Background: an optimization exercise with open tools, aiming at small area and a short achievable clock period. Do not read the settings as production practice.
RTL that was checked went through simulation tests only; none was proved equivalent to the original.
Some runs may be left out. An edit can pass the tests and still lose a function that they never use.
No functional check of the RTL was part of runs 2 to 8.

Figure 1. Zoomed window (run 1).
The bar under the picture is 10 um long. Region (63, 97) to (103, 137) um. Cells in gray, sequential cells in the stronger gray; small squares are vias.
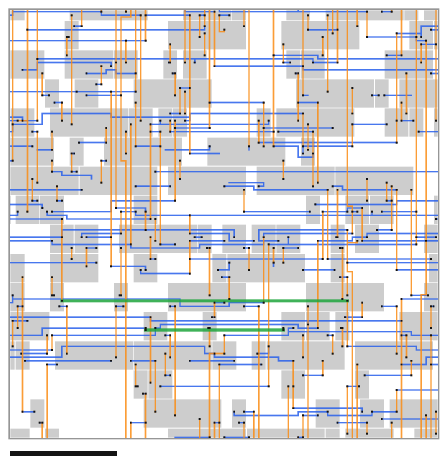
Figure 2. Signal wires by layer (run 1).
Only two layers are drawn.
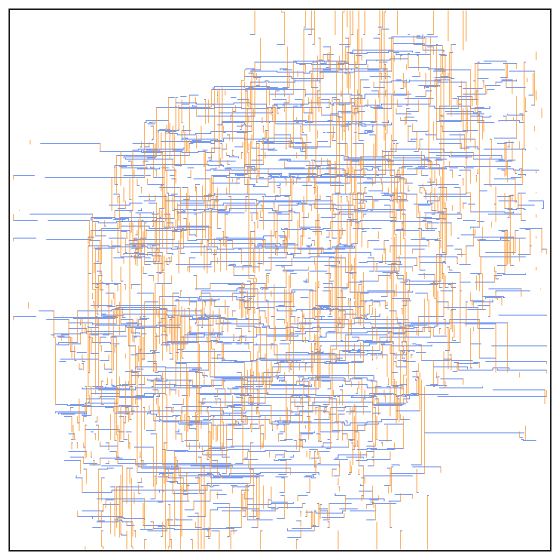
Figure 3. Final layout (run 1).
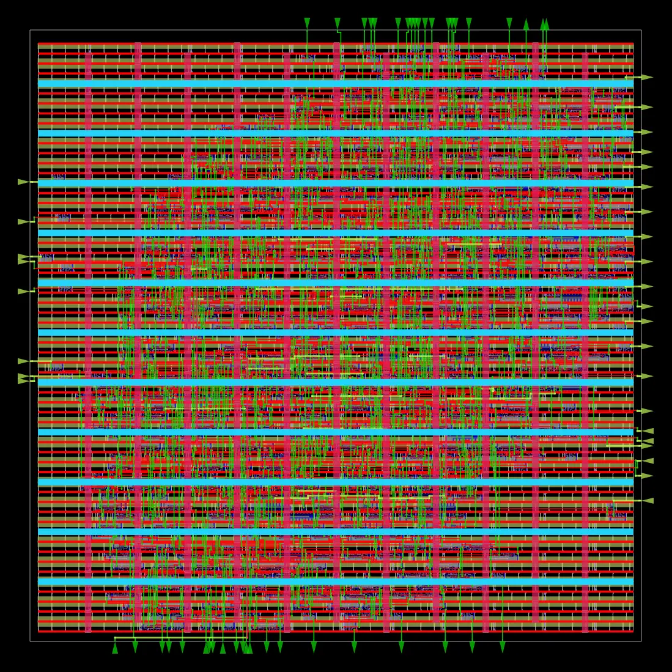
**design/flow/design.v**
```verilog
module HalfAdder(A,B,sum,C);                                                                            
	input A,B;
	output sum,C;
	assign sum = A ^ B;
	assign C = (A & B);
endmodule
module FullAdder1(A,B,Cin,sum,C);                                                                            
	input A,B,Cin;
	output sum,C;
	assign sum = A ^ B ^ Cin;
	assign C = ((A ^ B)&Cin) | (A&B);
endmodule
module Wallace (a,b,out);
input [7:0]a,b;
output [15:0]out;
reg c[7:0][7:0];
wire [55:1]sum;
wire [55:1]ca;
wire [10:0]d;
integer i,j;
always @* begin
for( i=0;i<8;i++)
begin
	for(j=0;j<8;j++)
	begin
		if(b[i]==0)
		c[i][j]=1'b0;
		else 
		c[i][j]=a[j];
	end
end	
end
assign out[0]=c[0][0];
HalfAdder h1(c[0][1],c[1][0],sum[1],ca[1]);
FullAdder1 f1(c[0][2],c[1][1],c[2][0],sum[2],ca[2]);
FullAdder1 f2(c[0][3],c[1][2],c[2][1],sum[3],ca[3]);
FullAdder1 f3(c[0][4],c[1][3],c[2][2],sum[4],ca[4]);
FullAdder1 f4(c[0][5],c[1][4],c[2][3],sum[5],ca[5]);	
FullAdder1 f5(c[0][6],c[1][5],c[2][4],sum[6],ca[6]);
FullAdder1 f6(c[0][7],c[1][6],c[2][5],sum[7],ca[7]);
HalfAdder h2(c[1][7],c[2][6],sum[8],ca[8]);
FullAdder1 f7(c[2][7],c[3][6],c[4][5],sum[9],ca[9]);
HalfAdder h3(c[3][1],c[4][0],sum[10],ca[10]);
FullAdder1 f11(c[3][2],c[4][1],c[5][0],sum[11],ca[11]);
FullAdder1 f8(c[3][3],c[4][2],c[5][1],sum[12],ca[12]);
FullAdder1 f9(c[3][4],c[4][3],c[5][2],sum[13],ca[13]);
FullAdder1 f10(c[3][5],c[4][4],c[5][3],sum[14],ca[14]);	
FullAdder1 f12(c[3][7],c[4][6],c[5][5],sum[15],ca[15]);
HalfAdder h4(c[4][7],c[5][6],sum[16],ca[16]);
HalfAdder h5(sum[2],ca[1],sum[17],ca[17]);
FullAdder1 f13(sum[3],ca[2],c[3][0],sum[18],ca[18]);
FullAdder1 f14(sum[4],ca[3],sum[10],sum[19],ca[19]);
FullAdder1 f15(sum[5],ca[4],sum[11],sum[20],ca[20]);
FullAdder1 f16(sum[6],ca[5],sum[12],sum[21],ca[21]);
FullAdder1 f17(sum[7],ca[6],sum[13],sum[22],ca[22]);
FullAdder1 f18(sum[8],ca[7],sum[14],sum[23],ca[23]);
FullAdder1 f19(ca[14],sum[9],ca[8],sum[24],ca[24]);
HalfAdder h6(ca[11],c[6][0],sum[25],ca[25]);
FullAdder1 f20(ca[12],c[6][1],c[7][0],sum[26],ca[26]);
FullAdder1 f21(ca[13],c[6][2],c[7][1],sum[27],ca[27]);
FullAdder1 f22(c[5][4],c[6][3],c[7][2],sum[28],ca[28]);
FullAdder1 f23(ca[9],c[6][4],c[7][3],sum[29],ca[29]);
FullAdder1 f24(ca[15],c[6][5],c[7][4],sum[30],ca[30]);
FullAdder1 f25(c[5][7],c[6][6],c[7][5],sum[31],ca[31]);
HalfAdder h7(c[6][7],c[7][6],sum[32],ca[32]);
HalfAdder h8(sum[18],ca[17],sum[33],ca[33]);
HalfAdder h9(sum[19],ca[18],sum[34],ca[34]);
FullAdder1 f26(sum[20],ca[19],ca[10],sum[35],ca[35]);
FullAdder1 f27(sum[21],ca[20],sum[25],sum[36],ca[36]);
FullAdder1 f28(sum[22],ca[21],sum[26],sum[37],ca[37]);
FullAdder1 f29(sum[23],ca[22],sum[27],sum[38],ca[38]);
FullAdder1 f30(sum[24],ca[23],sum[28],sum[39],ca[39]);
FullAdder1 f31(sum[15],ca[24],sum[29],sum[40],ca[40]);
HalfAdder h10(sum[16],sum[30],sum[41],ca[41]);
HalfAdder h11(ca[16],sum[31],sum[42],ca[42]);
HalfAdder h12(ca[33],sum[34],sum[43],ca[43]);
HalfAdder h13(ca[34],sum[35],sum[44],ca[44]);
HalfAdder h14(ca[35],sum[36],sum[45],ca[45]);
FullAdder1 f32(sum[37],ca[36],ca[25],sum[46],ca[46]);
FullAdder1 f33(sum[38],ca[37],ca[26],sum[47],ca[47]);
FullAdder1 f34(sum[39],ca[38],ca[27],sum[48],ca[48]);
FullAdder1 f35(sum[40],ca[39],ca[28],sum[49],ca[49]);
FullAdder1 f36(sum[41],ca[40],ca[29],sum[50],ca[50]);
FullAdder1 f37(sum[42],ca[41],ca[30],sum[51],ca[51]);
FullAdder1 f38(ca[42],sum[32],ca[31],sum[52],ca[52]);
HalfAdder h15(c[7][7],ca[32],sum[53],ca[53]);
assign out[1]=sum[1];
assign out[2]=sum[17];
assign out[3]=sum[33];
assign out[4]=sum[43];
HalfAdder h16(sum[44],ca[43],out[5],d[0]);
FullAdder1 f39(sum[45],ca[44],d[0],out[6],d[1]);
FullAdder1 f40(sum[46],ca[45],d[1],out[7],d[2]);
FullAdder1 f41(sum[47],ca[46],d[2],out[8],d[3]);
FullAdder1 f42(sum[48],ca[47],d[3],out[9],d[4]);
FullAdder1 f43(sum[49],ca[48],d[4],out[10],d[5]);
FullAdder1 f44(sum[50],ca[49],d[5],out[11],d[6]);
FullAdder1 f45(sum[51],ca[50],d[6],out[12],d[7]);
FullAdder1 f46(sum[52],ca[51],d[7],out[13],d[8]);
FullAdder1 f47(sum[53],ca[52],d[8],out[14],d[9]);
HalfAdder h17(d[9],ca[53],out[15],d[10]);
endmodule
module FullAdder3(A,B,Cin,sum,C);                                                                            
	input A,B,Cin;
	output sum,C;
	assign sum = A ^ B ^ Cin;
	assign C = ((A ^ B)&Cin) | (A&B);
endmodule
module FA4_2(A,B,Cin,Sum,Carry);
	input [3:0] A,B;
	input Cin;
	output [3:0] Sum;
	output Carry;
	wire w0,w1,w2;
	FullAdder3 fa0 (A[0],B[0],Cin,Sum[0],w0);
	FullAdder3 fa1 (A[1],B[1],w0,Sum[1],w1);
	FullAdder3 fa2 (A[2],B[2],w1,Sum[2],w2);
	FullAdder3 fa3 (A[3],B[3],w2,Sum[3],Carry);
endmodule
module FA8(A,B,Cin,Sum,Carry);
	input [7:0] A,B;
	input Cin;
	output [7:0] Sum;
	output Carry;
	wire w0;
	FA4_2 fa4_0 (A[3:0],B[3:0],Cin,Sum[3:0],w0);
	FA4_2 fa4_1 (A[7:4],B[7:4],w0,Sum[7:4],Carry);
endmodule
module Wallace16bit(A,B,out);
	input [15:0] A,B;
	output [35:0] out;
	wire [15:0] pp1,pp2,pp3,pp4;
	Wallace w1(A[7:0],B[7:0],pp1); 
	Wallace w2(A[15:8],B[7:0],pp2);
	Wallace w3(A[7:0],B[15:8],pp3);
	Wallace w4(A[15:8],B[15:8],pp4);
	assign out[7:0] = pp1[7:0];
	wire c1,c2,c3,c4,c5;
	wire [7:0] temp1,temp2;
	FA8 F1 (pp1[15:8],pp2[7:0],1'b0,temp1,c1);
	FA8 F2 (temp1,pp3[7:0],1'b0,out[15:8],c2);
	FA8 F3 (pp2[15:8],pp3[15:8],c1,temp2,c3);
	FA8 F4 (temp2,pp4[7:0],c2,out[23:16],c4);
	wire [7:0] ca1;
	assign ca1[0] = c3;
	assign ca1[7:1] = 7'd0;
	FA8 F5 (pp4[15:8],ca1,c4,out[31:24],c5);
	assign out[35:32] = 4'd0;
endmodule
module FullAdder2(A,B,Cin,sum,C);                                                                            
	input A,B,Cin;
	output sum,C;
	assign sum = A ^ B ^ Cin;
	assign C = ((A ^ B)&Cin) | (A&B);
endmodule
module FA4_1(A,B,Cin,Sum,Carry);
	input [3:0] A,B;
	input Cin;
	output [3:0] Sum;
	output Carry;
	wire w0,w1,w2;
	FullAdder2 fa0 (A[0],B[0],Cin,Sum[0],w0);
	FullAdder2 fa1 (A[1],B[1],w0,Sum[1],w1);
	FullAdder2 fa2 (A[2],B[2],w1,Sum[2],w2);
	FullAdder2 fa3 (A[3],B[3],w2,Sum[3],Carry);
endmodule
module FA16(A,B,Cin,Sum,Carry);
	input [15:0] A,B;
	input Cin;
	output [15:0] Sum;
	output Carry;
	wire w0,w1,w2;
	FA4_1 fa4_0 (A[3:0],B[3:0],Cin,Sum[3:0],w0);
	FA4_1 fa4_1 (A[7:4],B[7:4],w0,Sum[7:4],w1);
	FA4_1 fa4_2 (A[11:8],B[11:8],w1,Sum[11:8],w2);
	FA4_1 fa4_3 (A[15:12],B[15:12],w2,Sum[15:12],Carry);
endmodule
module FullAdder(A,B,Cin,sum,C);                                                                            
input A,B,Cin;
output sum,C;
assign sum = A ^ B ^ Cin;
assign C = ((A ^ B)&Cin) | (A&B);
endmodule
module FA4(A,B,Cin,Sum,Carry);
	input [3:0] A,B;
	input Cin;
	output [3:0] Sum;
	output Carry;
	wire w0,w1,w2;
	FullAdder fa0 (A[0],B[0],Cin,Sum[0],w0);
	FullAdder fa1 (A[1],B[1],w0,Sum[1],w1);
	FullAdder fa2 (A[2],B[2],w1,Sum[2],w2);
	FullAdder fa3 (A[3],B[3],w2,Sum[3],Carry);
endmodule
module FA36(A,B,Sum,Carry);
	input [35:0] A,B;
	output [35:0] Sum;
	output Carry;
	wire w0,w1;
	FA16 fa36_0 (A[15:0],B[15:0],1'b0,Sum[15:0],w0);
	FA16 fa36_1 (A[31:16],B[31:16],w0,Sum[31:16],w1);
	FA4 fa36_2 (A[35:32],B[35:32],w1,Sum[35:32],Carry);
endmodule
module DFlipFlop(d,clk,reset,q);
	input [35:0] d;
	input clk, reset;
	output reg [35:0] q;
	always @(posedge clk or posedge reset)
	begin
		if(reset)
 			q <= 36'd0;
		else
			q <= d;
	end
endmodule
module MAC(A,B,out,clk,reset);
	input [15:0] A,B;
	input clk,reset;
	output [35:0] out;
	wire [35:0] out1,temp;
	Wallace16bit w(A,B,out1);
	DFlipFlop d1 (out1,clk,reset,temp);
	wire [35:0] sumt,outff;
	wire c;
	FA36 fa (temp,outff,out,c);
	DFlipFlop d2 (out,clk,reset,outff);
endmodule
```
**design/flow/run.sh**
```bash
#!/bin/bash
# synth_recipe.tcl (not shown) runs the flow's synth.tcl, then flattens the netlist and writes it again
# the make line also repeats each setting of config.mk as NAME=value (left out here)
make -C /OpenROAD-flow-scripts/flow DESIGN_CONFIG=/design/flow/config.mk WORK_HOME=/design/flow/orfs CLKGATE_MAP_FILE= SYNTH_SCRIPT=/design/flow/synth_recipe.tcl finish
```
**design/flow/constraint.sdc**
```tcl
create_clock -name core_clock -period 18.0 [get_ports {clk}]
set_input_delay 3.6000 -clock core_clock [delete_from_list [all_inputs] [get_ports {clk}]]
set_output_delay 3.6000 -clock core_clock [all_outputs]
set_load 0.01 [all_outputs]
```
**design/flow/config.mk**
```make
export PLATFORM = sky130hd
export DESIGN_NAME = MAC
export DESIGN_NICKNAME = MAC
export VERILOG_FILES = /design/flow/design.v
export SDC_FILE = /design/flow/constraint.sdc
export NUM_CORES = 4
export LEC_CHECK = 0
export CAP_MARGIN = 20
export CORE_MARGIN = 2
export CORE_UTILIZATION = 40
export SLEW_MARGIN = 20
```
==> impl_metrics.env, run 1 <==
export IMPL_outcome="complete, no violations"
export IMPL_worstPathRequired_ps=14400
export IMPL_gp_congestion=0.759
export IMPL_yosys_top_cells_area="fa_1, dfrtp_1, and2_1, ha_1, inv_1"
export IMPL_wl_met2_um=9430
export IMPL_fin_crit_sh=0.977
export IMPL_path_common_cell="fa_2"
export IMPL_clk_pin_slew_ps=60
export IMPL_slew_violations=0
export IMPL_clk_latency_ps=340
export IMPL_antenna_found_initial=0
export IMPL_areaGrowthSynthToFinish_pct=9.10
export IMPL_post_place_ws_ps=-910
export IMPL_yosys_top_cells_count="fa_1, inv_1, and2_1"
export IMPL_finalSetupViolCount=0
export IMPL_synth_nets=1305
export IMPL_synth_distinct_cells=10
export IMPL_timing_max_cap_violations=0
export IMPL_synth_yosys_seq_area_share=0.160
export IMPL_cpPeakStageDelay_ps=410
export IMPL_cts_made_buffers=9
export IMPL_syn_area_sq_um=10600
export IMPL_wl_um=19200
export IMPL_core_sq_um=26100
export IMPL_cts_hold_buf=0
export IMPL_yosysWarnings=4
export IMPL_grt_pass1_wl_um=33500
export IMPL_filler_cell_count=2443
export IMPL_placed_cell_area_sq_um=11200
export IMPL_worst_setup_path_start_kind="flip-flop"
export IMPL_cp_max_fo=2
export IMPL_maxUsedRoutingLayer="met4"
export IMPL_wl_per_cell_um=14.8
export IMPL_finalWorstSetupSlack_ps=417
export IMPL_final_layout_size_suffix_gt1_frac=0.0519
export IMPL_yosysTopAreaCell="fa_1"
export IMPL_grt_start_max_net_pins=69
export IMPL_min_period_ps=17580
export IMPL_synth_ff_type="dfrtp_1"
export IMPL_place_hpwl_um=15000
export IMPL_synth_seq_cells=68
export IMPL_drt_pass1_iter_count=4
export IMPL_vias=5912
export IMPL_fmax_ghz=0.0569
export IMPL_drc=0
export IMPL_viasPerCell=4.55
export IMPL_timing_final_hold_violations=0
export IMPL_syn_inst=945
export IMPL_hold_slack_ps=456
export IMPL_crit_slowest_cell="fa_2"
export IMPL_fin_nets=1319
export IMPL_slew_headroom=0.443
export IMPL_syn_area_per_cell_sq_um=11.2
export IMPL_worst_slew_pin_slew_ps=836
export IMPL_grt_use_total=0.152
Notes on Figure 1 above:
met1: shown in blue. met3: shown in green. met2: shown in orange.
85 logic cells have their middle in the window. Sequential cells in the window: 0. Most frequent: and2_1 (30), fa_1 (25), inv_1 (22).

Notes on Figure 2 above:
met2: shown in orange, wire length 9,430 um. met1: shown in blue, wire length 9,070 um.

Notes on Figure 3 above:
Design Area, Final: 11,600 sq um
# IOs: 70
post-route insts no fill: 1,298
row count: 59
DIE WIDTH: 167 um

run 1: final timing paths:
kind                            slack, ps            endpoint  depth (start not counted)               start
worst min-delay path                  460  d2.q[35]$_DFF_PP0_                          1  d2.q[35]$_DFF_PP0_
max in group asynchronous           13620   d2.q[4]$_DFF_PP0_                          3               reset
worst min register to register        460  d2.q[35]$_DFF_PP0_                          1  d2.q[35]$_DFF_PP0_
worst max register to register       4470  d2.q[35]$_DFF_PP0_                         36   d1.q[0]$_DFF_PP0_
min in group asynchronous            3840  d1.q[24]$_DFF_PP0_                          3               reset
worst max-delay path                  420             out[34]                         36   d1.q[0]$_DFF_PP0_
run 1: routing by layer:
layer  global-route usage  up-vias
met3               0.0221       13
li1                     -     2660
met4               0.0322        0
met2                0.249       71
met1                0.216     3168
met5                    0        -
run 1: what timing repair did:
item | 4_1_cts | 5_1_grt
gates resized for setup | 16 | 1
pin swaps | 6 | 8
endpoints found under the setup margin | 6 | 4
run 1: state kept, by name, summed over array words and instances, names as in the netlist:
name,cells
d2.q,36
d1.q,32
run 1: placed cells by master (no fill, tap or decap), drive strengths merged:
cell           instances
ha                    76
inv                  223
and2                 217
xor2                   4
clkbuf                 9
xnor3                  1
dfrtp                 68
clkdlybuf4s50         66
fa                   250
nand2                 39
bufinv                 3
dlygate4sd2            2
buf                    3
clkinv                 2
run 1: logic make-up after synthesis:
family / count (synthesis) / share of synthesized area
xor+xnor: 5 / 0.00542
fa+ha+maj: 326 / 0.561
buf+inv: 290 / 0.132
flops: 68 / 0.160
simple gates: 256 / 0.142
run 1: final cells by class:
cell class	instances	area, sq um	area share
Clock buffer	9	225	0.0194
Clock inverter	6	113	0.00972
Inverter	222	833	0.0719
Multi-Input combinational cell	587	7590	0.656
Sequential cell	68	1700	0.147
Tap cell	335	419	0.0362
Timing Repair Buffer	71	698	0.0603
run 1: critical path: cells and delay by family, from the launching register on:
kind | cells | cell delay (ps)
flip-flops | 1 | 360
adder cells (fa/ha/maj) | 35 | 12980
buffers and inverters | 1 | 290
run 1: stage by stage:
stage	setup TNS, ps	utilization	instances
after detailed placement	-2860	0.431	1283
after CTS	0	0.444	1298
after global placement	-2280	0.431	1283
after global routing	0	0.445	1298
after floorplan	0	-	945
final	0	0.445	1298
==> run 2: a larger rewrite; changed files in full <==
removed: design/flow/run.sh
==> design/flow/design.v <==
module MAC(A,B,out,clk,reset);
  input [15:0] A,B;
  input clk,reset;
  output [35:0] out;
  reg [35:0] cs0, cs1;
  wire [35:0] acc = out;
  wire [35:0] n0, n1;
  wire pp_0_0 = A[0] & B[0];
  wire pp_0_1 = A[0] & B[1];
  wire pp_0_2 = A[0] & B[2];
  wire pp_0_3 = A[0] & B[3];
  wire pp_0_4 = A[0] & B[4];
  wire pp_0_5 = A[0] & B[5];
  wire pp_0_6 = A[0] & B[6];
  wire pp_0_7 = A[0] & B[7];
  wire pp_0_8 = A[0] & B[8];
  wire pp_0_9 = A[0] & B[9];
  wire pp_0_10 = A[0] & B[10];
  wire pp_0_11 = A[0] & B[11];
  wire pp_0_12 = A[0] & B[12];
  wire pp_0_13 = A[0] & B[13];
  wire pp_0_14 = A[0] & B[14];
  wire pp_0_15 = A[0] & B[15];
  wire pp_1_0 = A[1] & B[0];
  wire pp_1_1 = A[1] & B[1];
  wire pp_1_2 = A[1] & B[2];
  wire pp_1_3 = A[1] & B[3];
  wire pp_1_4 = A[1] & B[4];
  wire pp_1_5 = A[1] & B[5];
  wire pp_1_6 = A[1] & B[6];
  wire pp_1_7 = A[1] & B[7];
  wire pp_1_8 = A[1] & B[8];
  wire pp_1_9 = A[1] & B[9];
  wire pp_1_10 = A[1] & B[10];
  wire pp_1_11 = A[1] & B[11];
  wire pp_1_12 = A[1] & B[12];
  wire pp_1_13 = A[1] & B[13];
  wire pp_1_14 = A[1] & B[14];
  wire pp_1_15 = A[1] & B[15];
  wire pp_2_0 = A[2] & B[0];
  wire pp_2_1 = A[2] & B[1];
  wire pp_2_2 = A[2] & B[2];
  wire pp_2_3 = A[2] & B[3];
  wire pp_2_4 = A[2] & B[4];
  wire pp_2_5 = A[2] & B[5];
  wire pp_2_6 = A[2] & B[6];
  wire pp_2_7 = A[2] & B[7];
  wire pp_2_8 = A[2] & B[8];
  wire pp_2_9 = A[2] & B[9];
  wire pp_2_10 = A[2] & B[10];
  wire pp_2_11 = A[2] & B[11];
  wire pp_2_12 = A[2] & B[12];
  wire pp_2_13 = A[2] & B[13];
  wire pp_2_14 = A[2] & B[14];
  wire pp_2_15 = A[2] & B[15];
  wire pp_3_0 = A[3] & B[0];
  wire pp_3_1 = A[3] & B[1];
  wire pp_3_2 = A[3] & B[2];
  wire pp_3_3 = A[3] & B[3];
  wire pp_3_4 = A[3] & B[4];
  wire pp_3_5 = A[3] & B[5];
  wire pp_3_6 = A[3] & B[6];
  wire pp_3_7 = A[3] & B[7];
  wire pp_3_8 = A[3] & B[8];
  wire pp_3_9 = A[3] & B[9];
  wire pp_3_10 = A[3] & B[10];
  wire pp_3_11 = A[3] & B[11];
  wire pp_3_12 = A[3] & B[12];
  wire pp_3_13 = A[3] & B[13];
  wire pp_3_14 = A[3] & B[14];
  wire pp_3_15 = A[3] & B[15];
  wire pp_4_0 = A[4] & B[0];
  wire pp_4_1 = A[4] & B[1];
  wire pp_4_2 = A[4] & B[2];
  wire pp_4_3 = A[4] & B[3];
  wire pp_4_4 = A[4] & B[4];
  wire pp_4_5 = A[4] & B[5];
  wire pp_4_6 = A[4] & B[6];
  wire pp_4_7 = A[4] & B[7];
  wire pp_4_8 = A[4] & B[8];
  wire pp_4_9 = A[4] & B[9];
  wire pp_4_10 = A[4] & B[10];
  wire pp_4_11 = A[4] & B[11];
  wire pp_4_12 = A[4] & B[12];
  wire pp_4_13 = A[4] & B[13];
  wire pp_4_14 = A[4] & B[14];
  wire pp_4_15 = A[4] & B[15];
  wire pp_5_0 = A[5] & B[0];
  wire pp_5_1 = A[5] & B[1];
  wire pp_5_2 = A[5] & B[2];
  wire pp_5_3 = A[5] & B[3];
  wire pp_5_4 = A[5] & B[4];
  wire pp_5_5 = A[5] & B[5];
  wire pp_5_6 = A[5] & B[6];
  wire pp_5_7 = A[5] & B[7];
  wire pp_5_8 = A[5] & B[8];
  wire pp_5_9 = A[5] & B[9];
  wire pp_5_10 = A[5] & B[10];
  wire pp_5_11 = A[5] & B[11];
  wire pp_5_12 = A[5] & B[12];
  wire pp_5_13 = A[5] & B[13];
  wire pp_5_14 = A[5] & B[14];
  wire pp_5_15 = A[5] & B[15];
  wire pp_6_0 = A[6] & B[0];
  wire pp_6_1 = A[6] & B[1];
  wire pp_6_2 = A[6] & B[2];
  wire pp_6_3 = A[6] & B[3];
  wire pp_6_4 = A[6] & B[4];
  wire pp_6_5 = A[6] & B[5];
  wire pp_6_6 = A[6] & B[6];
  wire pp_6_7 = A[6] & B[7];
  wire pp_6_8 = A[6] & B[8];
  wire pp_6_9 = A[6] & B[9];
  wire pp_6_10 = A[6] & B[10];
  wire pp_6_11 = A[6] & B[11];
  wire pp_6_12 = A[6] & B[12];
  wire pp_6_13 = A[6] & B[13];
  wire pp_6_14 = A[6] & B[14];
  wire pp_6_15 = A[6] & B[15];
  wire pp_7_0 = A[7] & B[0];
  wire pp_7_1 = A[7] & B[1];
  wire pp_7_2 = A[7] & B[2];
  wire pp_7_3 = A[7] & B[3];
  wire pp_7_4 = A[7] & B[4];
  wire pp_7_5 = A[7] & B[5];
  wire pp_7_6 = A[7] & B[6];
  wire pp_7_7 = A[7] & B[7];
  wire pp_7_8 = A[7] & B[8];
  wire pp_7_9 = A[7] & B[9];
  wire pp_7_10 = A[7] & B[10];
  wire pp_7_11 = A[7] & B[11];
  wire pp_7_12 = A[7] & B[12];
  wire pp_7_13 = A[7] & B[13];
  wire pp_7_14 = A[7] & B[14];
  wire pp_7_15 = A[7] & B[15];
  wire pp_8_0 = A[8] & B[0];
  wire pp_8_1 = A[8] & B[1];
  wire pp_8_2 = A[8] & B[2];
  wire pp_8_3 = A[8] & B[3];
  wire pp_8_4 = A[8] & B[4];
  wire pp_8_5 = A[8] & B[5];
  wire pp_8_6 = A[8] & B[6];
  wire pp_8_7 = A[8] & B[7];
  wire pp_8_8 = A[8] & B[8];
  wire pp_8_9 = A[8] & B[9];
  wire pp_8_10 = A[8] & B[10];
  wire pp_8_11 = A[8] & B[11];
  wire pp_8_12 = A[8] & B[12];
  wire pp_8_13 = A[8] & B[13];
  wire pp_8_14 = A[8] & B[14];
  wire pp_8_15 = A[8] & B[15];
  wire pp_9_0 = A[9] & B[0];
  wire pp_9_1 = A[9] & B[1];
  wire pp_9_2 = A[9] & B[2];
  wire pp_9_3 = A[9] & B[3];
  wire pp_9_4 = A[9] & B[4];
  wire pp_9_5 = A[9] & B[5];
  wire pp_9_6 = A[9] & B[6];
  wire pp_9_7 = A[9] & B[7];
  wire pp_9_8 = A[9] & B[8];
  wire pp_9_9 = A[9] & B[9];
  wire pp_9_10 = A[9] & B[10];
  wire pp_9_11 = A[9] & B[11];
  wire pp_9_12 = A[9] & B[12];
  wire pp_9_13 = A[9] & B[13];
  wire pp_9_14 = A[9] & B[14];
  wire pp_9_15 = A[9] & B[15];
  wire pp_10_0 = A[10] & B[0];
  wire pp_10_1 = A[10] & B[1];
  wire pp_10_2 = A[10] & B[2];
  wire pp_10_3 = A[10] & B[3];
  wire pp_10_4 = A[10] & B[4];
  wire pp_10_5 = A[10] & B[5];
  wire pp_10_6 = A[10] & B[6];
  wire pp_10_7 = A[10] & B[7];
  wire pp_10_8 = A[10] & B[8];
  wire pp_10_9 = A[10] & B[9];
  wire pp_10_10 = A[10] & B[10];
  wire pp_10_11 = A[10] & B[11];
  wire pp_10_12 = A[10] & B[12];
  wire pp_10_13 = A[10] & B[13];
  wire pp_10_14 = A[10] & B[14];
  wire pp_10_15 = A[10] & B[15];
  wire pp_11_0 = A[11] & B[0];
  wire pp_11_1 = A[11] & B[1];
  wire pp_11_2 = A[11] & B[2];
  wire pp_11_3 = A[11] & B[3];
  wire pp_11_4 = A[11] & B[4];
  wire pp_11_5 = A[11] & B[5];
  wire pp_11_6 = A[11] & B[6];
  wire pp_11_7 = A[11] & B[7];
  wire pp_11_8 = A[11] & B[8];
  wire pp_11_9 = A[11] & B[9];
  wire pp_11_10 = A[11] & B[10];
  wire pp_11_11 = A[11] & B[11];
  wire pp_11_12 = A[11] & B[12];
  wire pp_11_13 = A[11] & B[13];
  wire pp_11_14 = A[11] & B[14];
  wire pp_11_15 = A[11] & B[15];
  wire pp_12_0 = A[12] & B[0];
  wire pp_12_1 = A[12] & B[1];
  wire pp_12_2 = A[12] & B[2];
  wire pp_12_3 = A[12] & B[3];
  wire pp_12_4 = A[12] & B[4];
  wire pp_12_5 = A[12] & B[5];
  wire pp_12_6 = A[12] & B[6];
  wire pp_12_7 = A[12] & B[7];
  wire pp_12_8 = A[12] & B[8];
  wire pp_12_9 = A[12] & B[9];
  wire pp_12_10 = A[12] & B[10];
  wire pp_12_11 = A[12] & B[11];
  wire pp_12_12 = A[12] & B[12];
  wire pp_12_13 = A[12] & B[13];
  wire pp_12_14 = A[12] & B[14];
  wire pp_12_15 = A[12] & B[15];
  wire pp_13_0 = A[13] & B[0];
  wire pp_13_1 = A[13] & B[1];
  wire pp_13_2 = A[13] & B[2];
  wire pp_13_3 = A[13] & B[3];
  wire pp_13_4 = A[13] & B[4];
  wire pp_13_5 = A[13] & B[5];
  wire pp_13_6 = A[13] & B[6];
  wire pp_13_7 = A[13] & B[7];
  wire pp_13_8 = A[13] & B[8];
  wire pp_13_9 = A[13] & B[9];
  wire pp_13_10 = A[13] & B[10];
  wire pp_13_11 = A[13] & B[11];
  wire pp_13_12 = A[13] & B[12];
  wire pp_13_13 = A[13] & B[13];
  wire pp_13_14 = A[13] & B[14];
  wire pp_13_15 = A[13] & B[15];
  wire pp_14_0 = A[14] & B[0];
  wire pp_14_1 = A[14] & B[1];
  wire pp_14_2 = A[14] & B[2];
  wire pp_14_3 = A[14] & B[3];
  wire pp_14_4 = A[14] & B[4];
  wire pp_14_5 = A[14] & B[5];
  wire pp_14_6 = A[14] & B[6];
  wire pp_14_7 = A[14] & B[7];
  wire pp_14_8 = A[14] & B[8];
  wire pp_14_9 = A[14] & B[9];
  wire pp_14_10 = A[14] & B[10];
  wire pp_14_11 = A[14] & B[11];
  wire pp_14_12 = A[14] & B[12];
  wire pp_14_13 = A[14] & B[13];
  wire pp_14_14 = A[14] & B[14];
  wire pp_14_15 = A[14] & B[15];
  wire pp_15_0 = A[15] & B[0];
  wire pp_15_1 = A[15] & B[1];
  wire pp_15_2 = A[15] & B[2];
  wire pp_15_3 = A[15] & B[3];
  wire pp_15_4 = A[15] & B[4];
  wire pp_15_5 = A[15] & B[5];
  wire pp_15_6 = A[15] & B[6];
  wire pp_15_7 = A[15] & B[7];
  wire pp_15_8 = A[15] & B[8];
  wire pp_15_9 = A[15] & B[9];
  wire pp_15_10 = A[15] & B[10];
  wire pp_15_11 = A[15] & B[11];
  wire pp_15_12 = A[15] & B[12];
  wire pp_15_13 = A[15] & B[13];
  wire pp_15_14 = A[15] & B[14];
  wire pp_15_15 = A[15] & B[15];
  wire s1, c2;
  HA us1 (acc[1], pp_0_1, s1, c2);
  wire s3, c4;
  FA us3 (acc[2], pp_0_2, pp_1_1, s3, c4);
  wire s5, c6;
  HA us5 (pp_2_0, c2, s5, c6);
  wire s7, c8;
  FA us7 (acc[3], pp_0_3, pp_1_2, s7, c8);
  wire s9, c10;
  FA us9 (pp_2_1, pp_3_0, c4, s9, c10);
  wire s11, c12;
  HA us11 (c6, s7, s11, c12);
  wire s13, c14;
  FA us13 (acc[4], pp_0_4, pp_1_3, s13, c14);
  wire s15, c16;
  FA us15 (pp_2_2, pp_3_1, pp_4_0, s15, c16);
  wire s17, c18;
  FA us17 (c8, s13, s15, s17, c18);
  wire s19, c20;
  HA us19 (c12, c10, s19, c20);
  wire s21, c22;
  FA us21 (acc[5], pp_0_5, pp_1_4, s21, c22);
  wire s23, c24;
  FA us23 (pp_2_3, pp_3_2, pp_4_1, s23, c24);
  wire s25, c26;
  FA us25 (pp_5_0, c14, c16, s25, c26);
  wire s27, c28;
  FA us27 (s21, s23, c18, s27, c28);
  wire s29, c30;
  HA us29 (s25, c20, s29, c30);
  wire s31, c32;
  FA us31 (acc[6], pp_0_6, pp_1_5, s31, c32);
  wire s33, c34;
  FA us33 (pp_2_4, pp_3_3, pp_4_2, s33, c34);
  wire s35, c36;
  FA us35 (pp_5_1, pp_6_0, c22, s35, c36);
  wire s37, c38;
  FA us37 (c24, s31, s33, s37, c38);
  wire s39, c40;
  FA us39 (c26, s35, s37, s39, c40);
  wire s41, c42;
  HA us41 (c28, c30, s41, c42);
  wire s43, c44;
  FA us43 (acc[7], pp_0_7, pp_1_6, s43, c44);
  wire s45, c46;
  FA us45 (pp_2_5, pp_3_4, pp_4_3, s45, c46);
  wire s47, c48;
  FA us47 (pp_5_2, pp_6_1, pp_7_0, s47, c48);
  wire s49, c50;
  FA us49 (c32, c34, s43, s49, c50);
  wire s51, c52;
  FA us51 (s45, s47, c36, s51, c52);
  wire s53, c54;
  FA us53 (c38, s49, s51, s53, c54);
  wire s55, c56;
  HA us55 (c40, c42, s55, c56);
  wire s57, c58;
  FA us57 (acc[8], pp_0_8, pp_1_7, s57, c58);
  wire s59, c60;
  FA us59 (pp_2_6, pp_3_5, pp_4_4, s59, c60);
  wire s61, c62;
  FA us61 (pp_5_3, pp_6_2, pp_7_1, s61, c62);
  wire s63, c64;
  FA us63 (pp_8_0, c44, c46, s63, c64);
  wire s65, c66;
  FA us65 (c48, s57, s59, s65, c66);
  wire s67, c68;
  FA us67 (s61, c50, s63, s67, c68);
  wire s69, c70;
  FA us69 (s65, c52, s67, s69, c70);
  wire s71, c72;
  HA us71 (c54, c56, s71, c72);
  wire s73, c74;
  FA us73 (acc[9], pp_0_9, pp_1_8, s73, c74);
  wire s75, c76;
  FA us75 (pp_2_7, pp_3_6, pp_4_5, s75, c76);
  wire s77, c78;
  FA us77 (pp_5_4, pp_6_3, pp_7_2, s77, c78);
  wire s79, c80;
  FA us79 (pp_8_1, pp_9_0, c58, s79, c80);
  wire s81, c82;
  FA us81 (c60, c62, s73, s81, c82);
  wire s83, c84;
  FA us83 (s75, s77, c64, s83, c84);
  wire s85, c86;
  FA us85 (c66, s79, s81, s85, c86);
  wire s87, c88;
  FA us87 (c68, s83, s85, s87, c88);
  wire s89, c90;
  HA us89 (c70, s87, s89, c90);
  wire s91, c92;
  FA us91 (acc[10], pp_0_10, pp_10_0, s91, c92);
  wire s93, c94;
  FA us93 (pp_1_9, pp_2_8, pp_3_7, s93, c94);
  wire s95, c96;
  FA us95 (pp_4_6, pp_5_5, pp_6_4, s95, c96);
  wire s97, c98;
  FA us97 (pp_7_3, pp_8_2, pp_9_1, s97, c98);
  wire s99, c100;
  FA us99 (c74, c76, c78, s99, c100);
  wire s101, c102;
  FA us101 (s91, s93, s95, s101, c102);
  wire s103, c104;
  FA us103 (s97, c80, c82, s103, c104);
  wire s105, c106;
  FA us105 (s99, s101, c84, s105, c106);
  wire s107, c108;
  FA us107 (c86, s103, s105, s107, c108);
  wire s109, c110;
  HA us109 (c88, c90, s109, c110);
  wire s111, c112;
  FA us111 (acc[11], pp_0_11, pp_10_1, s111, c112);
  wire s113, c114;
  FA us113 (pp_11_0, pp_1_10, pp_2_9, s113, c114);
  wire s115, c116;
  FA us115 (pp_3_8, pp_4_7, pp_5_6, s115, c116);
  wire s117, c118;
  FA us117 (pp_6_5, pp_7_4, pp_8_3, s117, c118);
  wire s119, c120;
  FA us119 (pp_9_2, c92, c94, s119, c120);
  wire s121, c122;
  FA us121 (c96, c98, s111, s121, c122);
  wire s123, c124;
  FA us123 (s113, s115, s117, s123, c124);
  wire s125, c126;
  FA us125 (c100, c102, s119, s125, c126);
  wire s127, c128;
  FA us127 (s121, s123, c104, s127, c128);
  wire s129, c130;
  FA us129 (s125, c106, s127, s129, c130);
  wire s131, c132;
  HA us131 (c108, s129, s131, c132);
  wire s133, c134;
  FA us133 (acc[12], pp_0_12, pp_10_2, s133, c134);
  wire s135, c136;
  FA us135 (pp_11_1, pp_12_0, pp_1_11, s135, c136);
  wire s137, c138;
  FA us137 (pp_2_10, pp_3_9, pp_4_8, s137, c138);
  wire s139, c140;
  FA us139 (pp_5_7, pp_6_6, pp_7_5, s139, c140);
  wire s141, c142;
  FA us141 (pp_8_4, pp_9_3, c112, s141, c142);
  wire s143, c144;
  FA us143 (c114, c116, c118, s143, c144);
  wire s145, c146;
  FA us145 (s133, s135, s137, s145, c146);
  wire s147, c148;
  FA us147 (s139, c120, c122, s147, c148);
  wire s149, c150;
  FA us149 (c124, s141, s143, s149, c150);
  wire s151, c152;
  FA us151 (s145, c126, s147, s151, c152);
  wire s153, c154;
  FA us153 (s149, c128, s151, s153, c154);
  wire s155, c156;
  HA us155 (c130, s153, s155, c156);
  wire s157, c158;
  FA us157 (acc[13], pp_0_13, pp_10_3, s157, c158);
  wire s159, c160;
  FA us159 (pp_11_2, pp_12_1, pp_13_0, s159, c160);
  wire s161, c162;
  FA us161 (pp_1_12, pp_2_11, pp_3_10, s161, c162);
  wire s163, c164;
  FA us163 (pp_4_9, pp_5_8, pp_6_7, s163, c164);
  wire s165, c166;
  FA us165 (pp_7_6, pp_8_5, pp_9_4, s165, c166);
  wire s167, c168;
  FA us167 (c134, c136, c138, s167, c168);
  wire s169, c170;
  FA us169 (c140, s157, s159, s169, c170);
  wire s171, c172;
  FA us171 (s161, s163, s165, s171, c172);
  wire s173, c174;
  FA us173 (c142, c144, c146, s173, c174);
  wire s175, c176;
  FA us175 (s167, s169, s171, s175, c176);
  wire s177, c178;
  FA us177 (c148, c150, s173, s177, c178);
  wire s179, c180;
  FA us179 (s175, c152, s177, s179, c180);
  wire s181, c182;
  HA us181 (c154, s179, s181, c182);
  wire s183, c184;
  FA us183 (acc[14], pp_0_14, pp_10_4, s183, c184);
  wire s185, c186;
  FA us185 (pp_11_3, pp_12_2, pp_13_1, s185, c186);
  wire s187, c188;
  FA us187 (pp_14_0, pp_1_13, pp_2_12, s187, c188);
  wire s189, c190;
  FA us189 (pp_3_11, pp_4_10, pp_5_9, s189, c190);
  wire s191, c192;
  FA us191 (pp_6_8, pp_7_7, pp_8_6, s191, c192);
  wire s193, c194;
  FA us193 (pp_9_5, c158, c160, s193, c194);
  wire s195, c196;
  FA us195 (c162, c164, c166, s195, c196);
  wire s197, c198;
  FA us197 (s183, s185, s187, s197, c198);
  wire s199, c200;
  FA us199 (s189, s191, c168, s199, c200);
  wire s201, c202;
  FA us201 (c170, c172, s193, s201, c202);
  wire s203, c204;
  FA us203 (s195, s197, c174, s203, c204);
  wire s205, c206;
  FA us205 (s199, c176, s201, s205, c206);
  wire s207, c208;
  FA us207 (c178, s203, s205, s207, c208);
  wire s209, c210;
  HA us209 (c180, s207, s209, c210);
  wire s211, c212;
  FA us211 (acc[15], pp_0_15, pp_10_5, s211, c212);
  wire s213, c214;
  FA us213 (pp_11_4, pp_12_3, pp_13_2, s213, c214);
  wire s215, c216;
  FA us215 (pp_14_1, pp_15_0, pp_1_14, s215, c216);
  wire s217, c218;
  FA us217 (pp_2_13, pp_3_12, pp_4_11, s217, c218);
  wire s219, c220;
  FA us219 (pp_5_10, pp_6_9, pp_7_8, s219, c220);
  wire s221, c222;
  FA us221 (pp_8_7, pp_9_6, c184, s221, c222);
  wire s223, c224;
  FA us223 (c186, c188, c190, s223, c224);
  wire s225, c226;
  FA us225 (c192, s211, s213, s225, c226);
  wire s227, c228;
  FA us227 (s215, s217, s219, s227, c228);
  wire s229, c230;
  FA us229 (c194, c196, c198, s229, c230);
  wire s231, c232;
  FA us231 (s221, s223, s225, s231, c232);
  wire s233, c234;
  FA us233 (s227, c200, c202, s233, c234);
  wire s235, c236;
  FA us235 (s229, s231, c204, s235, c236);
  wire s237, c238;
  FA us237 (c206, s233, s235, s237, c238);
  wire s239, c240;
  HA us239 (c208, c210, s239, c240);
  wire s241, c242;
  FA us241 (acc[16], pp_10_6, pp_11_5, s241, c242);
  wire s243, c244;
  FA us243 (pp_12_4, pp_13_3, pp_14_2, s243, c244);
  wire s245, c246;
  FA us245 (pp_15_1, pp_1_15, pp_2_14, s245, c246);
  wire s247, c248;
  FA us247 (pp_3_13, pp_4_12, pp_5_11, s247, c248);
  wire s249, c250;
  FA us249 (pp_6_10, pp_7_9, pp_8_8, s249, c250);
  wire s251, c252;
  FA us251 (pp_9_7, c212, c214, s251, c252);
  wire s253, c254;
  FA us253 (c216, c218, c220, s253, c254);
  wire s255, c256;
  FA us255 (s241, s243, s245, s255, c256);
  wire s257, c258;
  FA us257 (s247, s249, c222, s257, c258);
  wire s259, c260;
  FA us259 (c224, c226, c228, s259, c260);
  wire s261, c262;
  FA us261 (s251, s253, s255, s261, c262);
  wire s263, c264;
  FA us263 (c230, s257, c232, s263, c264);
  wire s265, c266;
  FA us265 (s259, s261, c234, s265, c266);
  wire s267, c268;
  FA us267 (s263, c236, s265, s267, c268);
  wire s269, c270;
  HA us269 (c238, s267, s269, c270);
  wire s271, c272;
  FA us271 (acc[17], pp_10_7, pp_11_6, s271, c272);
  wire s273, c274;
  FA us273 (pp_12_5, pp_13_4, pp_14_3, s273, c274);
  wire s275, c276;
  FA us275 (pp_15_2, pp_2_15, pp_3_14, s275, c276);
  wire s277, c278;
  FA us277 (pp_4_13, pp_5_12, pp_6_11, s277, c278);
  wire s279, c280;
  FA us279 (pp_7_10, pp_8_9, pp_9_8, s279, c280);
  wire s281, c282;
  FA us281 (c242, c244, c246, s281, c282);
  wire s283, c284;
  FA us283 (c248, c250, s271, s283, c284);
  wire s285, c286;
  FA us285 (s273, s275, s277, s285, c286);
  wire s287, c288;
  FA us287 (s279, c252, c254, s287, c288);
  wire s289, c290;
  FA us289 (c256, s281, s283, s289, c290);
  wire s291, c292;
  FA us291 (s285, c258, c260, s291, c292);
  wire s293, c294;
  FA us293 (s287, c262, s289, s293, c294);
  wire s295, c296;
  FA us295 (c264, s291, s293, s295, c296);
  wire s297, c298;
  FA us297 (c266, s295, c268, s297, c298);
  wire s299, c300;
  FA us299 (acc[18], pp_10_8, pp_11_7, s299, c300);
  wire s301, c302;
  FA us301 (pp_12_6, pp_13_5, pp_14_4, s301, c302);
  wire s303, c304;
  FA us303 (pp_15_3, pp_3_15, pp_4_14, s303, c304);
  wire s305, c306;
  FA us305 (pp_5_13, pp_6_12, pp_7_11, s305, c306);
  wire s307, c308;
  FA us307 (pp_8_10, pp_9_9, c272, s307, c308);
  wire s309, c310;
  FA us309 (c274, c276, c278, s309, c310);
  wire s311, c312;
  FA us311 (c280, s299, s301, s311, c312);
  wire s313, c314;
  FA us313 (s303, s305, c282, s313, c314);
  wire s315, c316;
  FA us315 (c284, c286, s307, s315, c316);
  wire s317, c318;
  FA us317 (s309, s311, c288, s317, c318);
  wire s319, c320;
  FA us319 (s313, c290, s315, s319, c320);
  wire s321, c322;
  FA us321 (c292, s317, c294, s321, c322);
  wire s323, c324;
  FA us323 (s319, c296, s321, s323, c324);
  wire s325, c326;
  FA us325 (acc[19], pp_10_9, pp_11_8, s325, c326);
  wire s327, c328;
  FA us327 (pp_12_7, pp_13_6, pp_14_5, s327, c328);
  wire s329, c330;
  FA us329 (pp_15_4, pp_4_15, pp_5_14, s329, c330);
  wire s331, c332;
  FA us331 (pp_6_13, pp_7_12, pp_8_11, s331, c332);
  wire s333, c334;
  FA us333 (pp_9_10, c300, c302, s333, c334);
  wire s335, c336;
  FA us335 (c304, c306, s325, s335, c336);
  wire s337, c338;
  FA us337 (s327, s329, s331, s337, c338);
  wire s339, c340;
  FA us339 (c308, c310, c312, s339, c340);
  wire s341, c342;
  FA us341 (s333, s335, s337, s341, c342);
  wire s343, c344;
  FA us343 (c314, c316, s339, s343, c344);
  wire s345, c346;
  FA us345 (s341, c318, c320, s345, c346);
  wire s347, c348;
  FA us347 (s343, c322, s345, s347, c348);
  wire s349, c350;
  FA us349 (acc[20], pp_10_10, pp_11_9, s349, c350);
  wire s351, c352;
  FA us351 (pp_12_8, pp_13_7, pp_14_6, s351, c352);
  wire s353, c354;
  FA us353 (pp_15_5, pp_5_15, pp_6_14, s353, c354);
  wire s355, c356;
  FA us355 (pp_7_13, pp_8_12, pp_9_11, s355, c356);
  wire s357, c358;
  FA us357 (c326, c328, c330, s357, c358);
  wire s359, c360;
  FA us359 (c332, s349, s351, s359, c360);
  wire s361, c362;
  FA us361 (s353, s355, c334, s361, c362);
  wire s363, c364;
  FA us363 (c336, c338, s357, s363, c364);
  wire s365, c366;
  FA us365 (s359, c340, s361, s365, c366);
  wire s367, c368;
  FA us367 (c342, s363, c344, s367, c368);
  wire s369, c370;
  FA us369 (s365, c346, s367, s369, c370);
  wire s371, c372;
  FA us371 (acc[21], pp_10_11, pp_11_10, s371, c372);
  wire s373, c374;
  FA us373 (pp_12_9, pp_13_8, pp_14_7, s373, c374);
  wire s375, c376;
  FA us375 (pp_15_6, pp_6_15, pp_7_14, s375, c376);
  wire s377, c378;
  FA us377 (pp_8_13, pp_9_12, c350, s377, c378);
  wire s379, c380;
  FA us379 (c352, c354, c356, s379, c380);
  wire s381, c382;
  FA us381 (s371, s373, s375, s381, c382);
  wire s383, c384;
  FA us383 (c358, c360, s377, s383, c384);
  wire s385, c386;
  FA us385 (s379, s381, c362, s385, c386);
  wire s387, c388;
  FA us387 (c364, s383, c366, s387, c388);
  wire s389, c390;
  FA us389 (s385, c368, s387, s389, c390);
  wire s391, c392;
  FA us391 (acc[22], pp_10_12, pp_11_11, s391, c392);
  wire s393, c394;
  FA us393 (pp_12_10, pp_13_9, pp_14_8, s393, c394);
  wire s395, c396;
  FA us395 (pp_15_7, pp_7_15, pp_8_14, s395, c396);
  wire s397, c398;
  FA us397 (pp_9_13, c372, c374, s397, c398);
  wire s399, c400;
  FA us399 (c376, s391, s393, s399, c400);
  wire s401, c402;
  FA us401 (s395, c378, c380, s401, c402);
  wire s403, c404;
  FA us403 (c382, s397, s399, s403, c404);
  wire s405, c406;
  FA us405 (c384, s401, s403, s405, c406);
  wire s407, c408;
  FA us407 (c386, s405, c388, s407, c408);
  wire s409, c410;
  FA us409 (acc[23], pp_10_13, pp_11_12, s409, c410);
  wire s411, c412;
  FA us411 (pp_12_11, pp_13_10, pp_14_9, s411, c412);
  wire s413, c414;
  FA us413 (pp_15_8, pp_8_15, pp_9_14, s413, c414);
  wire s415, c416;
  FA us415 (c392, c394, c396, s415, c416);
  wire s417, c418;
  FA us417 (s409, s411, s413, s417, c418);
  wire s419, c420;
  FA us419 (c398, c400, s415, s419, c420);
  wire s421, c422;
  FA us421 (s417, c402, c404, s421, c422);
  wire s423, c424;
  FA us423 (s419, c406, s421, s423, c424);
  wire s425, c426;
  FA us425 (acc[24], pp_10_14, pp_11_13, s425, c426);
  wire s427, c428;
  FA us427 (pp_12_12, pp_13_11, pp_14_10, s427, c428);
  wire s429, c430;
  FA us429 (pp_15_9, pp_9_15, c410, s429, c430);
  wire s431, c432;
  FA us431 (c412, c414, s425, s431, c432);
  wire s433, c434;
  FA us433 (s427, c416, c418, s433, c434);
  wire s435, c436;
  FA us435 (s429, s431, c420, s435, c436);
  wire s437, c438;
  FA us437 (s433, c422, s435, s437, c438);
  wire s439, c440;
  FA us439 (acc[25], pp_10_15, pp_11_14, s439, c440);
  wire s441, c442;
  FA us441 (pp_12_13, pp_13_12, pp_14_11, s441, c442);
  wire s443, c444;
  FA us443 (pp_15_10, c426, c428, s443, c444);
  wire s445, c446;
  FA us445 (s439, s441, c430, s445, c446);
  wire s447, c448;
  FA us447 (c432, s443, c434, s447, c448);
  wire s449, c450;
  FA us449 (s445, c436, s447, s449, c450);
  wire s451, c452;
  FA us451 (acc[26], pp_11_15, pp_12_14, s451, c452);
  wire s453, c454;
  FA us453 (pp_13_13, pp_14_12, pp_15_11, s453, c454);
  wire s455, c456;
  FA us455 (c440, c442, s451, s455, c456);
  wire s457, c458;
  FA us457 (s453, c444, s455, s457, c458);
  wire s459, c460;
  FA us459 (c446, s457, c448, s459, c460);
  wire s461, c462;
  FA us461 (acc[27], pp_12_15, pp_13_14, s461, c462);
  wire s463, c464;
  FA us463 (pp_14_13, pp_15_12, c452, s463, c464);
  wire s465, c466;
  FA us465 (c454, s461, c456, s465, c466);
  wire s467, c468;
  FA us467 (s463, c458, s465, s467, c468);
  wire s469, c470;
  FA us469 (acc[28], pp_13_15, pp_14_14, s469, c470);
  wire s471, c472;
  FA us471 (pp_15_13, c462, s469, s471, c472);
  wire s473, c474;
  FA us473 (c464, s471, c466, s473, c474);
  wire s475, c476;
  FA us475 (acc[29], pp_14_15, pp_15_14, s475, c476);
  wire s477, c478;
  FA us477 (c470, s475, c472, s477, c478);
  wire s479, c480;
  FA us479 (acc[30], pp_15_15, c476, s479, c480);
  assign n0[0] = acc[0];
  assign n1[0] = pp_0_0;
  assign n0[1] = pp_1_0;
  assign n1[1] = s1;
  assign n0[2] = s3;
  assign n1[2] = s5;
  assign n0[3] = s11;
  assign n1[3] = s9;
  assign n0[4] = s17;
  assign n1[4] = s19;
  assign n0[5] = s29;
  assign n1[5] = s27;
  assign n0[6] = s39;
  assign n1[6] = s41;
  assign n0[7] = s53;
  assign n1[7] = s55;
  assign n0[8] = s69;
  assign n1[8] = s71;
  assign n0[9] = c72;
  assign n1[9] = s89;
  assign n0[10] = s107;
  assign n1[10] = s109;
  assign n0[11] = c110;
  assign n1[11] = s131;
  assign n0[12] = c132;
  assign n1[12] = s155;
  assign n0[13] = c156;
  assign n1[13] = s181;
  assign n0[14] = c182;
  assign n1[14] = s209;
  assign n0[15] = s237;
  assign n1[15] = s239;
  assign n0[16] = c240;
  assign n1[16] = s269;
  assign n0[17] = c270;
  assign n1[17] = s297;
  assign n0[18] = s323;
  assign n1[18] = c298;
  assign n0[19] = c324;
  assign n1[19] = s347;
  assign n0[20] = c348;
  assign n1[20] = s369;
  assign n0[21] = c370;
  assign n1[21] = s389;
  assign n0[22] = c390;
  assign n1[22] = s407;
  assign n0[23] = s423;
  assign n1[23] = c408;
  assign n0[24] = c424;
  assign n1[24] = s437;
  assign n0[25] = c438;
  assign n1[25] = s449;
  assign n0[26] = c450;
  assign n1[26] = s459;
  assign n0[27] = s467;
  assign n1[27] = c460;
  assign n0[28] = c468;
  assign n1[28] = s473;
  assign n0[29] = s477;
  assign n1[29] = c474;
  assign n0[30] = s479;
  assign n1[30] = c478;
  assign n0[31] = acc[31];
  assign n1[31] = c480;
  assign n0[32] = acc[32];
  assign n1[32] = 1'b0;
  assign n0[33] = acc[33];
  assign n1[33] = 1'b0;
  assign n0[34] = acc[34];
  assign n1[34] = 1'b0;
  assign n0[35] = acc[35];
  assign n1[35] = 1'b0;
  always @(posedge clk or posedge reset)
    if (reset) begin
      cs0 <= 36'd0;
      cs1 <= 36'd0;
    end else begin
      cs0 <= n0;
      cs1 <= n1;
    end
  assign out = cs0 + cs1;
endmodule
module FA(a, b, c, s, co);
  input a, b, c;
  output s, co;
  assign s = a ^ b ^ c;
  assign co = (a & b) | (a & c) | (b & c);
endmodule
module HA(a, b, s, co);
  input a, b;
  output s, co;
  assign s = a ^ b;
  assign co = a & b;
endmodule
==> design/flow/flow/run.sh <==
#!/bin/bash
# Standard ORFS layout (standard.sh, standard synthesis unchanged) with two layout
# choices: port buffers of a given strength, and repair_timing aiming for extra setup slack
# so that the layout is optimised beyond the 18 ns constraint (the SDC is not changed).
set -euo pipefail
HERE=$(cd "$(dirname "$0")" && pwd)
source "$HERE/knobs.sh"
bash standard.sh BUFFER_PORTS_ARGS="-buffer_cell $PORT_BUF" SETUP_SLACK_MARGIN=$MARGIN finish > make_flow.log 2>&1
==> design/flow/flow/knobs.sh <==
PORT_BUF=sky130_fd_sc_hd__buf_4
MARGIN=0
==> design/flow/standard.sh <==
#!/bin/bash
# synth_recipe.tcl (not shown) runs the flow's synth.tcl, then flattens the netlist and writes it again
# the make line also repeats each setting of config.mk as NAME=value (left out here)
make -C /OpenROAD-flow-scripts/flow DESIGN_CONFIG=/design/flow/config.mk WORK_HOME=/design/flow/orfs CLKGATE_MAP_FILE= SYNTH_SCRIPT=/design/flow/synth_recipe.tcl "${@:-finish}"
==> design/flow/config.mk <==
export PLATFORM = sky130hd
export DESIGN_NAME = MAC
export DESIGN_NICKNAME = MAC
export VERILOG_FILES = /design/flow/design.v
export SDC_FILE = /design/flow/constraint.sdc
export NUM_CORES = 4
export LEC_CHECK = 0
export CAP_MARGIN = 20
export CORE_MARGIN = 2
export CORE_UTILIZATION = 40
export SLEW_MARGIN = 20
export SYNTH_HIERARCHICAL = 1
Figure 4. Sequential cells colored by netlist name (run 2).
The bar under the picture is 50 um long. Other cells in gray.
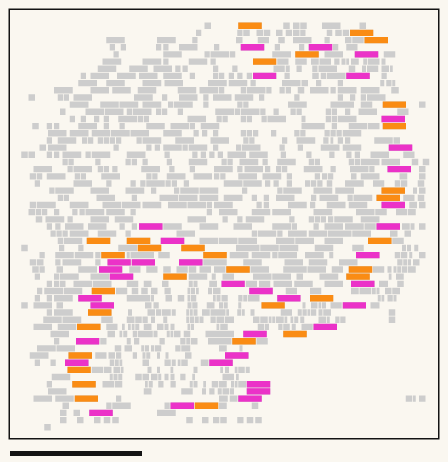
cs1: shown in orange, flops 32, where widely spread. cs0: shown in magenta, flops 36, where widely spread.

Figure 5. Zoomed window (run 2).
The bar under the picture is 10 um long. Region (61, 94) to (101, 134) um. Cells in gray, sequential cells in the stronger gray; small squares are vias.
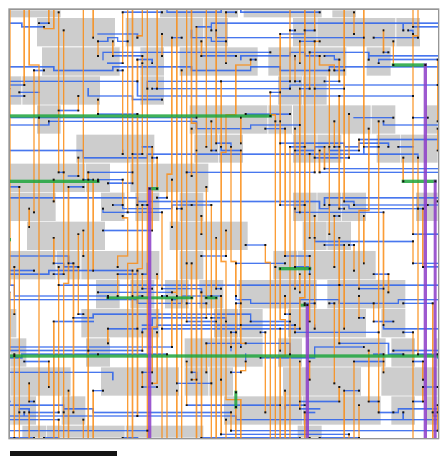
met2: shown in orange. met1: shown in blue. met4: shown in purple. met3: shown in green.
Most frequent: and2_1 (47), fa_1 (30). Sequential cells in the window: 0. 77 logic cells have their middle in the window.

==> run 2 against run 1 <==
  * Hold slack better by 42 ps
  * Clock skew is 3.6 ps lower
  * Cell count is 3.5% lower
==> impl_metrics.env, run 2 <==
export IMPL_outcome="complete, no violations"
export IMPL_slew_violations=0
export IMPL_cts_resized=0
export IMPL_synth_yosys_seq_area_share=0.170
export IMPL_placementRows=57
export IMPL_wl_um=26400
export IMPL_fin_nets=1230
export IMPL_final_layout_size_suffix_gt1_frac=0.101
export IMPL_multiInputGateArea_sq_um=8150
export IMPL_synth_distinct_cells=51
export IMPL_top_regs="cs0 (36), cs1 (32)"
export IMPL_largest_reg_flops=36
export IMPL_slew_headroom=0.341
export IMPL_synth_seq_cells=68
export IMPL_yosysTopAreaCell="fa_1"
export IMPL_r2r_slack_ps=12030
export IMPL_syn_area_per_cell_sq_um=11.4
export IMPL_crit_slowest_cell="a211oi_1"
export IMPL_drt_pass1_iter_count=4
export IMPL_min_period_ps=7400
export IMPL_vias=6632
export IMPL_regArea_sq_um=1700
export IMPL_timing_final_hold_violations=0
export IMPL_worst_path_stages=10
export IMPL_cts_made_buffers=9
export IMPL_ioPinCount=70
export IMPL_largest_register="cs0"
export IMPL_cpPeakStageDelay_ps=550
export IMPL_final_common_cell="and2_1"
export IMPL_final_cells=1252
export IMPL_die_x_um=162
export IMPL_rr_startpoint="cs0[0]$_DFF_PP0_"
export IMPL_filler_cell_count=2299
export IMPL_r2r_end="cs1[17]$_DFF_PP0_"
export IMPL_core_sq_um=24500
export IMPL_clk_pin_slew_ps=60
export IMPL_grt_start_max_net_pins=69
export IMPL_grt_pass1_wl_um=41900
export IMPL_synth_nets=1186
export IMPL_yosys_top_cells_area="fa_1, dfrtp_1, and2_1, ha_1, a21oi_1"
export IMPL_timing_max_cap_violations=0
export IMPL_hp_start="cs1[0]$_DFF_PP0_"
Figure 6. Signal wires by layer (run 2).
Only two layers are drawn.
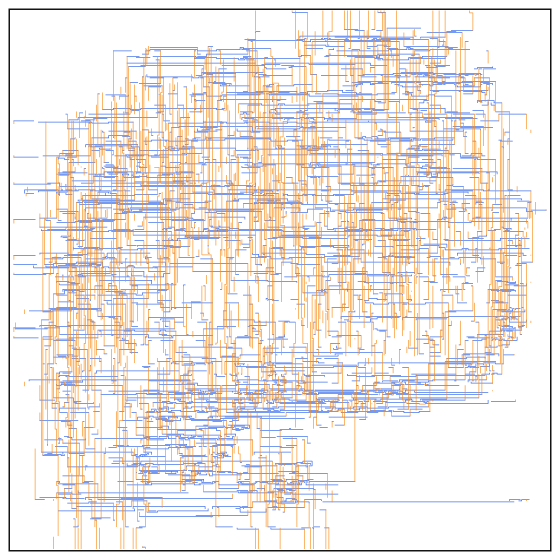
met2: shown in orange, wire length 13,700 um. met1: shown in blue, wire length 11,100 um.

## run 2: how the worst min path moves through the flow
| stage | end | cells after the start |
|---|---|---|
| floorplan | cs0[0]$_DFF_PP0_ | 1 |
| global placement | cs0[0]$_DFF_PP0_ | 1 |
| detailed placement | cs0[0]$_DFF_PP0_ | 1 |
| CTS | cs0[0]$_DFF_PP0_ | 1 |
| global route | cs0[0]$_DFF_PP0_ | 1 |
| finish | cs0[0]$_DFF_PP0_ | 1 |
## run 2: layout make-up
class,instances,share of cell area
sequential,68,0.153
clock inverter,5,0.00473
multi-input combinational,763,0.734
clock buffer,11,0.0210
inverter,11,0.00372
timing repair buffer,70,0.0473
tap,324,0.0365
## run 2: metrics by stage
stage / setup slack (ps) / cell area (sq um)
after CTS: 10590 / 11100
after global routing: 10350 / 11100
final: 10600 / 11100
after global placement: 10820 / 10800
after floorplan: 11000 / 10000
after detailed placement: 10780 / 10800
## run 2: worst register-to-register path, stage by stage (launching register included)
cell      delay [ps]
dfrtp_1          360
ha_1             220
fa_1             430
a21oi_1          240
o22ai_1          220
nor4bb_1         480
or2_2            260
o31a_1           240
xnor2_1          360
fa_1             560
fa_1             460
fa_1             570
fa_1             470
fa_1             550
fa_1             430
## run 2: cell families after synthesis
logic type | Yosys count | share of synthesized area
xor gates and xnor gates | 29 | 0.0253
AOI/OAI and AO/OA | 116 | 0.0759
and+or+nand+nor | 345 | 0.202
DFF | 68 | 0.170
adders and majority gates | 273 | 0.509
buffers and inverters | 48 | 0.0182
## run 2: per-module statistics from Yosys (local to each module, per instance)
module	flip-flops and latches	cells	cell area [sq um]
MAC	68	639	5350
HA	0	1	12.5
FA	0	1	20.0
## run 2: metal layers
| layer | vias up | track usage | part of all wire |
|---|---|---|---|
| met4 | 0 | 0.0579 | 0.021 |
| met2 | 166 | 0.371 | 0.52 |
| met3 | 35 | 0.0257 | 0.039 |
| li1 | 2943 | - | - |
| met5 | - | 0 | 0 |
| met1 | 3488 | 0.283 | 0.42 |
--- run 3 (diff from run 2) ---
==> design/flow/flow/knobs.sh (replaced) <==
PORT_BUF=sky130_fd_sc_hd__buf_4
MARGIN=11.5
Figure 7. Zoomed window (run 3).
The bar under the picture is 10 um long. Region (61, 94) to (101, 134) um. Cells in gray, sequential cells in the stronger gray; small squares are vias.
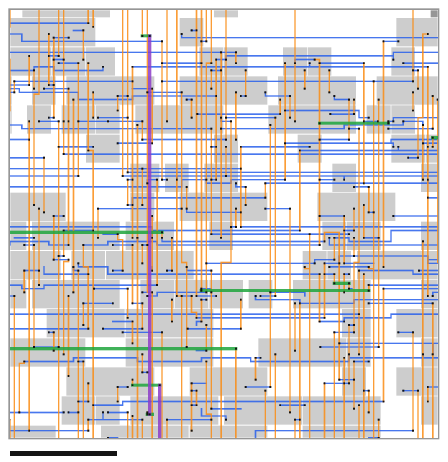
met2: shown in orange. met3: shown in green. met1: shown in blue. met4: shown in purple.
Sequential cells in the window: 0. 72 logic cells have their middle in the window. Most frequent: and2_1 (28), fa_2 (16), fa_1 (13).

Figure 8. Sequential cells colored by netlist name (run 3).
The bar under the picture is 50 um long. Other cells in gray.
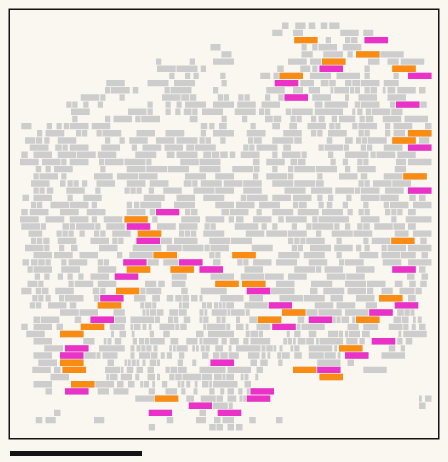
cs1: shown in orange, flops 32, where widely spread. cs0: shown in magenta, flops 36, where widely spread.

==> run 3 against run 2 <==
  * Die area unchanged
  * Still clean
  * First-iteration DRC count increased by 11%
  * Sequential share of layout area decreased by 1.9 points
  * Cell count increased by 3.8%
  * Count of clock-buffer cells in the layout decreased by 1
  * Via count increased by 7.0%
  * Non-clock buffer count increased by 47
  * Wire length increased by 9.2%
  * Global-route usage increased by 1.5 points
==> impl_metrics.env, run 3 <==
export IMPL_yosys_top_cells_count="and2_1, fa_1, dfrtp_1"
export IMPL_largest_register="cs0"
export IMPL_htreeDepth=3
export IMPL_final_cell_mix="and2_1, fa_1, buf_4"
export IMPL_antenna_found_initial=0
export IMPL_worstPathRequired_ps=18280
export IMPL_synth_top_cell_area_share=0.449
export IMPL_path_buf_inv=1
export IMPL_start_util=0.410
export IMPL_worst_setup_path_start_kind="input port"
export IMPL_yosysMostFrequentCell="and2_1"
export IMPL_fin_nets=1277
export IMPL_timing_final_hold_violations=0
export IMPL_finalSetupViolCount=0
export IMPL_drt_pass1_iter_count=5
export IMPL_drc=0
export IMPL_overflow=0
export IMPL_top_regs="cs0 (36), cs1 (32)"
export IMPL_cp_max_fo=16
export IMPL_grt_start_max_net_pins=69
export IMPL_largest_reg_flops=36
export IMPL_path_cells="buf_8 > and2_4 > fa_1 > fa_2 > fa_1 > fa_2 > fa_2 > fa_2"
export IMPL_viasPerCell=5.46
export IMPL_worst_slew_pin_slew_ps=921
export IMPL_clk_latency_ps=350
export IMPL_slew_violations=0
export IMPL_grt_pass1_wl_um=44600
export IMPL_cts_tree="built"
export IMPL_synth_seq_cells=68
export IMPL_synth_yosys_seq_area_share=0.170
export IMPL_cp_data_arrival_time_ps=6890
export IMPL_yosysTopAreaCell="fa_1"
export IMPL_final_common_cell="and2_1"
export IMPL_wl_per_cell_um=22.2
export IMPL_ioPinCount=70
export IMPL_gp_congestion=0.827
export IMPL_ant_nets=0
export IMPL_cp_end_kind="flip-flop"
export IMPL_path_delay_family="adder cells"
export IMPL_path_common_cell="fa_2"
export IMPL_syn_area_per_cell_sq_um=11.4
export IMPL_synth_edf_count=0
export IMPL_slew_headroom=0.386
export IMPL_crit_type="input port to flip-flop"
export IMPL_min_period_ps=6610
export IMPL_vias=7095
export IMPL_async_flop_share=1.00
export IMPL_areaGrowthSynthToFinish_pct=26.8
export IMPL_yosysWarnings=7
export IMPL_synth_distinct_cells=51
export IMPL_hp_class="flip-flop to flip-flop"
export IMPL_placed_cells=1236
export IMPL_grt_use_total=0.228
export IMPL_numPortBuffers=69
export IMPL_drtIter0Drc=395
export IMPL_final_cell_area_sq_um=12700
export IMPL_outcome="complete, no violations"
export IMPL_cts_made_buffers=9
export IMPL_skew_ps=10.7
export IMPL_cts_root_buf="clkbuf_16"
export IMPL_core_sq_um=24500
export IMPL_place_hpwl_um=21000
export IMPL_yosys_top_cells_area="fa_1, dfrtp_1, and2_1, ha_1, a21oi_1"
export IMPL_grt_pass1_vias=7873
export IMPL_placementRows=57
export IMPL_clk_pin_slew_ps=60
export IMPL_fin_crit_sh=0.367
export IMPL_clock_sinks=68
export IMPL_syn_area_sq_um=10000
export IMPL_final_util=0.520
export IMPL_fmax_ghz=0.151
export IMPL_synth_nets=1186
export IMPL_synth_ff_type="dfrtp_1"
export IMPL_final_setup_tns_ps=0
export IMPL_final_layout_size_suffix_gt1_frac=0.314
export IMPL_rsz0062_at_grt="yes"
export IMPL_syn_inst=879
export IMPL_antenna_cells=0
export IMPL_timing_max_cap_violations=0
export IMPL_placed_cell_area_sq_um=11000
export IMPL_cpPeakStageDelay_ps=560
export IMPL_cts_max_path_buffers=2
export IMPL_crit_slowest_cell="fa_2"
Figure 9. Final layout (run 3).
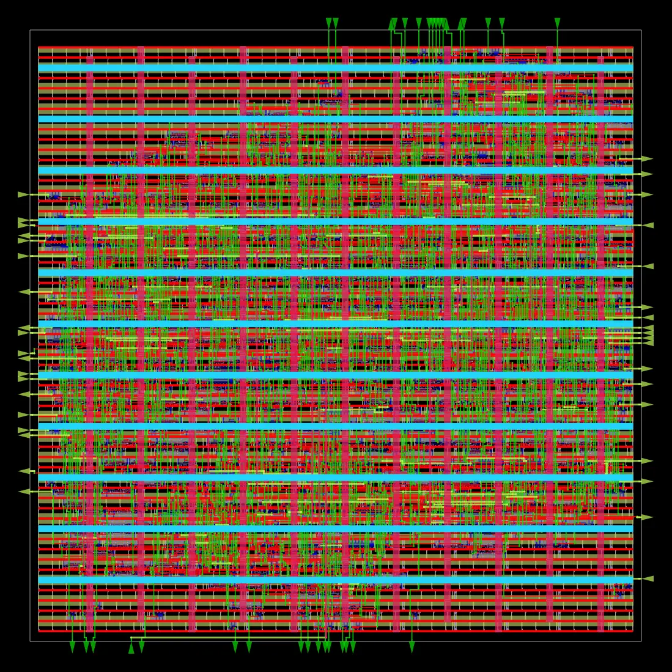
total wire length: 28,900 um
DIE WIDTH: 162 um
post-route insts no fill: 1,299
Die Area: 26,400 sq um

run 3: path summary, 6_finish.rpt:
check / startpoint / end / slack (ps) / cells after the start
worst max-delay path: A[11] / cs1[17]$_DFF_PP0_ / 11390 / 8
worst min-delay path: cs0[34]$_DFF_PP0_ / cs0[34]$_DFF_PP0_ / 510 / 1
worst max register to register: cs1[0]$_DFF_PP0_ / cs1[17]$_DFF_PP0_ / 12500 / 16
worst min register to register: cs0[34]$_DFF_PP0_ / cs0[34]$_DFF_PP0_ / 510 / 1
max in group asynchronous: reset / cs0[20]$_DFF_PP0_ / 13870 / 3
min in group asynchronous: reset / cs1[12]$_DFF_PP0_ / 3520 / 3
run 3: worst register-to-register path: cells and delay by family (launching register included):
kind / cells / cell delay [ps]
XOR/XNOR: 1 / 80
flip-flops: 1 / 370
adder cells (fa/ha/maj): 8 / 3540
AO/OA/AOI/OAI: 3 / 550
buffers and inverters: 2 / 300
AND/OR/NAND/NOR: 2 / 590
run 3: per-layer routing:
metal,track usage,wire length [um],up-vias
li1,-,-,3030
met1,0.294,11800,3826
met2,0.393,15100,201
met3,0.0328,1250,38
met4,0.0849,745,0
met5,0,0,-
run 3: modules after synthesis, one instance, submodules excluded:
module,times used,area [sq um]
HA,16,12.5
FA,224,20.0
MAC,1,5350
run 3: layout make-up:
cell class / instances / area [sq um]
inverter: 11 / 41.3
tap: 324 / 405
clock buffer: 10 / 239
clock inverter: 6 / 95.1
multi-input combinational: 763 / 9070
fill: 2156 / 11700
sequential: 68 / 1700
timing repair buffer: 117 / 1180
run 3: cells by family (layout without fill, tap and decap cells):
logic type,count (synthesis),in the layout,synth area share
AOI/OAI and AO/OA,116,116,0.0759
xor gates and xnor gates,29,29,0.0253
adders and majority gates,273,273,0.509
buffers and inverters,48,144,0.0182
DFF,68,68,0.170
and+or+nand+nor,345,345,0.202
run 3: stage by stage:
| step | setup slack (ps) | hold WS (ps) |
|---|---|---|
| final | 11390 | 512 |
| after global routing | 11280 | 542 |
| after CTS | 11350 | 513 |
| after detailed placement | 10960 | 489 |
| after global placement | 10990 | 503 |
| after floorplan | 11180 | 524 |
run 3: what timing repair did:
item                                   4_1_cts  5_1_grt
resized for setup                          150       54
gates cloned                                 1        0
hold buffers                                 0        0
setup endpoints to repair                   29       28
buffers inserted                            28       18
endpoints found under the hold margin        0        0
pin swaps                                   40       37
--- run 4 (diff from run 3) ---
==> design/flow/flow/knobs.sh (replaced) <==
PORT_BUF=sky130_fd_sc_hd__buf_4
MARGIN=10
Figure 10. Cell area per tile (run 4).
The die is cut into 16 by 16 equal tiles; dark purple is low, yellow is high, 0 to 100% covered.
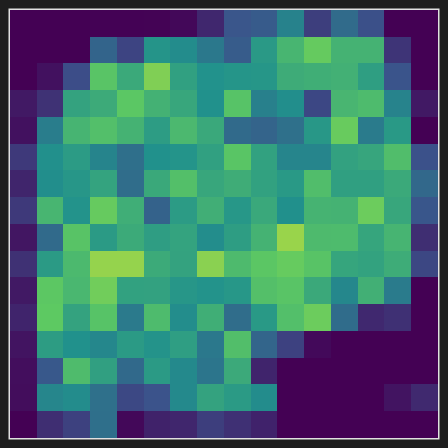
The mean over all tiles is 41%. 4.7% of the tiles are over 75% full. The densest ninth of the die: center. The fullest tile reaches 84%. 15% of the tiles are nearly empty. The emptiest ninth of the die: south-east.

==> run 4 against run 3 <==
  * Still clean
  * Via count down 6.5%
  * Count of clock-buffer cells in the layout up 1
  * Die area unchanged
  * Cell count down 3.6%
  * Sequential share of layout area up 1.9 points
  * Critical path type is now flip-flop to primary output
  * Critical endpoint is now out[28]
==> impl_metrics.env, run 4 <==
export IMPL_worst_slew_pin_slew_ps=982
export IMPL_worst_path_stages=10
export IMPL_critical_path_startpoint="cs0[0]$_DFF_PP0_"
export IMPL_placed_cell_area_sq_um=10800
export IMPL_largest_reg_flops=36
export IMPL_path_buf_inv=1
export IMPL_synth_top_cell_area_share=0.449
export IMPL_yosys_top_cells_area="fa_1, dfrtp_1, and2_1, ha_1, a21oi_1"
export IMPL_drc=0
export IMPL_cts_max_path_buffers=2
export IMPL_clk_latency_ps=340
export IMPL_cts_tree="built"
export IMPL_grt_pass1_wl_um=41900
export IMPL_syn_area_per_cell_sq_um=11.4
export IMPL_final_setup_tns_ps=0
export IMPL_ant_nets=0
export IMPL_hp_start="cs1[0]$_DFF_PP0_"
export IMPL_vias=6632
export IMPL_slew_headroom=0.341
export IMPL_r2r_cells=14
export IMPL_outcome="complete, no violations"
export IMPL_final_cell_mix="and2_1, fa_1, buf_4"
export IMPL_synth_edf_count=0
export IMPL_min_period_ps=7400
export IMPL_hp_class="flip-flop to flip-flop"
export IMPL_ioPinCount=70
export IMPL_yosys_top_cells_count="and2_1, fa_1, dfrtp_1"
export IMPL_final_layout_size_suffix_gt1_frac=0.101
export IMPL_fin_nets=1230
export IMPL_cp_max_fo=4
export IMPL_synth_ff_type="dfrtp_1"
export IMPL_filler_cell_count=2299
export IMPL_clk_pin_slew_ps=60
export IMPL_crit_type="flip-flop to primary output"
export IMPL_synth_nets=1186
export IMPL_fmax_ghz=0.135
export IMPL_wl_per_cell_um=21.1
export IMPL_clock_sinks=68
export IMPL_timing_max_cap_violations=0
export IMPL_hold_slack_ps=498
export IMPL_synth_seq_cells=68
export IMPL_cts_hold_buf=0
export IMPL_slew_violations=0
export IMPL_yosysWarnings=7
Figure 11. Final layout (run 4).
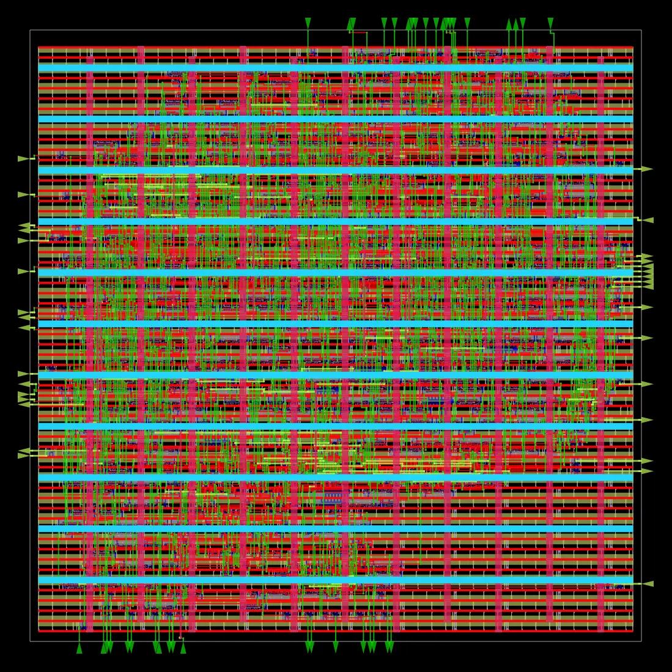
Die H: 162 um
Util after Layout: 0.454

[run 4: cell counts after synthesis]
No cell type changed its count.
[run 4: final cells by class]
| cell class | instances | area [sq um] | area share |
|---|---|---|---|
| inverter | 11 | 41.3 | 0.00372 |
| timing repair buffer | 70 | 526 | 0.0473 |
| tap | 324 | 405 | 0.0365 |
| clock buffer | 11 | 233 | 0.0210 |
| sequential | 68 | 1700 | 0.153 |
| multi-input combinational | 763 | 8150 | 0.734 |
| clock inverter | 5 | 52.6 | 0.00473 |
[run 4: how the worst min path moves through the flow]
stage                       endpoint  cells after the start
floorplan           cs0[0]$_DFF_PP0_                      1
global placement    cs0[0]$_DFF_PP0_                      1
detailed placement  cs0[0]$_DFF_PP0_                      1
CTS                 cs0[0]$_DFF_PP0_                      1
global route        cs0[0]$_DFF_PP0_                      1
finish              cs0[0]$_DFF_PP0_                      1
[run 4: kinds of logic (layout without fill, tap and decap cells)]
kind of cell               count (synthesis)  count (layout)  synth area share
AOI/OAI and AO/OA                        116             116            0.0759
and+or+nand+nor                          345             345             0.202
DFF                                       68              68             0.170
buffers and inverters                     48              97            0.0182
xor gates and xnor gates                  29              29            0.0253
adders and majority gates                273             273             0.509
[run 4: routing by layer]
metal	vias up	part of all wire	GRT usage
met1	3488	0.42	0.283
li1	2943	-	-
met3	35	0.039	0.0257
met4	0	0.021	0.0579
met5	-	0	0
met2	166	0.52	0.371
[run 4: metrics by stage]
stage	std cells	setup WS, ps	utilization
2_1_floorplan	879	11000	-
3_3_place_gp	1236	10820	0.442
3_5_place_dp	1236	10780	0.442
4_1_cts	1252	10590	0.454
5_1_grt	1252	10350	0.454
6_report	1252	10600	0.454
[run 4: Yosys stat by module, one instance, submodules excluded]
module	times used	cell area, sq um	flops+latches	cells inside
MAC	1	5350	68	639
HA	16	12.5	0	1
FA	224	20.0	0	1
[run 4: worst reg2reg max path: cells and delay by family (launching register included)]
kind | cells | cell delay, ps
fa+ha+maj | 8 | 3690
flops | 1 | 360
simple gates | 2 | 740
xor+xnor | 1 | 360
compound gates | 3 | 700
--- run 5 (diff from run 4) ---
==> design/flow/run.sh (new file) <==
#!/bin/bash
# synth_recipe.tcl (not shown) runs the flow's synth.tcl, then flattens the netlist and writes it again
# the make line also repeats each setting of config.mk as NAME=value (left out here)
make -C /OpenROAD-flow-scripts/flow DESIGN_CONFIG=/design/flow/config.mk WORK_HOME=/design/flow/orfs CLKGATE_MAP_FILE= SYNTH_SCRIPT=/design/flow/synth_recipe.tcl finish
removed: design/flow/flow/run.sh
removed: design/flow/flow/knobs.sh
removed: design/flow/standard.sh
Figure 12. Zoomed window (run 5).
The bar under the picture is 10 um long. Region (61, 94) to (101, 134) um. Cells in gray, sequential cells in the stronger gray; small squares are vias.
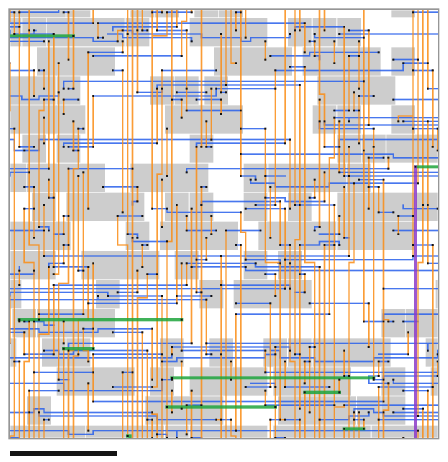

Figure 13. Final layout (run 5).
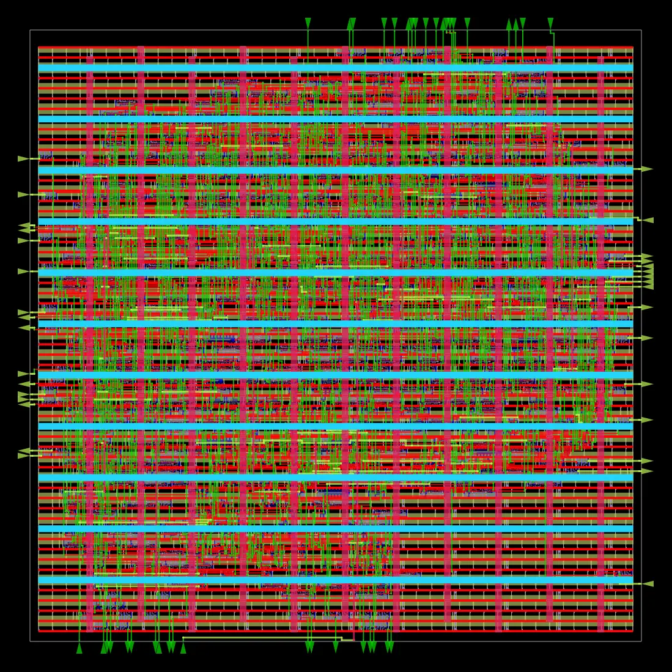
post-route insts no fill: 1,254
Util after Layout: 0.462

==> run 5 against run 4 <==
  * Highest routed layer unchanged
  * Hold slack better by 1.5 ps
  * Critical path depth unchanged
  * Still clean
  * Utilization up 0.74 points
  * Synthesized cell count unchanged
  * Sequential share of layout area down 0.25 points
==> impl_metrics.env, run 5 <==
export IMPL_clk_latency_ps=350
export IMPL_min_period_ps=7910
export IMPL_finalWorstSetupSlack_ps=10090
export IMPL_path_buf_inv=1
export IMPL_ioPinCount=70
export IMPL_outcome="complete, no violations"
export IMPL_cts_max_path_buffers=2
export IMPL_clock_sinks=68
export IMPL_yosysWarnings=7
export IMPL_syn_area_per_cell_sq_um=11.4
export IMPL_fmax_ghz=0.126
export IMPL_synth_ff_type="dfrtp_1"
export IMPL_grt_start_max_net_pins=69
export IMPL_placed_cell_area_sq_um=11000
export IMPL_final_layout_size_suffix_gt1_frac=0.0312
export IMPL_cts_tree="built"
export IMPL_final_setup_tns_ps=0
export IMPL_cts_hold_buf=0
export IMPL_grt_pass1_wl_um=42400
export IMPL_wl_per_cell_um=21.1
export IMPL_timing_max_cap_violations=0
export IMPL_hp_class="flip-flop to flip-flop"
export IMPL_yosysMostFrequentCell="and2_1"
export IMPL_worst_slew_pin_slew_ps=1120
export IMPL_clk_pin_slew_ps=50
export IMPL_post_place_ws_ps=10010
export IMPL_drc=0
export IMPL_hold_slack_ps=499
export IMPL_fin_nets=1232
export IMPL_cp_max_fo=4
export IMPL_die_y_um=162
export IMPL_ant_nets=0
export IMPL_synth_nets=1186
export IMPL_largest_reg_flops=36
export IMPL_crit_slowest_cell="clkdlybuf4s50_1"
export IMPL_vias=6709
export IMPL_slew_violations=0
export IMPL_yosys_top_cells_area="fa_1, dfrtp_1, and2_1, ha_1, a21oi_1"
export IMPL_finalSetupViolCount=0
export IMPL_slew_headroom=0.251
export IMPL_cpPeakStageDelay_ps=620
export IMPL_synth_seq_cells=68
export IMPL_worstPathRequired_ps=14400
Figure 14. Cell area per tile (run 5).
The die is cut into 16 by 16 equal tiles; dark purple is low, yellow is high, 0 to 100% covered.
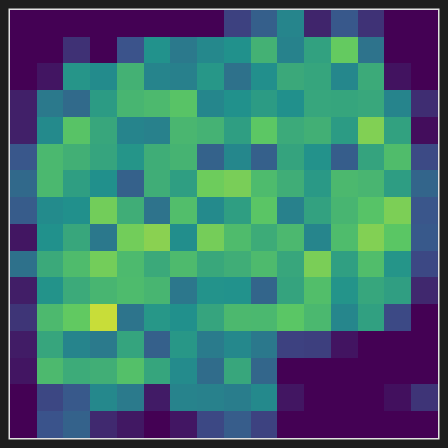
Starting Density: 0.410
core box area: 24,500 sq um

run 5: cells by family (layout without fill, tap and decap cells):
family	Yosys count	count (layout)	synth area share
buffers and inverters	48	99	0.0182
AO/OA/AOI/OAI	116	116	0.0759
AND/OR/NAND/NOR	345	345	0.202
adder cells (fa/ha/maj)	273	273	0.509
flip-flops	68	68	0.170
XOR/XNOR	29	29	0.0253
run 5: stage by stage:
| stage | instances | utilization |
|---|---|---|
| 6_report | 1254 | 0.462 |
| 5_1_grt | 1254 | 0.462 |
| 4_1_cts | 1254 | 0.462 |
| 3_5_place_dp | 1238 | 0.450 |
| 3_3_place_gp | 1238 | 0.450 |
| 2_1_floorplan | 879 | - |
run 5: area by class of cell:
| class | count | area (sq um) | area share |
|---|---|---|---|
| Multi-Input combinational cell | 763 | 8150 | 0.722 |
| Sequential cell | 68 | 1700 | 0.151 |
| Timing Repair Buffer | 72 | 713 | 0.0632 |
| Tap cell | 324 | 405 | 0.0359 |
| Clock buffer | 10 | 239 | 0.0212 |
| Inverter | 11 | 41.3 | 0.00366 |
| Clock inverter | 6 | 40.0 | 0.00355 |
run 5: layer usage:
metal | vias to the layer above | wire (um) | GRT usage
li1 | 2946 | - | -
met1 | 3560 | 11300 | 0.291
met2 | 174 | 13600 | 0.370
met3 | 29 | 1020 | 0.0283
met4 | 0 | 549 | 0.0623
met5 | - | 0 | 0
run 5: path summary, 6_finish.rpt:
| path | from | to | slack [ps] | depth (start not counted) |
|---|---|---|---|---|
| worst min register to register | cs1[0]$_DFF_PP0_ | cs0[0]$_DFF_PP0_ | 500 | 1 |
| worst min-delay path | cs1[0]$_DFF_PP0_ | cs0[0]$_DFF_PP0_ | 500 | 1 |
| min in group asynchronous | reset | cs0[11]$_DFF_PP0_ | 3830 | 3 |
| worst max-delay path | cs0[0]$_DFF_PP0_ | out[28] | 10090 | 10 |
| max in group asynchronous | reset | cs1[23]$_DFF_PP0_ | 13580 | 3 |
| worst max register to register | cs0[4]$_DFF_PP0_ | cs1[17]$_DFF_PP0_ | 12040 | 13 |
run 5: modules after synthesis, one instance, submodules excluded:
module / cells / area, sq um / times used
FA: 1 / 20.0 / 224
HA: 1 / 12.5 / 16
MAC: 639 / 5350 / 1
## Run 6: large edit since run 5, in outline
design/flow/design.v: 837 -> 838 lines; modules unchanged: 2
  MAC: edited, 825 -> 826 lines
==> design/flow/flow/run.sh (new file) <==
#!/bin/bash
# Standard ORFS layout (standard.sh, standard synthesis unchanged) with two layout
# choices: port buffers of a given strength, and repair_timing aiming for extra setup slack
# so that the layout is optimised beyond the 18 ns constraint (the SDC is not changed).
set -euo pipefail
HERE=$(cd "$(dirname "$0")" && pwd)
source "$HERE/knobs.sh"
bash standard.sh BUFFER_PORTS_ARGS="-buffer_cell $PORT_BUF" SETUP_SLACK_MARGIN=$MARGIN finish > make_flow.log 2>&1
==> design/flow/flow/knobs.sh (new file) <==
PORT_BUF=sky130_fd_sc_hd__buf_4
MARGIN=0
==> design/flow/standard.sh (new file) <==
#!/bin/bash
# synth_recipe.tcl (not shown) runs the flow's synth.tcl, then flattens the netlist and writes it again
# the make line also repeats each setting of config.mk as NAME=value (left out here)
make -C /OpenROAD-flow-scripts/flow DESIGN_CONFIG=/design/flow/config.mk WORK_HOME=/design/flow/orfs CLKGATE_MAP_FILE= SYNTH_SCRIPT=/design/flow/synth_recipe.tcl "${@:-finish}"
removed: design/flow/run.sh
Figure 15. Cell area per tile (run 6).
The die is cut into 16 by 16 equal tiles; dark purple is low, yellow is high, 0 to 100% covered.
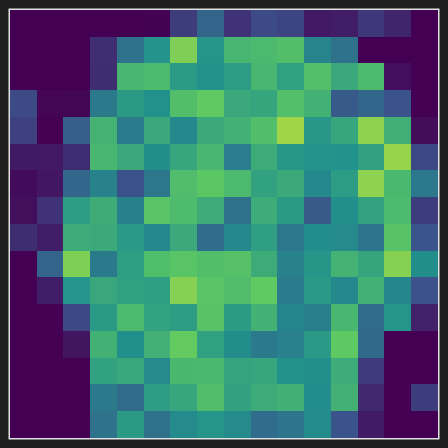
Util after Layout: 0.454

Figure 16. Zoomed window (run 6).
The bar under the picture is 10 um long. Region (61, 94) to (101, 134) um. Cells in gray, sequential cells in the stronger gray; small squares are vias.
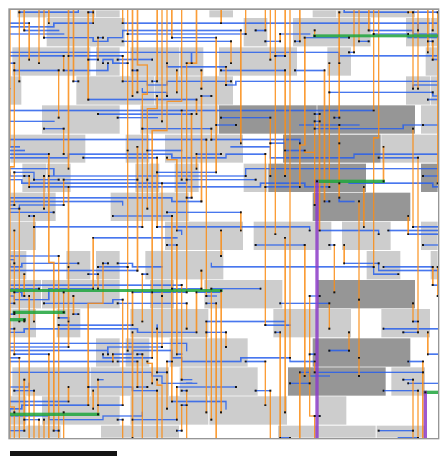
met1: shown in blue. met3: shown in green. met2: shown in orange. met4: shown in purple.
Most frequent: fa_1 (25), and2_1 (21), dfrtp_1 (8). Netlist names of flops here include x (4), y (4). 63 logic cells have their middle in the window. Sequential cells in the window: 8.

==> run 6 against run 5 <==
  * Register-to-register slack better by 500 ps
  * Hold slack worse by 8.1 ps
  * Synthesized area unchanged
  * Non-clock buffer count down 2
==> impl_metrics.env, run 6 <==
export IMPL_outcome="complete, no violations"
export IMPL_worstPathRequired_ps=14400
export IMPL_yosys_top_cells_area="fa_1, dfrtp_1, and2_1, ha_1, a21oi_1"
export IMPL_ioPinCount=70
export IMPL_final_setup_tns_ps=0
export IMPL_largest_reg_flops=36
export IMPL_final_layout_size_suffix_gt1_frac=0.103
export IMPL_slew_headroom=0.389
export IMPL_areaGrowthSynthToFinish_pct=10.7
export IMPL_post_place_ws_ps=11110
export IMPL_cpPeakStageDelay_ps=520
export IMPL_core_sq_um=24500
export IMPL_timing_max_cap_violations=0
export IMPL_start_util=0.410
export IMPL_final_cell_mix="and2_1, fa_1, buf_4"
export IMPL_slew_violations=0
export IMPL_yosysWarnings=7
export IMPL_hp_class="flip-flop to flip-flop"
export IMPL_grt_start_max_net_pins=69
export IMPL_filler_cell_count=2299
export IMPL_cts_resized=0
export IMPL_cts_hold_buf=0
export IMPL_cp_max_fo=4
export IMPL_cts_tree="built"
export IMPL_worst_slew_pin_slew_ps=912
export IMPL_final_common_cell="and2_1"
export IMPL_antenna_cells=0
export IMPL_synth_seq_cells=68
export IMPL_cp_data_arrival_time_ps=3500
export IMPL_numPortBuffers=69
export IMPL_fin_nets=1230
export IMPL_drc=0
export IMPL_min_period_ps=7100
export IMPL_cts_max_path_buffers=2
export IMPL_grt_pass1_wl_um=41700
export IMPL_die_y_um=162
export IMPL_yosysTopAreaCell="fa_1"
export IMPL_placed_cell_area_sq_um=10800
export IMPL_yosysMostFrequentCell="and2_1"
export IMPL_r2r_slack_ps=12540
export IMPL_viasPerCell=5.31
export IMPL_clock_sinks=68
export IMPL_post_cts_buffers=0
export IMPL_ant_nets=0
export IMPL_fin_crit_sh=0.395
export IMPL_clk_latency_ps=330
export IMPL_synth_distinct_cells=51
export IMPL_clk_pin_slew_ps=50
export IMPL_syn_area_sq_um=10000
export IMPL_timing_final_hold_violations=0
export IMPL_syn_inst=879
export IMPL_htreeDepth=3
export IMPL_cts_made_buffers=9
export IMPL_fmax_ghz=0.141
export IMPL_synth_nets=1186
export IMPL_drt_pass1_iter_count=5
export IMPL_synth_edf_count=0
export IMPL_finalWorstSetupSlack_ps=10900
export IMPL_crit_slowest_cell="a211oi_1"
export IMPL_synth_ff_type="dfrtp_1"
export IMPL_syn_area_per_cell_sq_um=11.4
export IMPL_finalSetupViolCount=0
Figure 17. Signal wires by layer (run 6).
Only two layers are drawn.
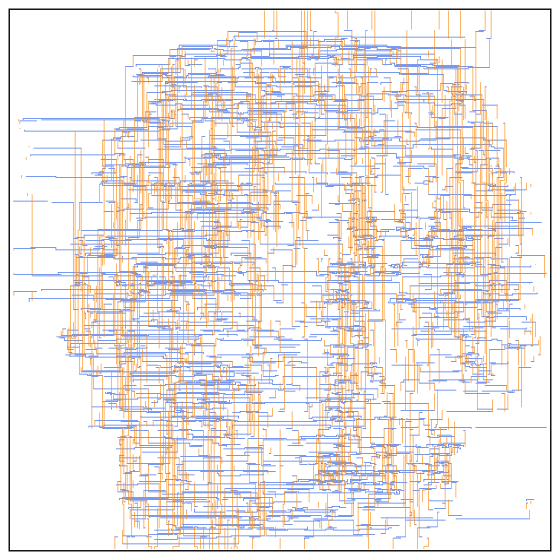
total wire length: 25,900 um
via count: 6,653
Total GRT Usage: 0.210
WL/cell: 20.7 um

run 6: cell count changes in the layout (fill, tap and decap cells not counted), sizes merged:
cell	change
clkdlybuf4s50	-69
buf	+67
clkbuf	+1
clkinvlp	+2
clkinv	-3
run 6: layout make-up:
class	instances	area, sq um	area share
sequential	68	1700	0.153
inverter	11	41.3	0.00372
timing repair buffer	70	526	0.0473
clock buffer	11	253	0.0227
tap	324	405	0.0365
multi-input combinational	763	8150	0.733
clock inverter	5	36.3	0.00327
run 6: per-layer routing:
metal	vias up	routed length, um	GRT usage
met4	0	439	0.0539
li1	2942	-	-
met3	29	801	0.0293
met2	129	12300	0.338
met1	3553	12300	0.303
met5	-	0	0
run 6: cells by family (layout without fill, tap and decap cells):
logic type,Yosys count,in the layout,synth area share
simple gates,345,345,0.202
fa+ha+maj,273,273,0.509
compound gates,116,116,0.0759
flops,68,68,0.170
buf+inv,48,97,0.0182
xor+xnor,29,29,0.0253
run 6: worst paths after layout:
check,cells after the start,from,end
worst max-delay path,10,y[0]$_DFF_PP0_,out[26]
worst max register to register,14,y[0]$_DFF_PP0_,y[17]$_DFF_PP0_
max in group asynchronous,3,reset,x[9]$_DFF_PP0_
worst min register to register,1,x[0]$_DFF_PP0_,x[0]$_DFF_PP0_
min in group asynchronous,3,reset,x[29]$_DFF_PP0_
worst min-delay path,1,x[0]$_DFF_PP0_,x[0]$_DFF_PP0_
run 6: critical path, delay by kind of cell, from the launching register on:
kind / cells / cell delay (ps)
XOR/XNOR: 1 / 330
flip-flops: 1 / 360
AO/OA/AOI/OAI: 4 / 1150
adder cells (fa/ha/maj): 2 / 620
buffers and inverters: 1 / 190
AND/OR/NAND/NOR: 2 / 520
run 6: Yosys stat by module, one instance, submodules excluded:
module,area [sq um],copies in the design
MAC,5350,1
HA,12.5,16
FA,20.0,224
run 6: metrics by stage:
stage / hold WS (ps) / util / cells
after floorplan: 524 / - / 879
after global placement: 476 / 0.442 / 1236
after detailed placement: 492 / 0.442 / 1236
after CTS: 500 / 0.454 / 1252
after global routing: 501 / 0.454 / 1252
final: 491 / 0.454 / 1252
--- run 7 (diff from run 6) ---
--- a/design/flow/design.v
+++ b/design/flow/design.v
@@ -822,7 +822,214 @@
       x <= nx;
       y <= ny;
     end
-  assign out = x + y;
+  wire [35:0] g = x & y;
+  wire [35:0] p = x ^ y;
+  wire G0_1 = g[1] | (p[1] & g[0]);
+  wire P0_1 = p[1] & p[0];
+  wire G0_3 = g[3] | (p[3] & g[2]);
+  wire P0_3 = p[3] & p[2];
+  wire G0_5 = g[5] | (p[5] & g[4]);
+  wire P0_5 = p[5] & p[4];
+  wire G0_7 = g[7] | (p[7] & g[6]);
+  wire P0_7 = p[7] & p[6];
+  wire G0_9 = g[9] | (p[9] & g[8]);
+  wire P0_9 = p[9] & p[8];
+  wire G0_11 = g[11] | (p[11] & g[10]);
+  wire P0_11 = p[11] & p[10];
+  wire G0_13 = g[13] | (p[13] & g[12]);
+  wire P0_13 = p[13] & p[12];
+  wire G0_15 = g[15] | (p[15] & g[14]);
+  wire P0_15 = p[15] & p[14];
+  wire G0_17 = g[17] | (p[17] & g[16]);
+  wire P0_17 = p[17] & p[16];
+  wire G0_19 = g[19] | (p[19] & g[18]);
+  wire P0_19 = p[19] & p[18];
+  wire G0_21 = g[21] | (p[21] & g[20]);
+  wire P0_21 = p[21] & p[20];
+  wire G0_23 = g[23] | (p[23] & g[22]);
+  wire P0_23 = p[23] & p[22];
+  wire G0_25 = g[25] | (p[25] & g[24]);
+  wire P0_25 = p[25] & p[24];
+  wire G0_27 = g[27] | (p[27] & g[26]);
+  wire P0_27 = p[27] & p[26];
+  wire G0_29 = g[29] | (p[29] & g[28]);
+  wire P0_29 = p[29] & p[28];
+  wire G0_31 = g[31] | (p[31] & g[30]);
+  wire P0_31 = p[31] & p[30];
+  wire G0_33 = g[33] | (p[33] & g[32]);
+  wire P0_33 = p[33] & p[32];
+  wire G1_2 = g[2] | (p[2] & G0_1);
+  wire P1_2 = p[2] & P0_1;
+  wire G1_3 = G0_3 | (P0_3 & G0_1);
+  wire P1_3 = P0_3 & P0_1;
+  wire G1_6 = g[6] | (p[6] & G0_5);
+  wire P1_6 = p[6] & P0_5;
+  wire G1_7 = G0_7 | (P0_7 & G0_5);
+  wire P1_7 = P0_7 & P0_5;
+  wire G1_10 = g[10] | (p[10] & G0_9);
+  wire P1_10 = p[10] & P0_9;
+  wire G1_11 = G0_11 | (P0_11 & G0_9);
+  wire P1_11 = P0_11 & P0_9;
+  wire G1_14 = g[14] | (p[14] & G0_13);
+  wire P1_14 = p[14] & P0_13;
+  wire G1_15 = G0_15 | (P0_15 & G0_13);
+  wire P1_15 = P0_15 & P0_13;
+  wire G1_18 = g[18] | (p[18] & G0_17);
+  wire P1_18 = p[18] & P0_17;
+  wire G1_19 = G0_19 | (P0_19 & G0_17);
+  wire P1_19 = P0_19 & P0_17;
+  wire G1_22 = g[22] | (p[22] & G0_21);
+  wire P1_22 = p[22] & P0_21;
+  wire G1_23 = G0_23 | (P0_23 & G0_21);
+  wire P1_23 = P0_23 & P0_21;
+  wire G1_26 = g[26] | (p[26] & G0_25);
+  wire P1_26 = p[26] & P0_25;
+  wire G1_27 = G0_27 | (P0_27 & G0_25);
+  wire P1_27 = P0_27 & P0_25;
+  wire G1_30 = g[30] | (p[30] & G0_29);
+  wire P1_30 = p[30] & P0_29;
+  wire G1_31 = G0_31 | (P0_31 & G0_29);
+  wire P1_31 = P0_31 & P0_29;
+  wire G1_34 = g[34] | (p[34] & G0_33);
+  wire P1_34 = p[34] & P0_33;
+  wire G2_4 = g[4] | (p[4] & G1_3);
+  wire P2_4 = p[4] & P1_3;
+  wire G2_5 = G0_5 | (P0_5 & G1_3);
+  wire P2_5 = P0_5 & P1_3;
+  wire G2_6 = G1_6 | (P1_6 & G1_3);
+  wire P2_6 = P1_6 & P1_3;
+  wire G2_7 = G1_7 | (P1_7 & G1_3);
+  wire P2_7 = P1_7 & P1_3;
+  wire G2_12 = g[12] | (p[12] & G1_11);
+  wire P2_12 = p[12] & P1_11;
+  wire G2_13 = G0_13 | (P0_13 & G1_11);
+  wire P2_13 = P0_13 & P1_11;
+  wire G2_14 = G1_14 | (P1_14 & G1_11);
+  wire P2_14 = P1_14 & P1_11;
+  wire G2_15 = G1_15 | (P1_15 & G1_11);
+  wire P2_15 = P1_15 & P1_11;
+  wire G2_20 = g[20] | (p[20] & G1_19);
+  wire P2_20 = p[20] & P1_19;
+  wire G2_21 = G0_21 | (P0_21 & G1_19);
+  wire P2_21 = P0_21 & P1_19;
+  wire G2_22 = G1_22 | (P1_22 & G1_19);
+  wire P2_22 = P1_22 & P1_19;
+  wire G2_23 = G1_23 | (P1_23 & G1_19);
+  wire P2_23 = P1_23 & P1_19;
+  wire G2_28 = g[28] | (p[28] & G1_27);
+  wire P2_28 = p[28] & P1_27;
+  wire G2_29 = G0_29 | (P0_29 & G1_27);
+  wire P2_29 = P0_29 & P1_27;
+  wire G2_30 = G1_30 | (P1_30 & G1_27);
+  wire P2_30 = P1_30 & P1_27;
+  wire G2_31 = G1_31 | (P1_31 & G1_27);
+  wire P2_31 = P1_31 & P1_27;
+  wire G3_8 = g[8] | (p[8] & G2_7);
+  wire P3_8 = p[8] & P2_7;
+  wire G3_9 = G0_9 | (P0_9 & G2_7);
+  wire P3_9 = P0_9 & P2_7;
+  wire G3_10 = G1_10 | (P1_10 & G2_7);
+  wire P3_10 = P1_10 & P2_7;
+  wire G3_11 = G1_11 | (P1_11 & G2_7);
+  wire P3_11 = P1_11 & P2_7;
+  wire G3_12 = G2_12 | (P2_12 & G2_7);
+  wire P3_12 = P2_12 & P2_7;
+  wire G3_13 = G2_13 | (P2_13 & G2_7);
+  wire P3_13 = P2_13 & P2_7;
+  wire G3_14 = G2_14 | (P2_14 & G2_7);
+  wire P3_14 = P2_14 & P2_7;
+  wire G3_15 = G2_15 | (P2_15 & G2_7);
+  wire P3_15 = P2_15 & P2_7;
+  wire G3_24 = g[24] | (p[24] & G2_23);
+  wire P3_24 = p[24] & P2_23;
+  wire G3_25 = G0_25 | (P0_25 & G2_23);
+  wire P3_25 = P0_25 & P2_23;
+  wire G3_26 = G1_26 | (P1_26 & G2_23);
+  wire P3_26 = P1_26 & P2_23;
+  wire G3_27 = G1_27 | (P1_27 & G2_23);
+  wire P3_27 = P1_27 & P2_23;
+  wire G3_28 = G2_28 | (P2_28 & G2_23);
+  wire P3_28 = P2_28 & P2_23;
+  wire G3_29 = G2_29 | (P2_29 & G2_23);
+  wire P3_29 = P2_29 & P2_23;
+  wire G3_30 = G2_30 | (P2_30 & G2_23);
+  wire P3_30 = P2_30 & P2_23;
+  wire G3_31 = G2_31 | (P2_31 & G2_23);
+  wire P3_31 = P2_31 & P2_23;
+  wire G4_16 = g[16] | (p[16] & G3_15);
+  wire P4_16 = p[16] & P3_15;
+  wire G4_17 = G0_17 | (P0_17 & G3_15);
+  wire P4_17 = P0_17 & P3_15;
+  wire G4_18 = G1_18 | (P1_18 & G3_15);
+  wire P4_18 = P1_18 & P3_15;
+  wire G4_19 = G1_19 | (P1_19 & G3_15);
+  wire P4_19 = P1_19 & P3_15;
+  wire G4_20 = G2_20 | (P2_20 & G3_15);
+  wire P4_20 = P2_20 & P3_15;
+  wire G4_21 = G2_21 | (P2_21 & G3_15);
+  wire P4_21 = P2_21 & P3_15;
+  wire G4_22 = G2_22 | (P2_22 & G3_15);
+  wire P4_22 = P2_22 & P3_15;
+  wire G4_23 = G2_23 | (P2_23 & G3_15);
+  wire P4_23 = P2_23 & P3_15;
+  wire G4_24 = G3_24 | (P3_24 & G3_15);
+  wire P4_24 = P3_24 & P3_15;
+  wire G4_25 = G3_25 | (P3_25 & G3_15);
+  wire P4_25 = P3_25 & P3_15;
+  wire G4_26 = G3_26 | (P3_26 & G3_15);
+  wire P4_26 = P3_26 & P3_15;
+  wire G4_27 = G3_27 | (P3_27 & G3_15);
+  wire P4_27 = P3_27 & P3_15;
+  wire G4_28 = G3_28 | (P3_28 & G3_15);
+  wire P4_28 = P3_28 & P3_15;
+  wire G4_29 = G3_29 | (P3_29 & G3_15);
+  wire P4_29 = P3_29 & P3_15;
+  wire G4_30 = G3_30 | (P3_30 & G3_15);
+  wire P4_30 = P3_30 & P3_15;
+  wire G4_31 = G3_31 | (P3_31 & G3_15);
+  wire P4_31 = P3_31 & P3_15;
+  wire G5_32 = g[32] | (p[32] & G4_31);
+  wire P5_32 = p[32] & P4_31;
+  wire G5_33 = G0_33 | (P0_33 & G4_31);
+  wire P5_33 = P0_33 & P4_31;
+  wire G5_34 = G1_34 | (P1_34 & G4_31);
+  wire P5_34 = P1_34 & P4_31;
+  assign out[0] = p[0];
+  assign out[1] = p[1] ^ g[0];
+  assign out[2] = p[2] ^ G0_1;
+  assign out[3] = p[3] ^ G1_2;
+  assign out[4] = p[4] ^ G1_3;
+  assign out[5] = p[5] ^ G2_4;
+  assign out[6] = p[6] ^ G2_5;
+  assign out[7] = p[7] ^ G2_6;
+  assign out[8] = p[8] ^ G2_7;
+  assign out[9] = p[9] ^ G3_8;
+  assign out[10] = p[10] ^ G3_9;
+  assign out[11] = p[11] ^ G3_10;
+  assign out[12] = p[12] ^ G3_11;
+  assign out[13] = p[13] ^ G3_12;
+  assign out[14] = p[14] ^ G3_13;
+  assign out[15] = p[15] ^ G3_14;
+  assign out[16] = p[16] ^ G3_15;
+  assign out[17] = p[17] ^ G4_16;
+  assign out[18] = p[18] ^ G4_17;
+  assign out[19] = p[19] ^ G4_18;
+  assign out[20] = p[20] ^ G4_19;
+  assign out[21] = p[21] ^ G4_20;
+  assign out[22] = p[22] ^ G4_21;
+  assign out[23] = p[23] ^ G4_22;
+  assign out[24] = p[24] ^ G4_23;
+  assign out[25] = p[25] ^ G4_24;
+  assign out[26] = p[26] ^ G4_25;
+  assign out[27] = p[27] ^ G4_26;
+  assign out[28] = p[28] ^ G4_27;
+  assign out[29] = p[29] ^ G4_28;
+  assign out[30] = p[30] ^ G4_29;
+  assign out[31] = p[31] ^ G4_30;
+  assign out[32] = p[32] ^ G4_31;
+  assign out[33] = p[33] ^ G5_32;
+  assign out[34] = p[34] ^ G5_33;
+  assign out[35] = p[35] ^ G5_34;
 endmodule
 module FA(a, b, c, s, co);
   input a, b, c;
Figure 18. Cell area per tile (run 7).
The die is cut into 16 by 16 equal tiles; dark purple is low, yellow is high, 0 to 100% covered.
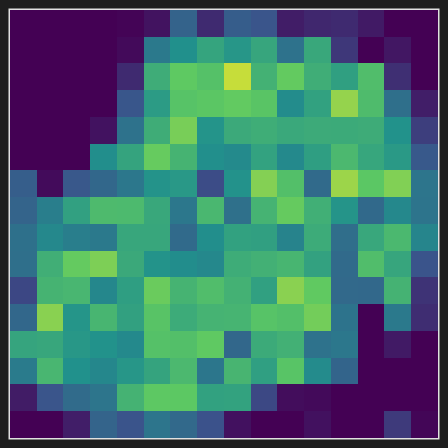
18% of the tiles are nearly empty. The fullest tile reaches 91%. The emptiest ninth of the die: north-west.

Figure 19. Sequential cells colored by netlist name (run 7).
The bar under the picture is 50 um long. Other cells in gray.
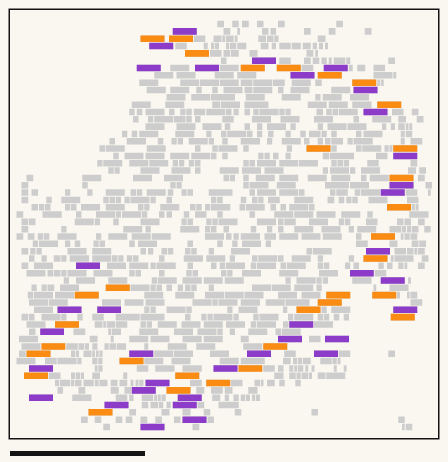
x: shown in purple, flops 36, where widely spread. y: shown in orange, flops 32, where widely spread.

==> run 7 against run 6 <==
  * Still clean
  * Fmax decreased by 0.53%
  * Register-to-register slack got worse by 250 ps
  * Die area decreased by 4.2%
  * Wire length decreased by 8.0%
  * Count of clock-buffer cells in the layout decreased by 2
==> impl_metrics.env, run 7 <==
export IMPL_drt_pass1_iter_count=5
export IMPL_clock_sinks=68
export IMPL_ant_nets=0
export IMPL_ioPinCount=70
export IMPL_final_cell_mix="and2_1, fa_1, buf_4"
export IMPL_largest_register="x"
export IMPL_worst_slew_pin_slew_ps=944
export IMPL_hp_class="flip-flop to flip-flop"
export IMPL_fin_nets=1153
export IMPL_cp_data_arrival_time_ps=3540
export IMPL_yosysWarnings=7
export IMPL_cts_resized=0
export IMPL_synth_ff_type="dfrtp_1"
export IMPL_clk_pin_slew_ps=60
export IMPL_synth_edf_count=0
export IMPL_synth_nets=1106
export IMPL_die_x_um=159
export IMPL_yosys_top_cells_count="and2_1, fa_1, dfrtp_1"
export IMPL_final_layout_size_suffix_gt1_frac=0.106
export IMPL_skew_ps=11.9
export IMPL_grt_use_total=0.204
export IMPL_cts_root_buf="clkbuf_16"
export IMPL_viasPerCell=5.16
export IMPL_vias=6021
export IMPL_antenna_found_initial=0
export IMPL_crit_type="flip-flop to primary output"
export IMPL_finalSetupViolCount=0
export IMPL_worstPathRequired_ps=14400
export IMPL_synth_top_cell_area_share=0.478
export IMPL_gp_congestion=0.809
export IMPL_min_period_ps=7140
export IMPL_synth_distinct_cells=43
export IMPL_synth_yosys_seq_area_share=0.177
export IMPL_cts_tree="built"
export IMPL_top_regs="x (36), y (32)"
export IMPL_yosysMostFrequentCell="and2_1"
export IMPL_syn_area_per_cell_sq_um=12.1
export IMPL_outcome="complete, no violations"
export IMPL_htreeDepth=3
export IMPL_yosys_top_cells_area="fa_1, dfrtp_1, and2_1, ha_1, clkbuf_1"
export IMPL_drc=0
export IMPL_final_setup_tns_ps=0
export IMPL_cp_end_kind="primary output"
export IMPL_start_util=0.408
export IMPL_largest_reg_flops=36
export IMPL_fin_crit_sh=0.397
export IMPL_rsz0062_at_grt="no"
export IMPL_place_hpwl_um=18400
export IMPL_cts_max_path_buffers=2
export IMPL_cts_made_buffers=9
export IMPL_numPortBuffers=69
export IMPL_clk_latency_ps=350
export IMPL_grt_start_max_net_pins=69
export IMPL_timing_max_cap_violations=0
export IMPL_slew_violations=0
export IMPL_wl_per_cell_um=20.4
export IMPL_syn_area_sq_um=9600
export IMPL_grt_pass1_wl_um=39100
export IMPL_slew_headroom=0.363
export IMPL_syn_inst=795
export IMPL_yosysTopAreaCell="fa_1"
export IMPL_fmax_ghz=0.140
export IMPL_cts_hold_buf=0
export IMPL_die_area_sq_um=25200
export IMPL_hold_slack_ps=466
export IMPL_cp_max_fo=5
export IMPL_final_common_cell="and2_1"
export IMPL_antenna_cells=0
export IMPL_worst_setup_path_start_kind="flip-flop"
export IMPL_placed_cells=1150
export IMPL_overflow=0
export IMPL_synth_seq_cells=68
export IMPL_placementRows=56
export IMPL_grt_pass1_vias=6839
export IMPL_async_flop_share=1.00
export IMPL_core_sq_um=23500
export IMPL_drtIter0Drc=292
export IMPL_areaGrowthSynthToFinish_pct=11.1
export IMPL_post_cts_buffers=0
export IMPL_timing_final_hold_violations=0
Figure 20. Final layout (run 7).
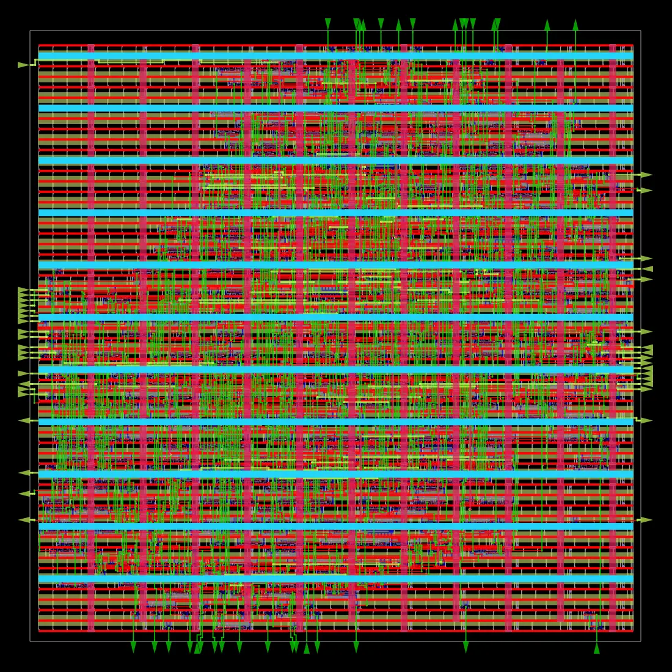
Util after Layout: 0.453
post-route insts no fill: 1,166
Die H: 159 um
Design Area, Final: 10,700 sq um
total wire length: 23,800 um

[run 7: area by class of cell]
cell class	instances	area, sq um
inverter	25	93.8
tap	319	399
clock buffer	9	225
sequential	68	1700
clock inverter	7	51.3
multi-input combinational	668	7670
timing repair buffer	70	526
fill	2217	12900
[run 7: through the flow]
stage	worst slack (ps)	instance area (sq um)
3_5_place_dp	11100	10400
5_1_grt	10610	10700
3_3_place_gp	11120	10400
6_report	10860	10700
2_1_floorplan	11260	9600
4_1_cts	10790	10700
[run 7: critical path, stage by stage (launching register included)]
cell	delay, ps
dfrtp_1	330
ha_1	140
inv_1	50
fa_1	400
nand2b_1	200
a21o_1	210
a21oi_1	220
o21ai_1	120
a21oi_1	360
nor2_1	120
o311ai_0	800
buf_4	250
[run 7: cell families (layout without fill, tap and decap cells)]
group | after synthesis | after routing | share of synthesized area
fa+ha+maj | 277 | 277 | 0.540
xor+xnor | 22 | 22 | 0.0201
compound gates | 58 | 58 | 0.0415
simple gates | 309 | 309 | 0.195
flops | 68 | 68 | 0.177
mux | 2 | 2 | 0.00209
buf+inv | 59 | 111 | 0.0235
[run 7: modules after synthesis, one instance, submodules excluded]
module,flip-flops and latches,copies in the design,cells inside
FA,0,224,1
HA,0,16,1
MAC,68,1,555
[run 7: worst paths after layout]
kind / start / to / slack (ps) / depth (start not counted)
setup / recovery: y[0]$_DFF_PP0_ / out[13] / 10860 / 11
hold / removal: x[35]$_DFF_PP0_ / x[35]$_DFF_PP0_ / 470 / 1
setup reg to reg: y[0]$_DFF_PP0_ / y[18]$_DFF_PP0_ / 12290 / 16
hold reg to reg: x[35]$_DFF_PP0_ / x[35]$_DFF_PP0_ / 470 / 1
max in group asynchronous: reset / x[11]$_DFF_PP0_ / 13910 / 3
min in group asynchronous: reset / y[0]$_DFF_PP0_ / 3520 / 3
[run 7: routing by layer]
layer	global-route usage	vias up	share of wire
li1	-	2597	-
met1	0.275	3244	0.42
met2	0.342	156	0.51
met3	0.0405	24	0.053
met4	0.0475	0	0.019
met5	0	-	0
--- run 8: outline of the changes from run 7 ---
design/flow/design.v: 1045 -> 1098 lines; modules unchanged: 2
  MAC: edited, 1033 -> 1081 lines
  INV: new, 5 lines
==> module INV as of run 8 <==
module INV(a, y);
  input a;
  output y;
  assign y = ~a;
endmodule
Figure 21. Signal wires by layer (run 8).
Only two layers are drawn.
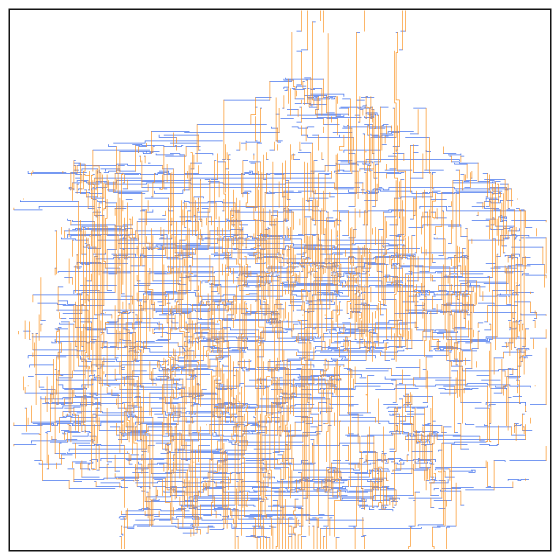
met1: shown in blue, wire length 10,200 um. met2: shown in orange, wire length 12,400 um.

Figure 22. Sequential cells colored by netlist name (run 8).
The bar under the picture is 50 um long. Other cells in gray.
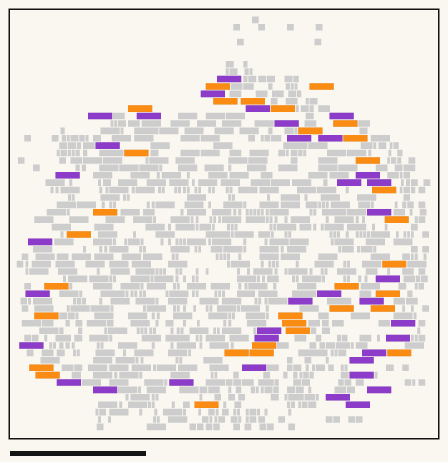
Reg area: 1700 sq um

==> run 8 against run 7 <==
  * Setup slack improved by 36 ps
  * Cell count grew 5.2%
  * Synthesized cell count is 11% higher
  * Highest routed layer unchanged
==> impl_metrics.env, run 8 <==
export IMPL_outcome="complete, no violations"
export IMPL_synth_seq_cells=68
export IMPL_timing_final_hold_violations=0
export IMPL_grt_pass1_wl_um=40900
export IMPL_overflow=0
export IMPL_core_sq_um=23300
export IMPL_fmax_ghz=0.141
export IMPL_worst_setup_path_start_kind="flip-flop"
export IMPL_numPortBuffers=69
export IMPL_ioPinCount=70
export IMPL_crit_type="flip-flop to primary output"
export IMPL_filler_cell_count=2245
export IMPL_cts_resized=0
export IMPL_fin_nets=1214
export IMPL_ant_nets=0
export IMPL_skew_ps=6.06
export IMPL_worst_slew_pin_slew_ps=901
export IMPL_cts_max_path_buffers=2
export IMPL_timing_max_cap_violations=0
export IMPL_drc=0
export IMPL_vias=6601
export IMPL_yosys_top_cells_area="fa_1, dfrtp_1, nor2_1, ha_1, clkbuf_1"
export IMPL_final_common_cell="nor2_1"
export IMPL_gp_congestion=0.866
export IMPL_grt_start_max_net_pins=69
export IMPL_grt_use_total=0.224
export IMPL_largest_reg_flops=36
export IMPL_post_cts_buffers=0
export IMPL_cts_hold_buf=0
export IMPL_die_area_sq_um=24700
export IMPL_drt_pass1_iter_count=5
export IMPL_place_hpwl_um=19500
export IMPL_grt_pass1_vias=7254
export IMPL_wl_per_cell_um=20.4
export IMPL_synth_ff_type="dfrtp_1"
export IMPL_slew_headroom=0.399
export IMPL_die_y_um=157
export IMPL_yosysWarnings=7
export IMPL_synth_distinct_cells=52
export IMPL_viasPerCell=5.38
export IMPL_slew_violations=0
export IMPL_synth_edf_count=0
export IMPL_cts_made_buffers=9
export IMPL_multiInputGateArea_sq_um=7230
export IMPL_finalWorstSetupSlack_ps=10890
export IMPL_path_delay_family="compound AO/OA/AOI/OAI gates"
export IMPL_cpPeakStageDelay_ps=740
export IMPL_cp_max_fo=7
export IMPL_cp_end_kind="primary output"
export IMPL_finalSetupViolCount=0
export IMPL_yosysTopAreaCell="fa_1"
export IMPL_final_setup_tns_ps=0
export IMPL_areaGrowthSynthToFinish_pct=10.6
export IMPL_antenna_found_initial=0
export IMPL_wl_um=25100
export IMPL_final_layout_size_suffix_gt1_frac=0.119
export IMPL_path_cells="ha_1 > nand4_1 > nor3_1 > a21boi_4 > a21oi_2 > o311ai_1 > buf_4"
export IMPL_min_period_ps=7110
export IMPL_placementRows=56
export IMPL_syn_area_sq_um=9400
export IMPL_syn_area_per_cell_sq_um=10.6
export IMPL_cts_tree="built"
export IMPL_worstPathRequired_ps=14400
export IMPL_rsz0062_at_grt="no"
export IMPL_top_regs="x (36), y (32)"
export IMPL_hp_class="flip-flop to flip-flop"
export IMPL_post_place_ws_ps=10650
export IMPL_htreeDepth=3
export IMPL_cts_root_buf="clkbuf_16"
export IMPL_final_cell_mix="nor2_1, fa_1, buf_4"
export IMPL_die_x_um=157
export IMPL_clock_sinks=68
export IMPL_path_buf_inv=1
export IMPL_synth_nets=1195
export IMPL_drtIter0Drc=395
export IMPL_antenna_cells=0
export IMPL_syn_inst=884
export IMPL_synth_top_cell_area_share=0.488
export IMPL_yosys_top_cells_count="nor2_1, fa_1, dfrtp_1"
export IMPL_largest_register="x"
export IMPL_synth_yosys_seq_area_share=0.181
export IMPL_crit_slowest_cell="nor3_1"
export IMPL_fin_crit_sh=0.395
export IMPL_yosysMostFrequentCell="nor2_1"
export IMPL_clk_pin_slew_ps=60
export IMPL_cp_data_arrival_time_ps=3510
Figure 23. Zoomed window (run 8).
The bar under the picture is 10 um long. Region (59, 90) to (99, 130) um. Cells in gray, sequential cells in the stronger gray; small squares are vias.
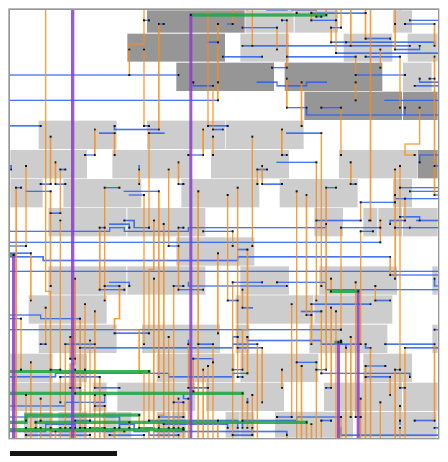
met3: shown in green. met2: shown in orange. met4: shown in purple. met1: shown in blue.
Sequential cells in the window: 5. Netlist names of flops here include y (3), x (2). Most frequent: fa_1 (31), nor2_1 (13). 63 logic cells have their middle in the window.

-- run 8: changes by cell type in the layout (fill, tap and decap cells not counted), moves of 4 or more --
cell / delta
and2_1: -254
o21ai_0: -7
nor2_1: +269
inv_1: +33
xnor2_1: +4
nor3_1: +5
a21oi_2: +6
-- run 8: stage by stage --
| stage | std cells | utilization | hold slack, ps | area, sq um |
|---|---|---|---|---|
| after floorplan | 884 | - | 465 | 9400 |
| after global placement | 1211 | 0.434 | 455 | 10100 |
| after detailed placement | 1211 | 0.434 | 470 | 10100 |
| after CTS | 1227 | 0.447 | 480 | 10400 |
| after global routing | 1227 | 0.447 | 487 | 10400 |
| final | 1227 | 0.447 | 468 | 10400 |
-- run 8: cell type report --
class,instances,share of cell area
inverters,58,0.0209
repair buffers,73,0.0527
multi-input cells,693,0.695
flip-flops and latches,68,0.164
clock buffers,9,0.0217
clock inverters,7,0.00734
well taps,319,0.0384
-- run 8: layer usage --
layer / routed length (um) / GRT usage / share of wire / up-vias
li1: - / - / - / 2778
met1: 10200 / 0.302 / 0.41 / 3489
met2: 12400 / 0.368 / 0.50 / 289
met3: 1720 / 0.0402 / 0.069 / 45
met4: 744 / 0.0797 / 0.030 / 0
met5: 0 / 0 / 0 / -
-- run 8: final timing paths --
check                                 from         endpoint  slack (ps)  depth (start not counted)
min reg2reg                x[35]$_DFF_PP0_  x[35]$_DFF_PP0_         470                          1
max in group asynchronous            reset  x[19]$_DFF_PP0_       13890                          3
max reg2reg                 y[0]$_DFF_PP0_  y[16]$_DFF_PP0_       12140                         15
min in group asynchronous            reset  x[35]$_DFF_PP0_        3510                          3
min                        x[35]$_DFF_PP0_  x[35]$_DFF_PP0_         470                          1
max                        y[18]$_DFF_PP0_          out[29]       10890                          7
-- run 8: cells by family (layout without fill, tap and decap cells) --
| kind of cell | Yosys count | in the layout | share of synthesized area |
|---|---|---|---|
| AOI/OAI and AO/OA | 67 | 67 | 0.0567 |
| xor gates and xnor gates | 23 | 23 | 0.0214 |
| adders and majority gates | 277 | 277 | 0.552 |
| buffers and inverters | 123 | 147 | 0.0495 |
| DFF | 68 | 68 | 0.181 |
| muxes | 1 | 1 | 0.00120 |
| and+or+nand+nor | 325 | 325 | 0.139 |
-- run 8: modules after synthesis, one instance, submodules excluded --
module	copies in the design	cells inside
HA	16	1
FA	224	1
INV	32	1
MAC	1	612
-- run 8: worst reg2reg max path, stage by stage, from the launching register on --
cell      delay [ps]
dfrtp_1          340
ha_1             140
inv_1             50
fa_1             400
nand2b_1         230
a211oi_2         330
nor2_1           140
a41oi_1          390
a21oi_1          170
o311ai_1         670
fa_1             540
fa_1             550
fa_1             450
fa_1             400
fa_1             510
fa_1             420

==> layout pictures side by side <==
Signal wires by layer.
Only two layers are drawn.
Plate I
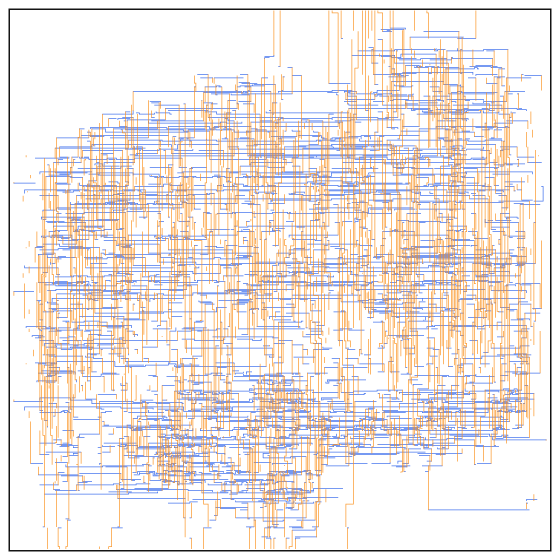
Plate II
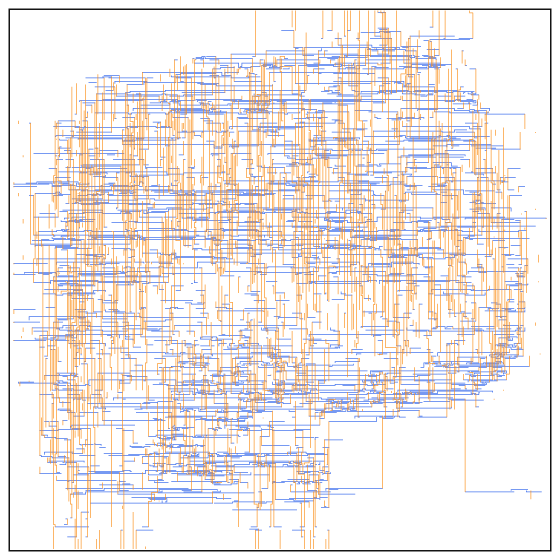
Plate III
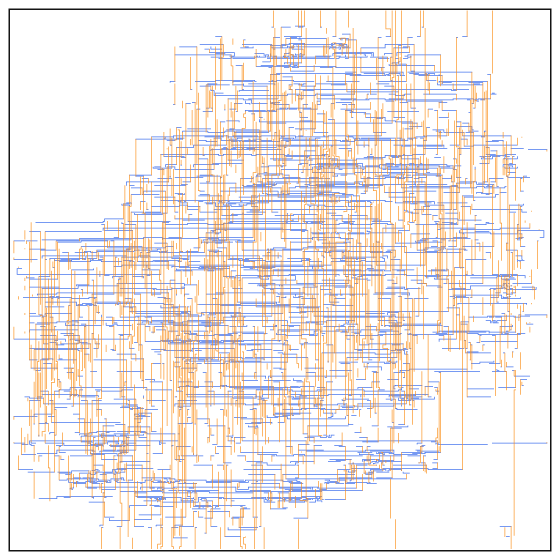
Plate III is run 7.
Plate I is run 3.
Plate II is run 5.


==> gallery <==
Cell area per tile.
(a)
The die is cut into 17 by 17 equal tiles; dark purple is low, yellow is high, 0 to 100% covered.
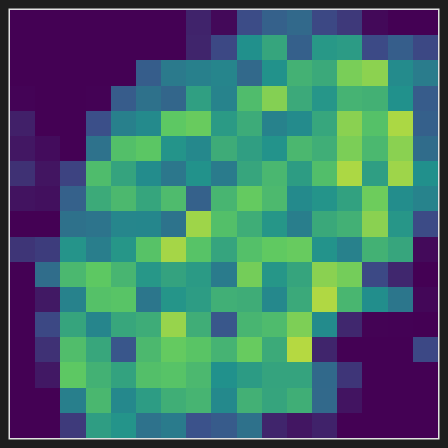
(b)
The die is cut into 16 by 16 equal tiles; dark purple is low, yellow is high, 0 to 100% covered.
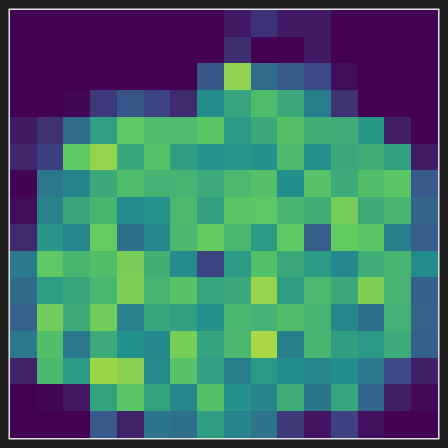
(c)
The die is cut into 16 by 16 equal tiles; dark purple is low, yellow is high, 0 to 100% covered.
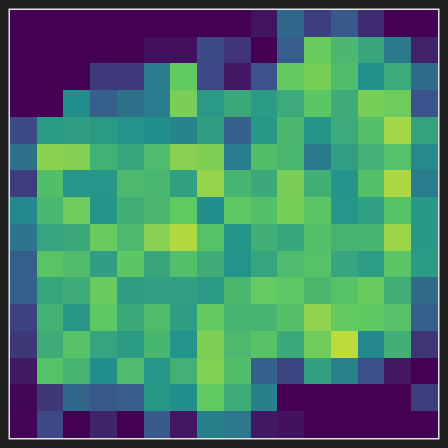
- (c) = run 3
- (a) = run 1
- (b) = run 8
- highest utilization: (c)

-- what the ideal ports hide --
Ports are ideal in the flow. The routed layouts listed here were re-timed in OpenROAD. Step 1, drivers: a clkbuf_16 drives clk and a buf_2 each remaining input, both assumed. Step 2 also shifts input and output timing later by t, the mid clock arrival at the registers, as if the neighbouring blocks saw the same clock. Three values: ideal ports, drivers, drivers and shift; two values: the first two.
run	t (ns)	setup WS [ns]	worst setup path after step 2	clock arrival spread, ns	worst data-port slew with drivers (ns)
run 1	0.384	0.417 / 0.370 / 0.754	register to output	0.012 / 0.012	0.05
run 2	0.376	10.598 / 10.557 / 10.791	input to register	0.008 / 0.008	0.05
run 3	0.390	11.394 / 11.381 / 10.991	input to register	0.011 / 0.010	0.13
run 4	0.376	10.598 / 10.557 / 10.791	input to register	0.008 / 0.008	0.05
run 5	0.387	10.095 / 10.049 / 9.954	input to register	0.015 / 0.015	0.05
run 6	0.368	10.896 / 10.860 / 11.079	input to register	0.006 / 0.007	0.04
run 7	0.386	10.859 / 10.815 / 11.076	input to register	0.012 / 0.011	0.05
run 8	0.395	10.894 / 10.848 / 10.546	input to register	0.006 / 0.006	0.04
After both steps setup and hold are still met in every run listed. The setup slack of run 3, which loses most, moves by -0.013 ns with the drivers and by -0.403 ns with both steps.
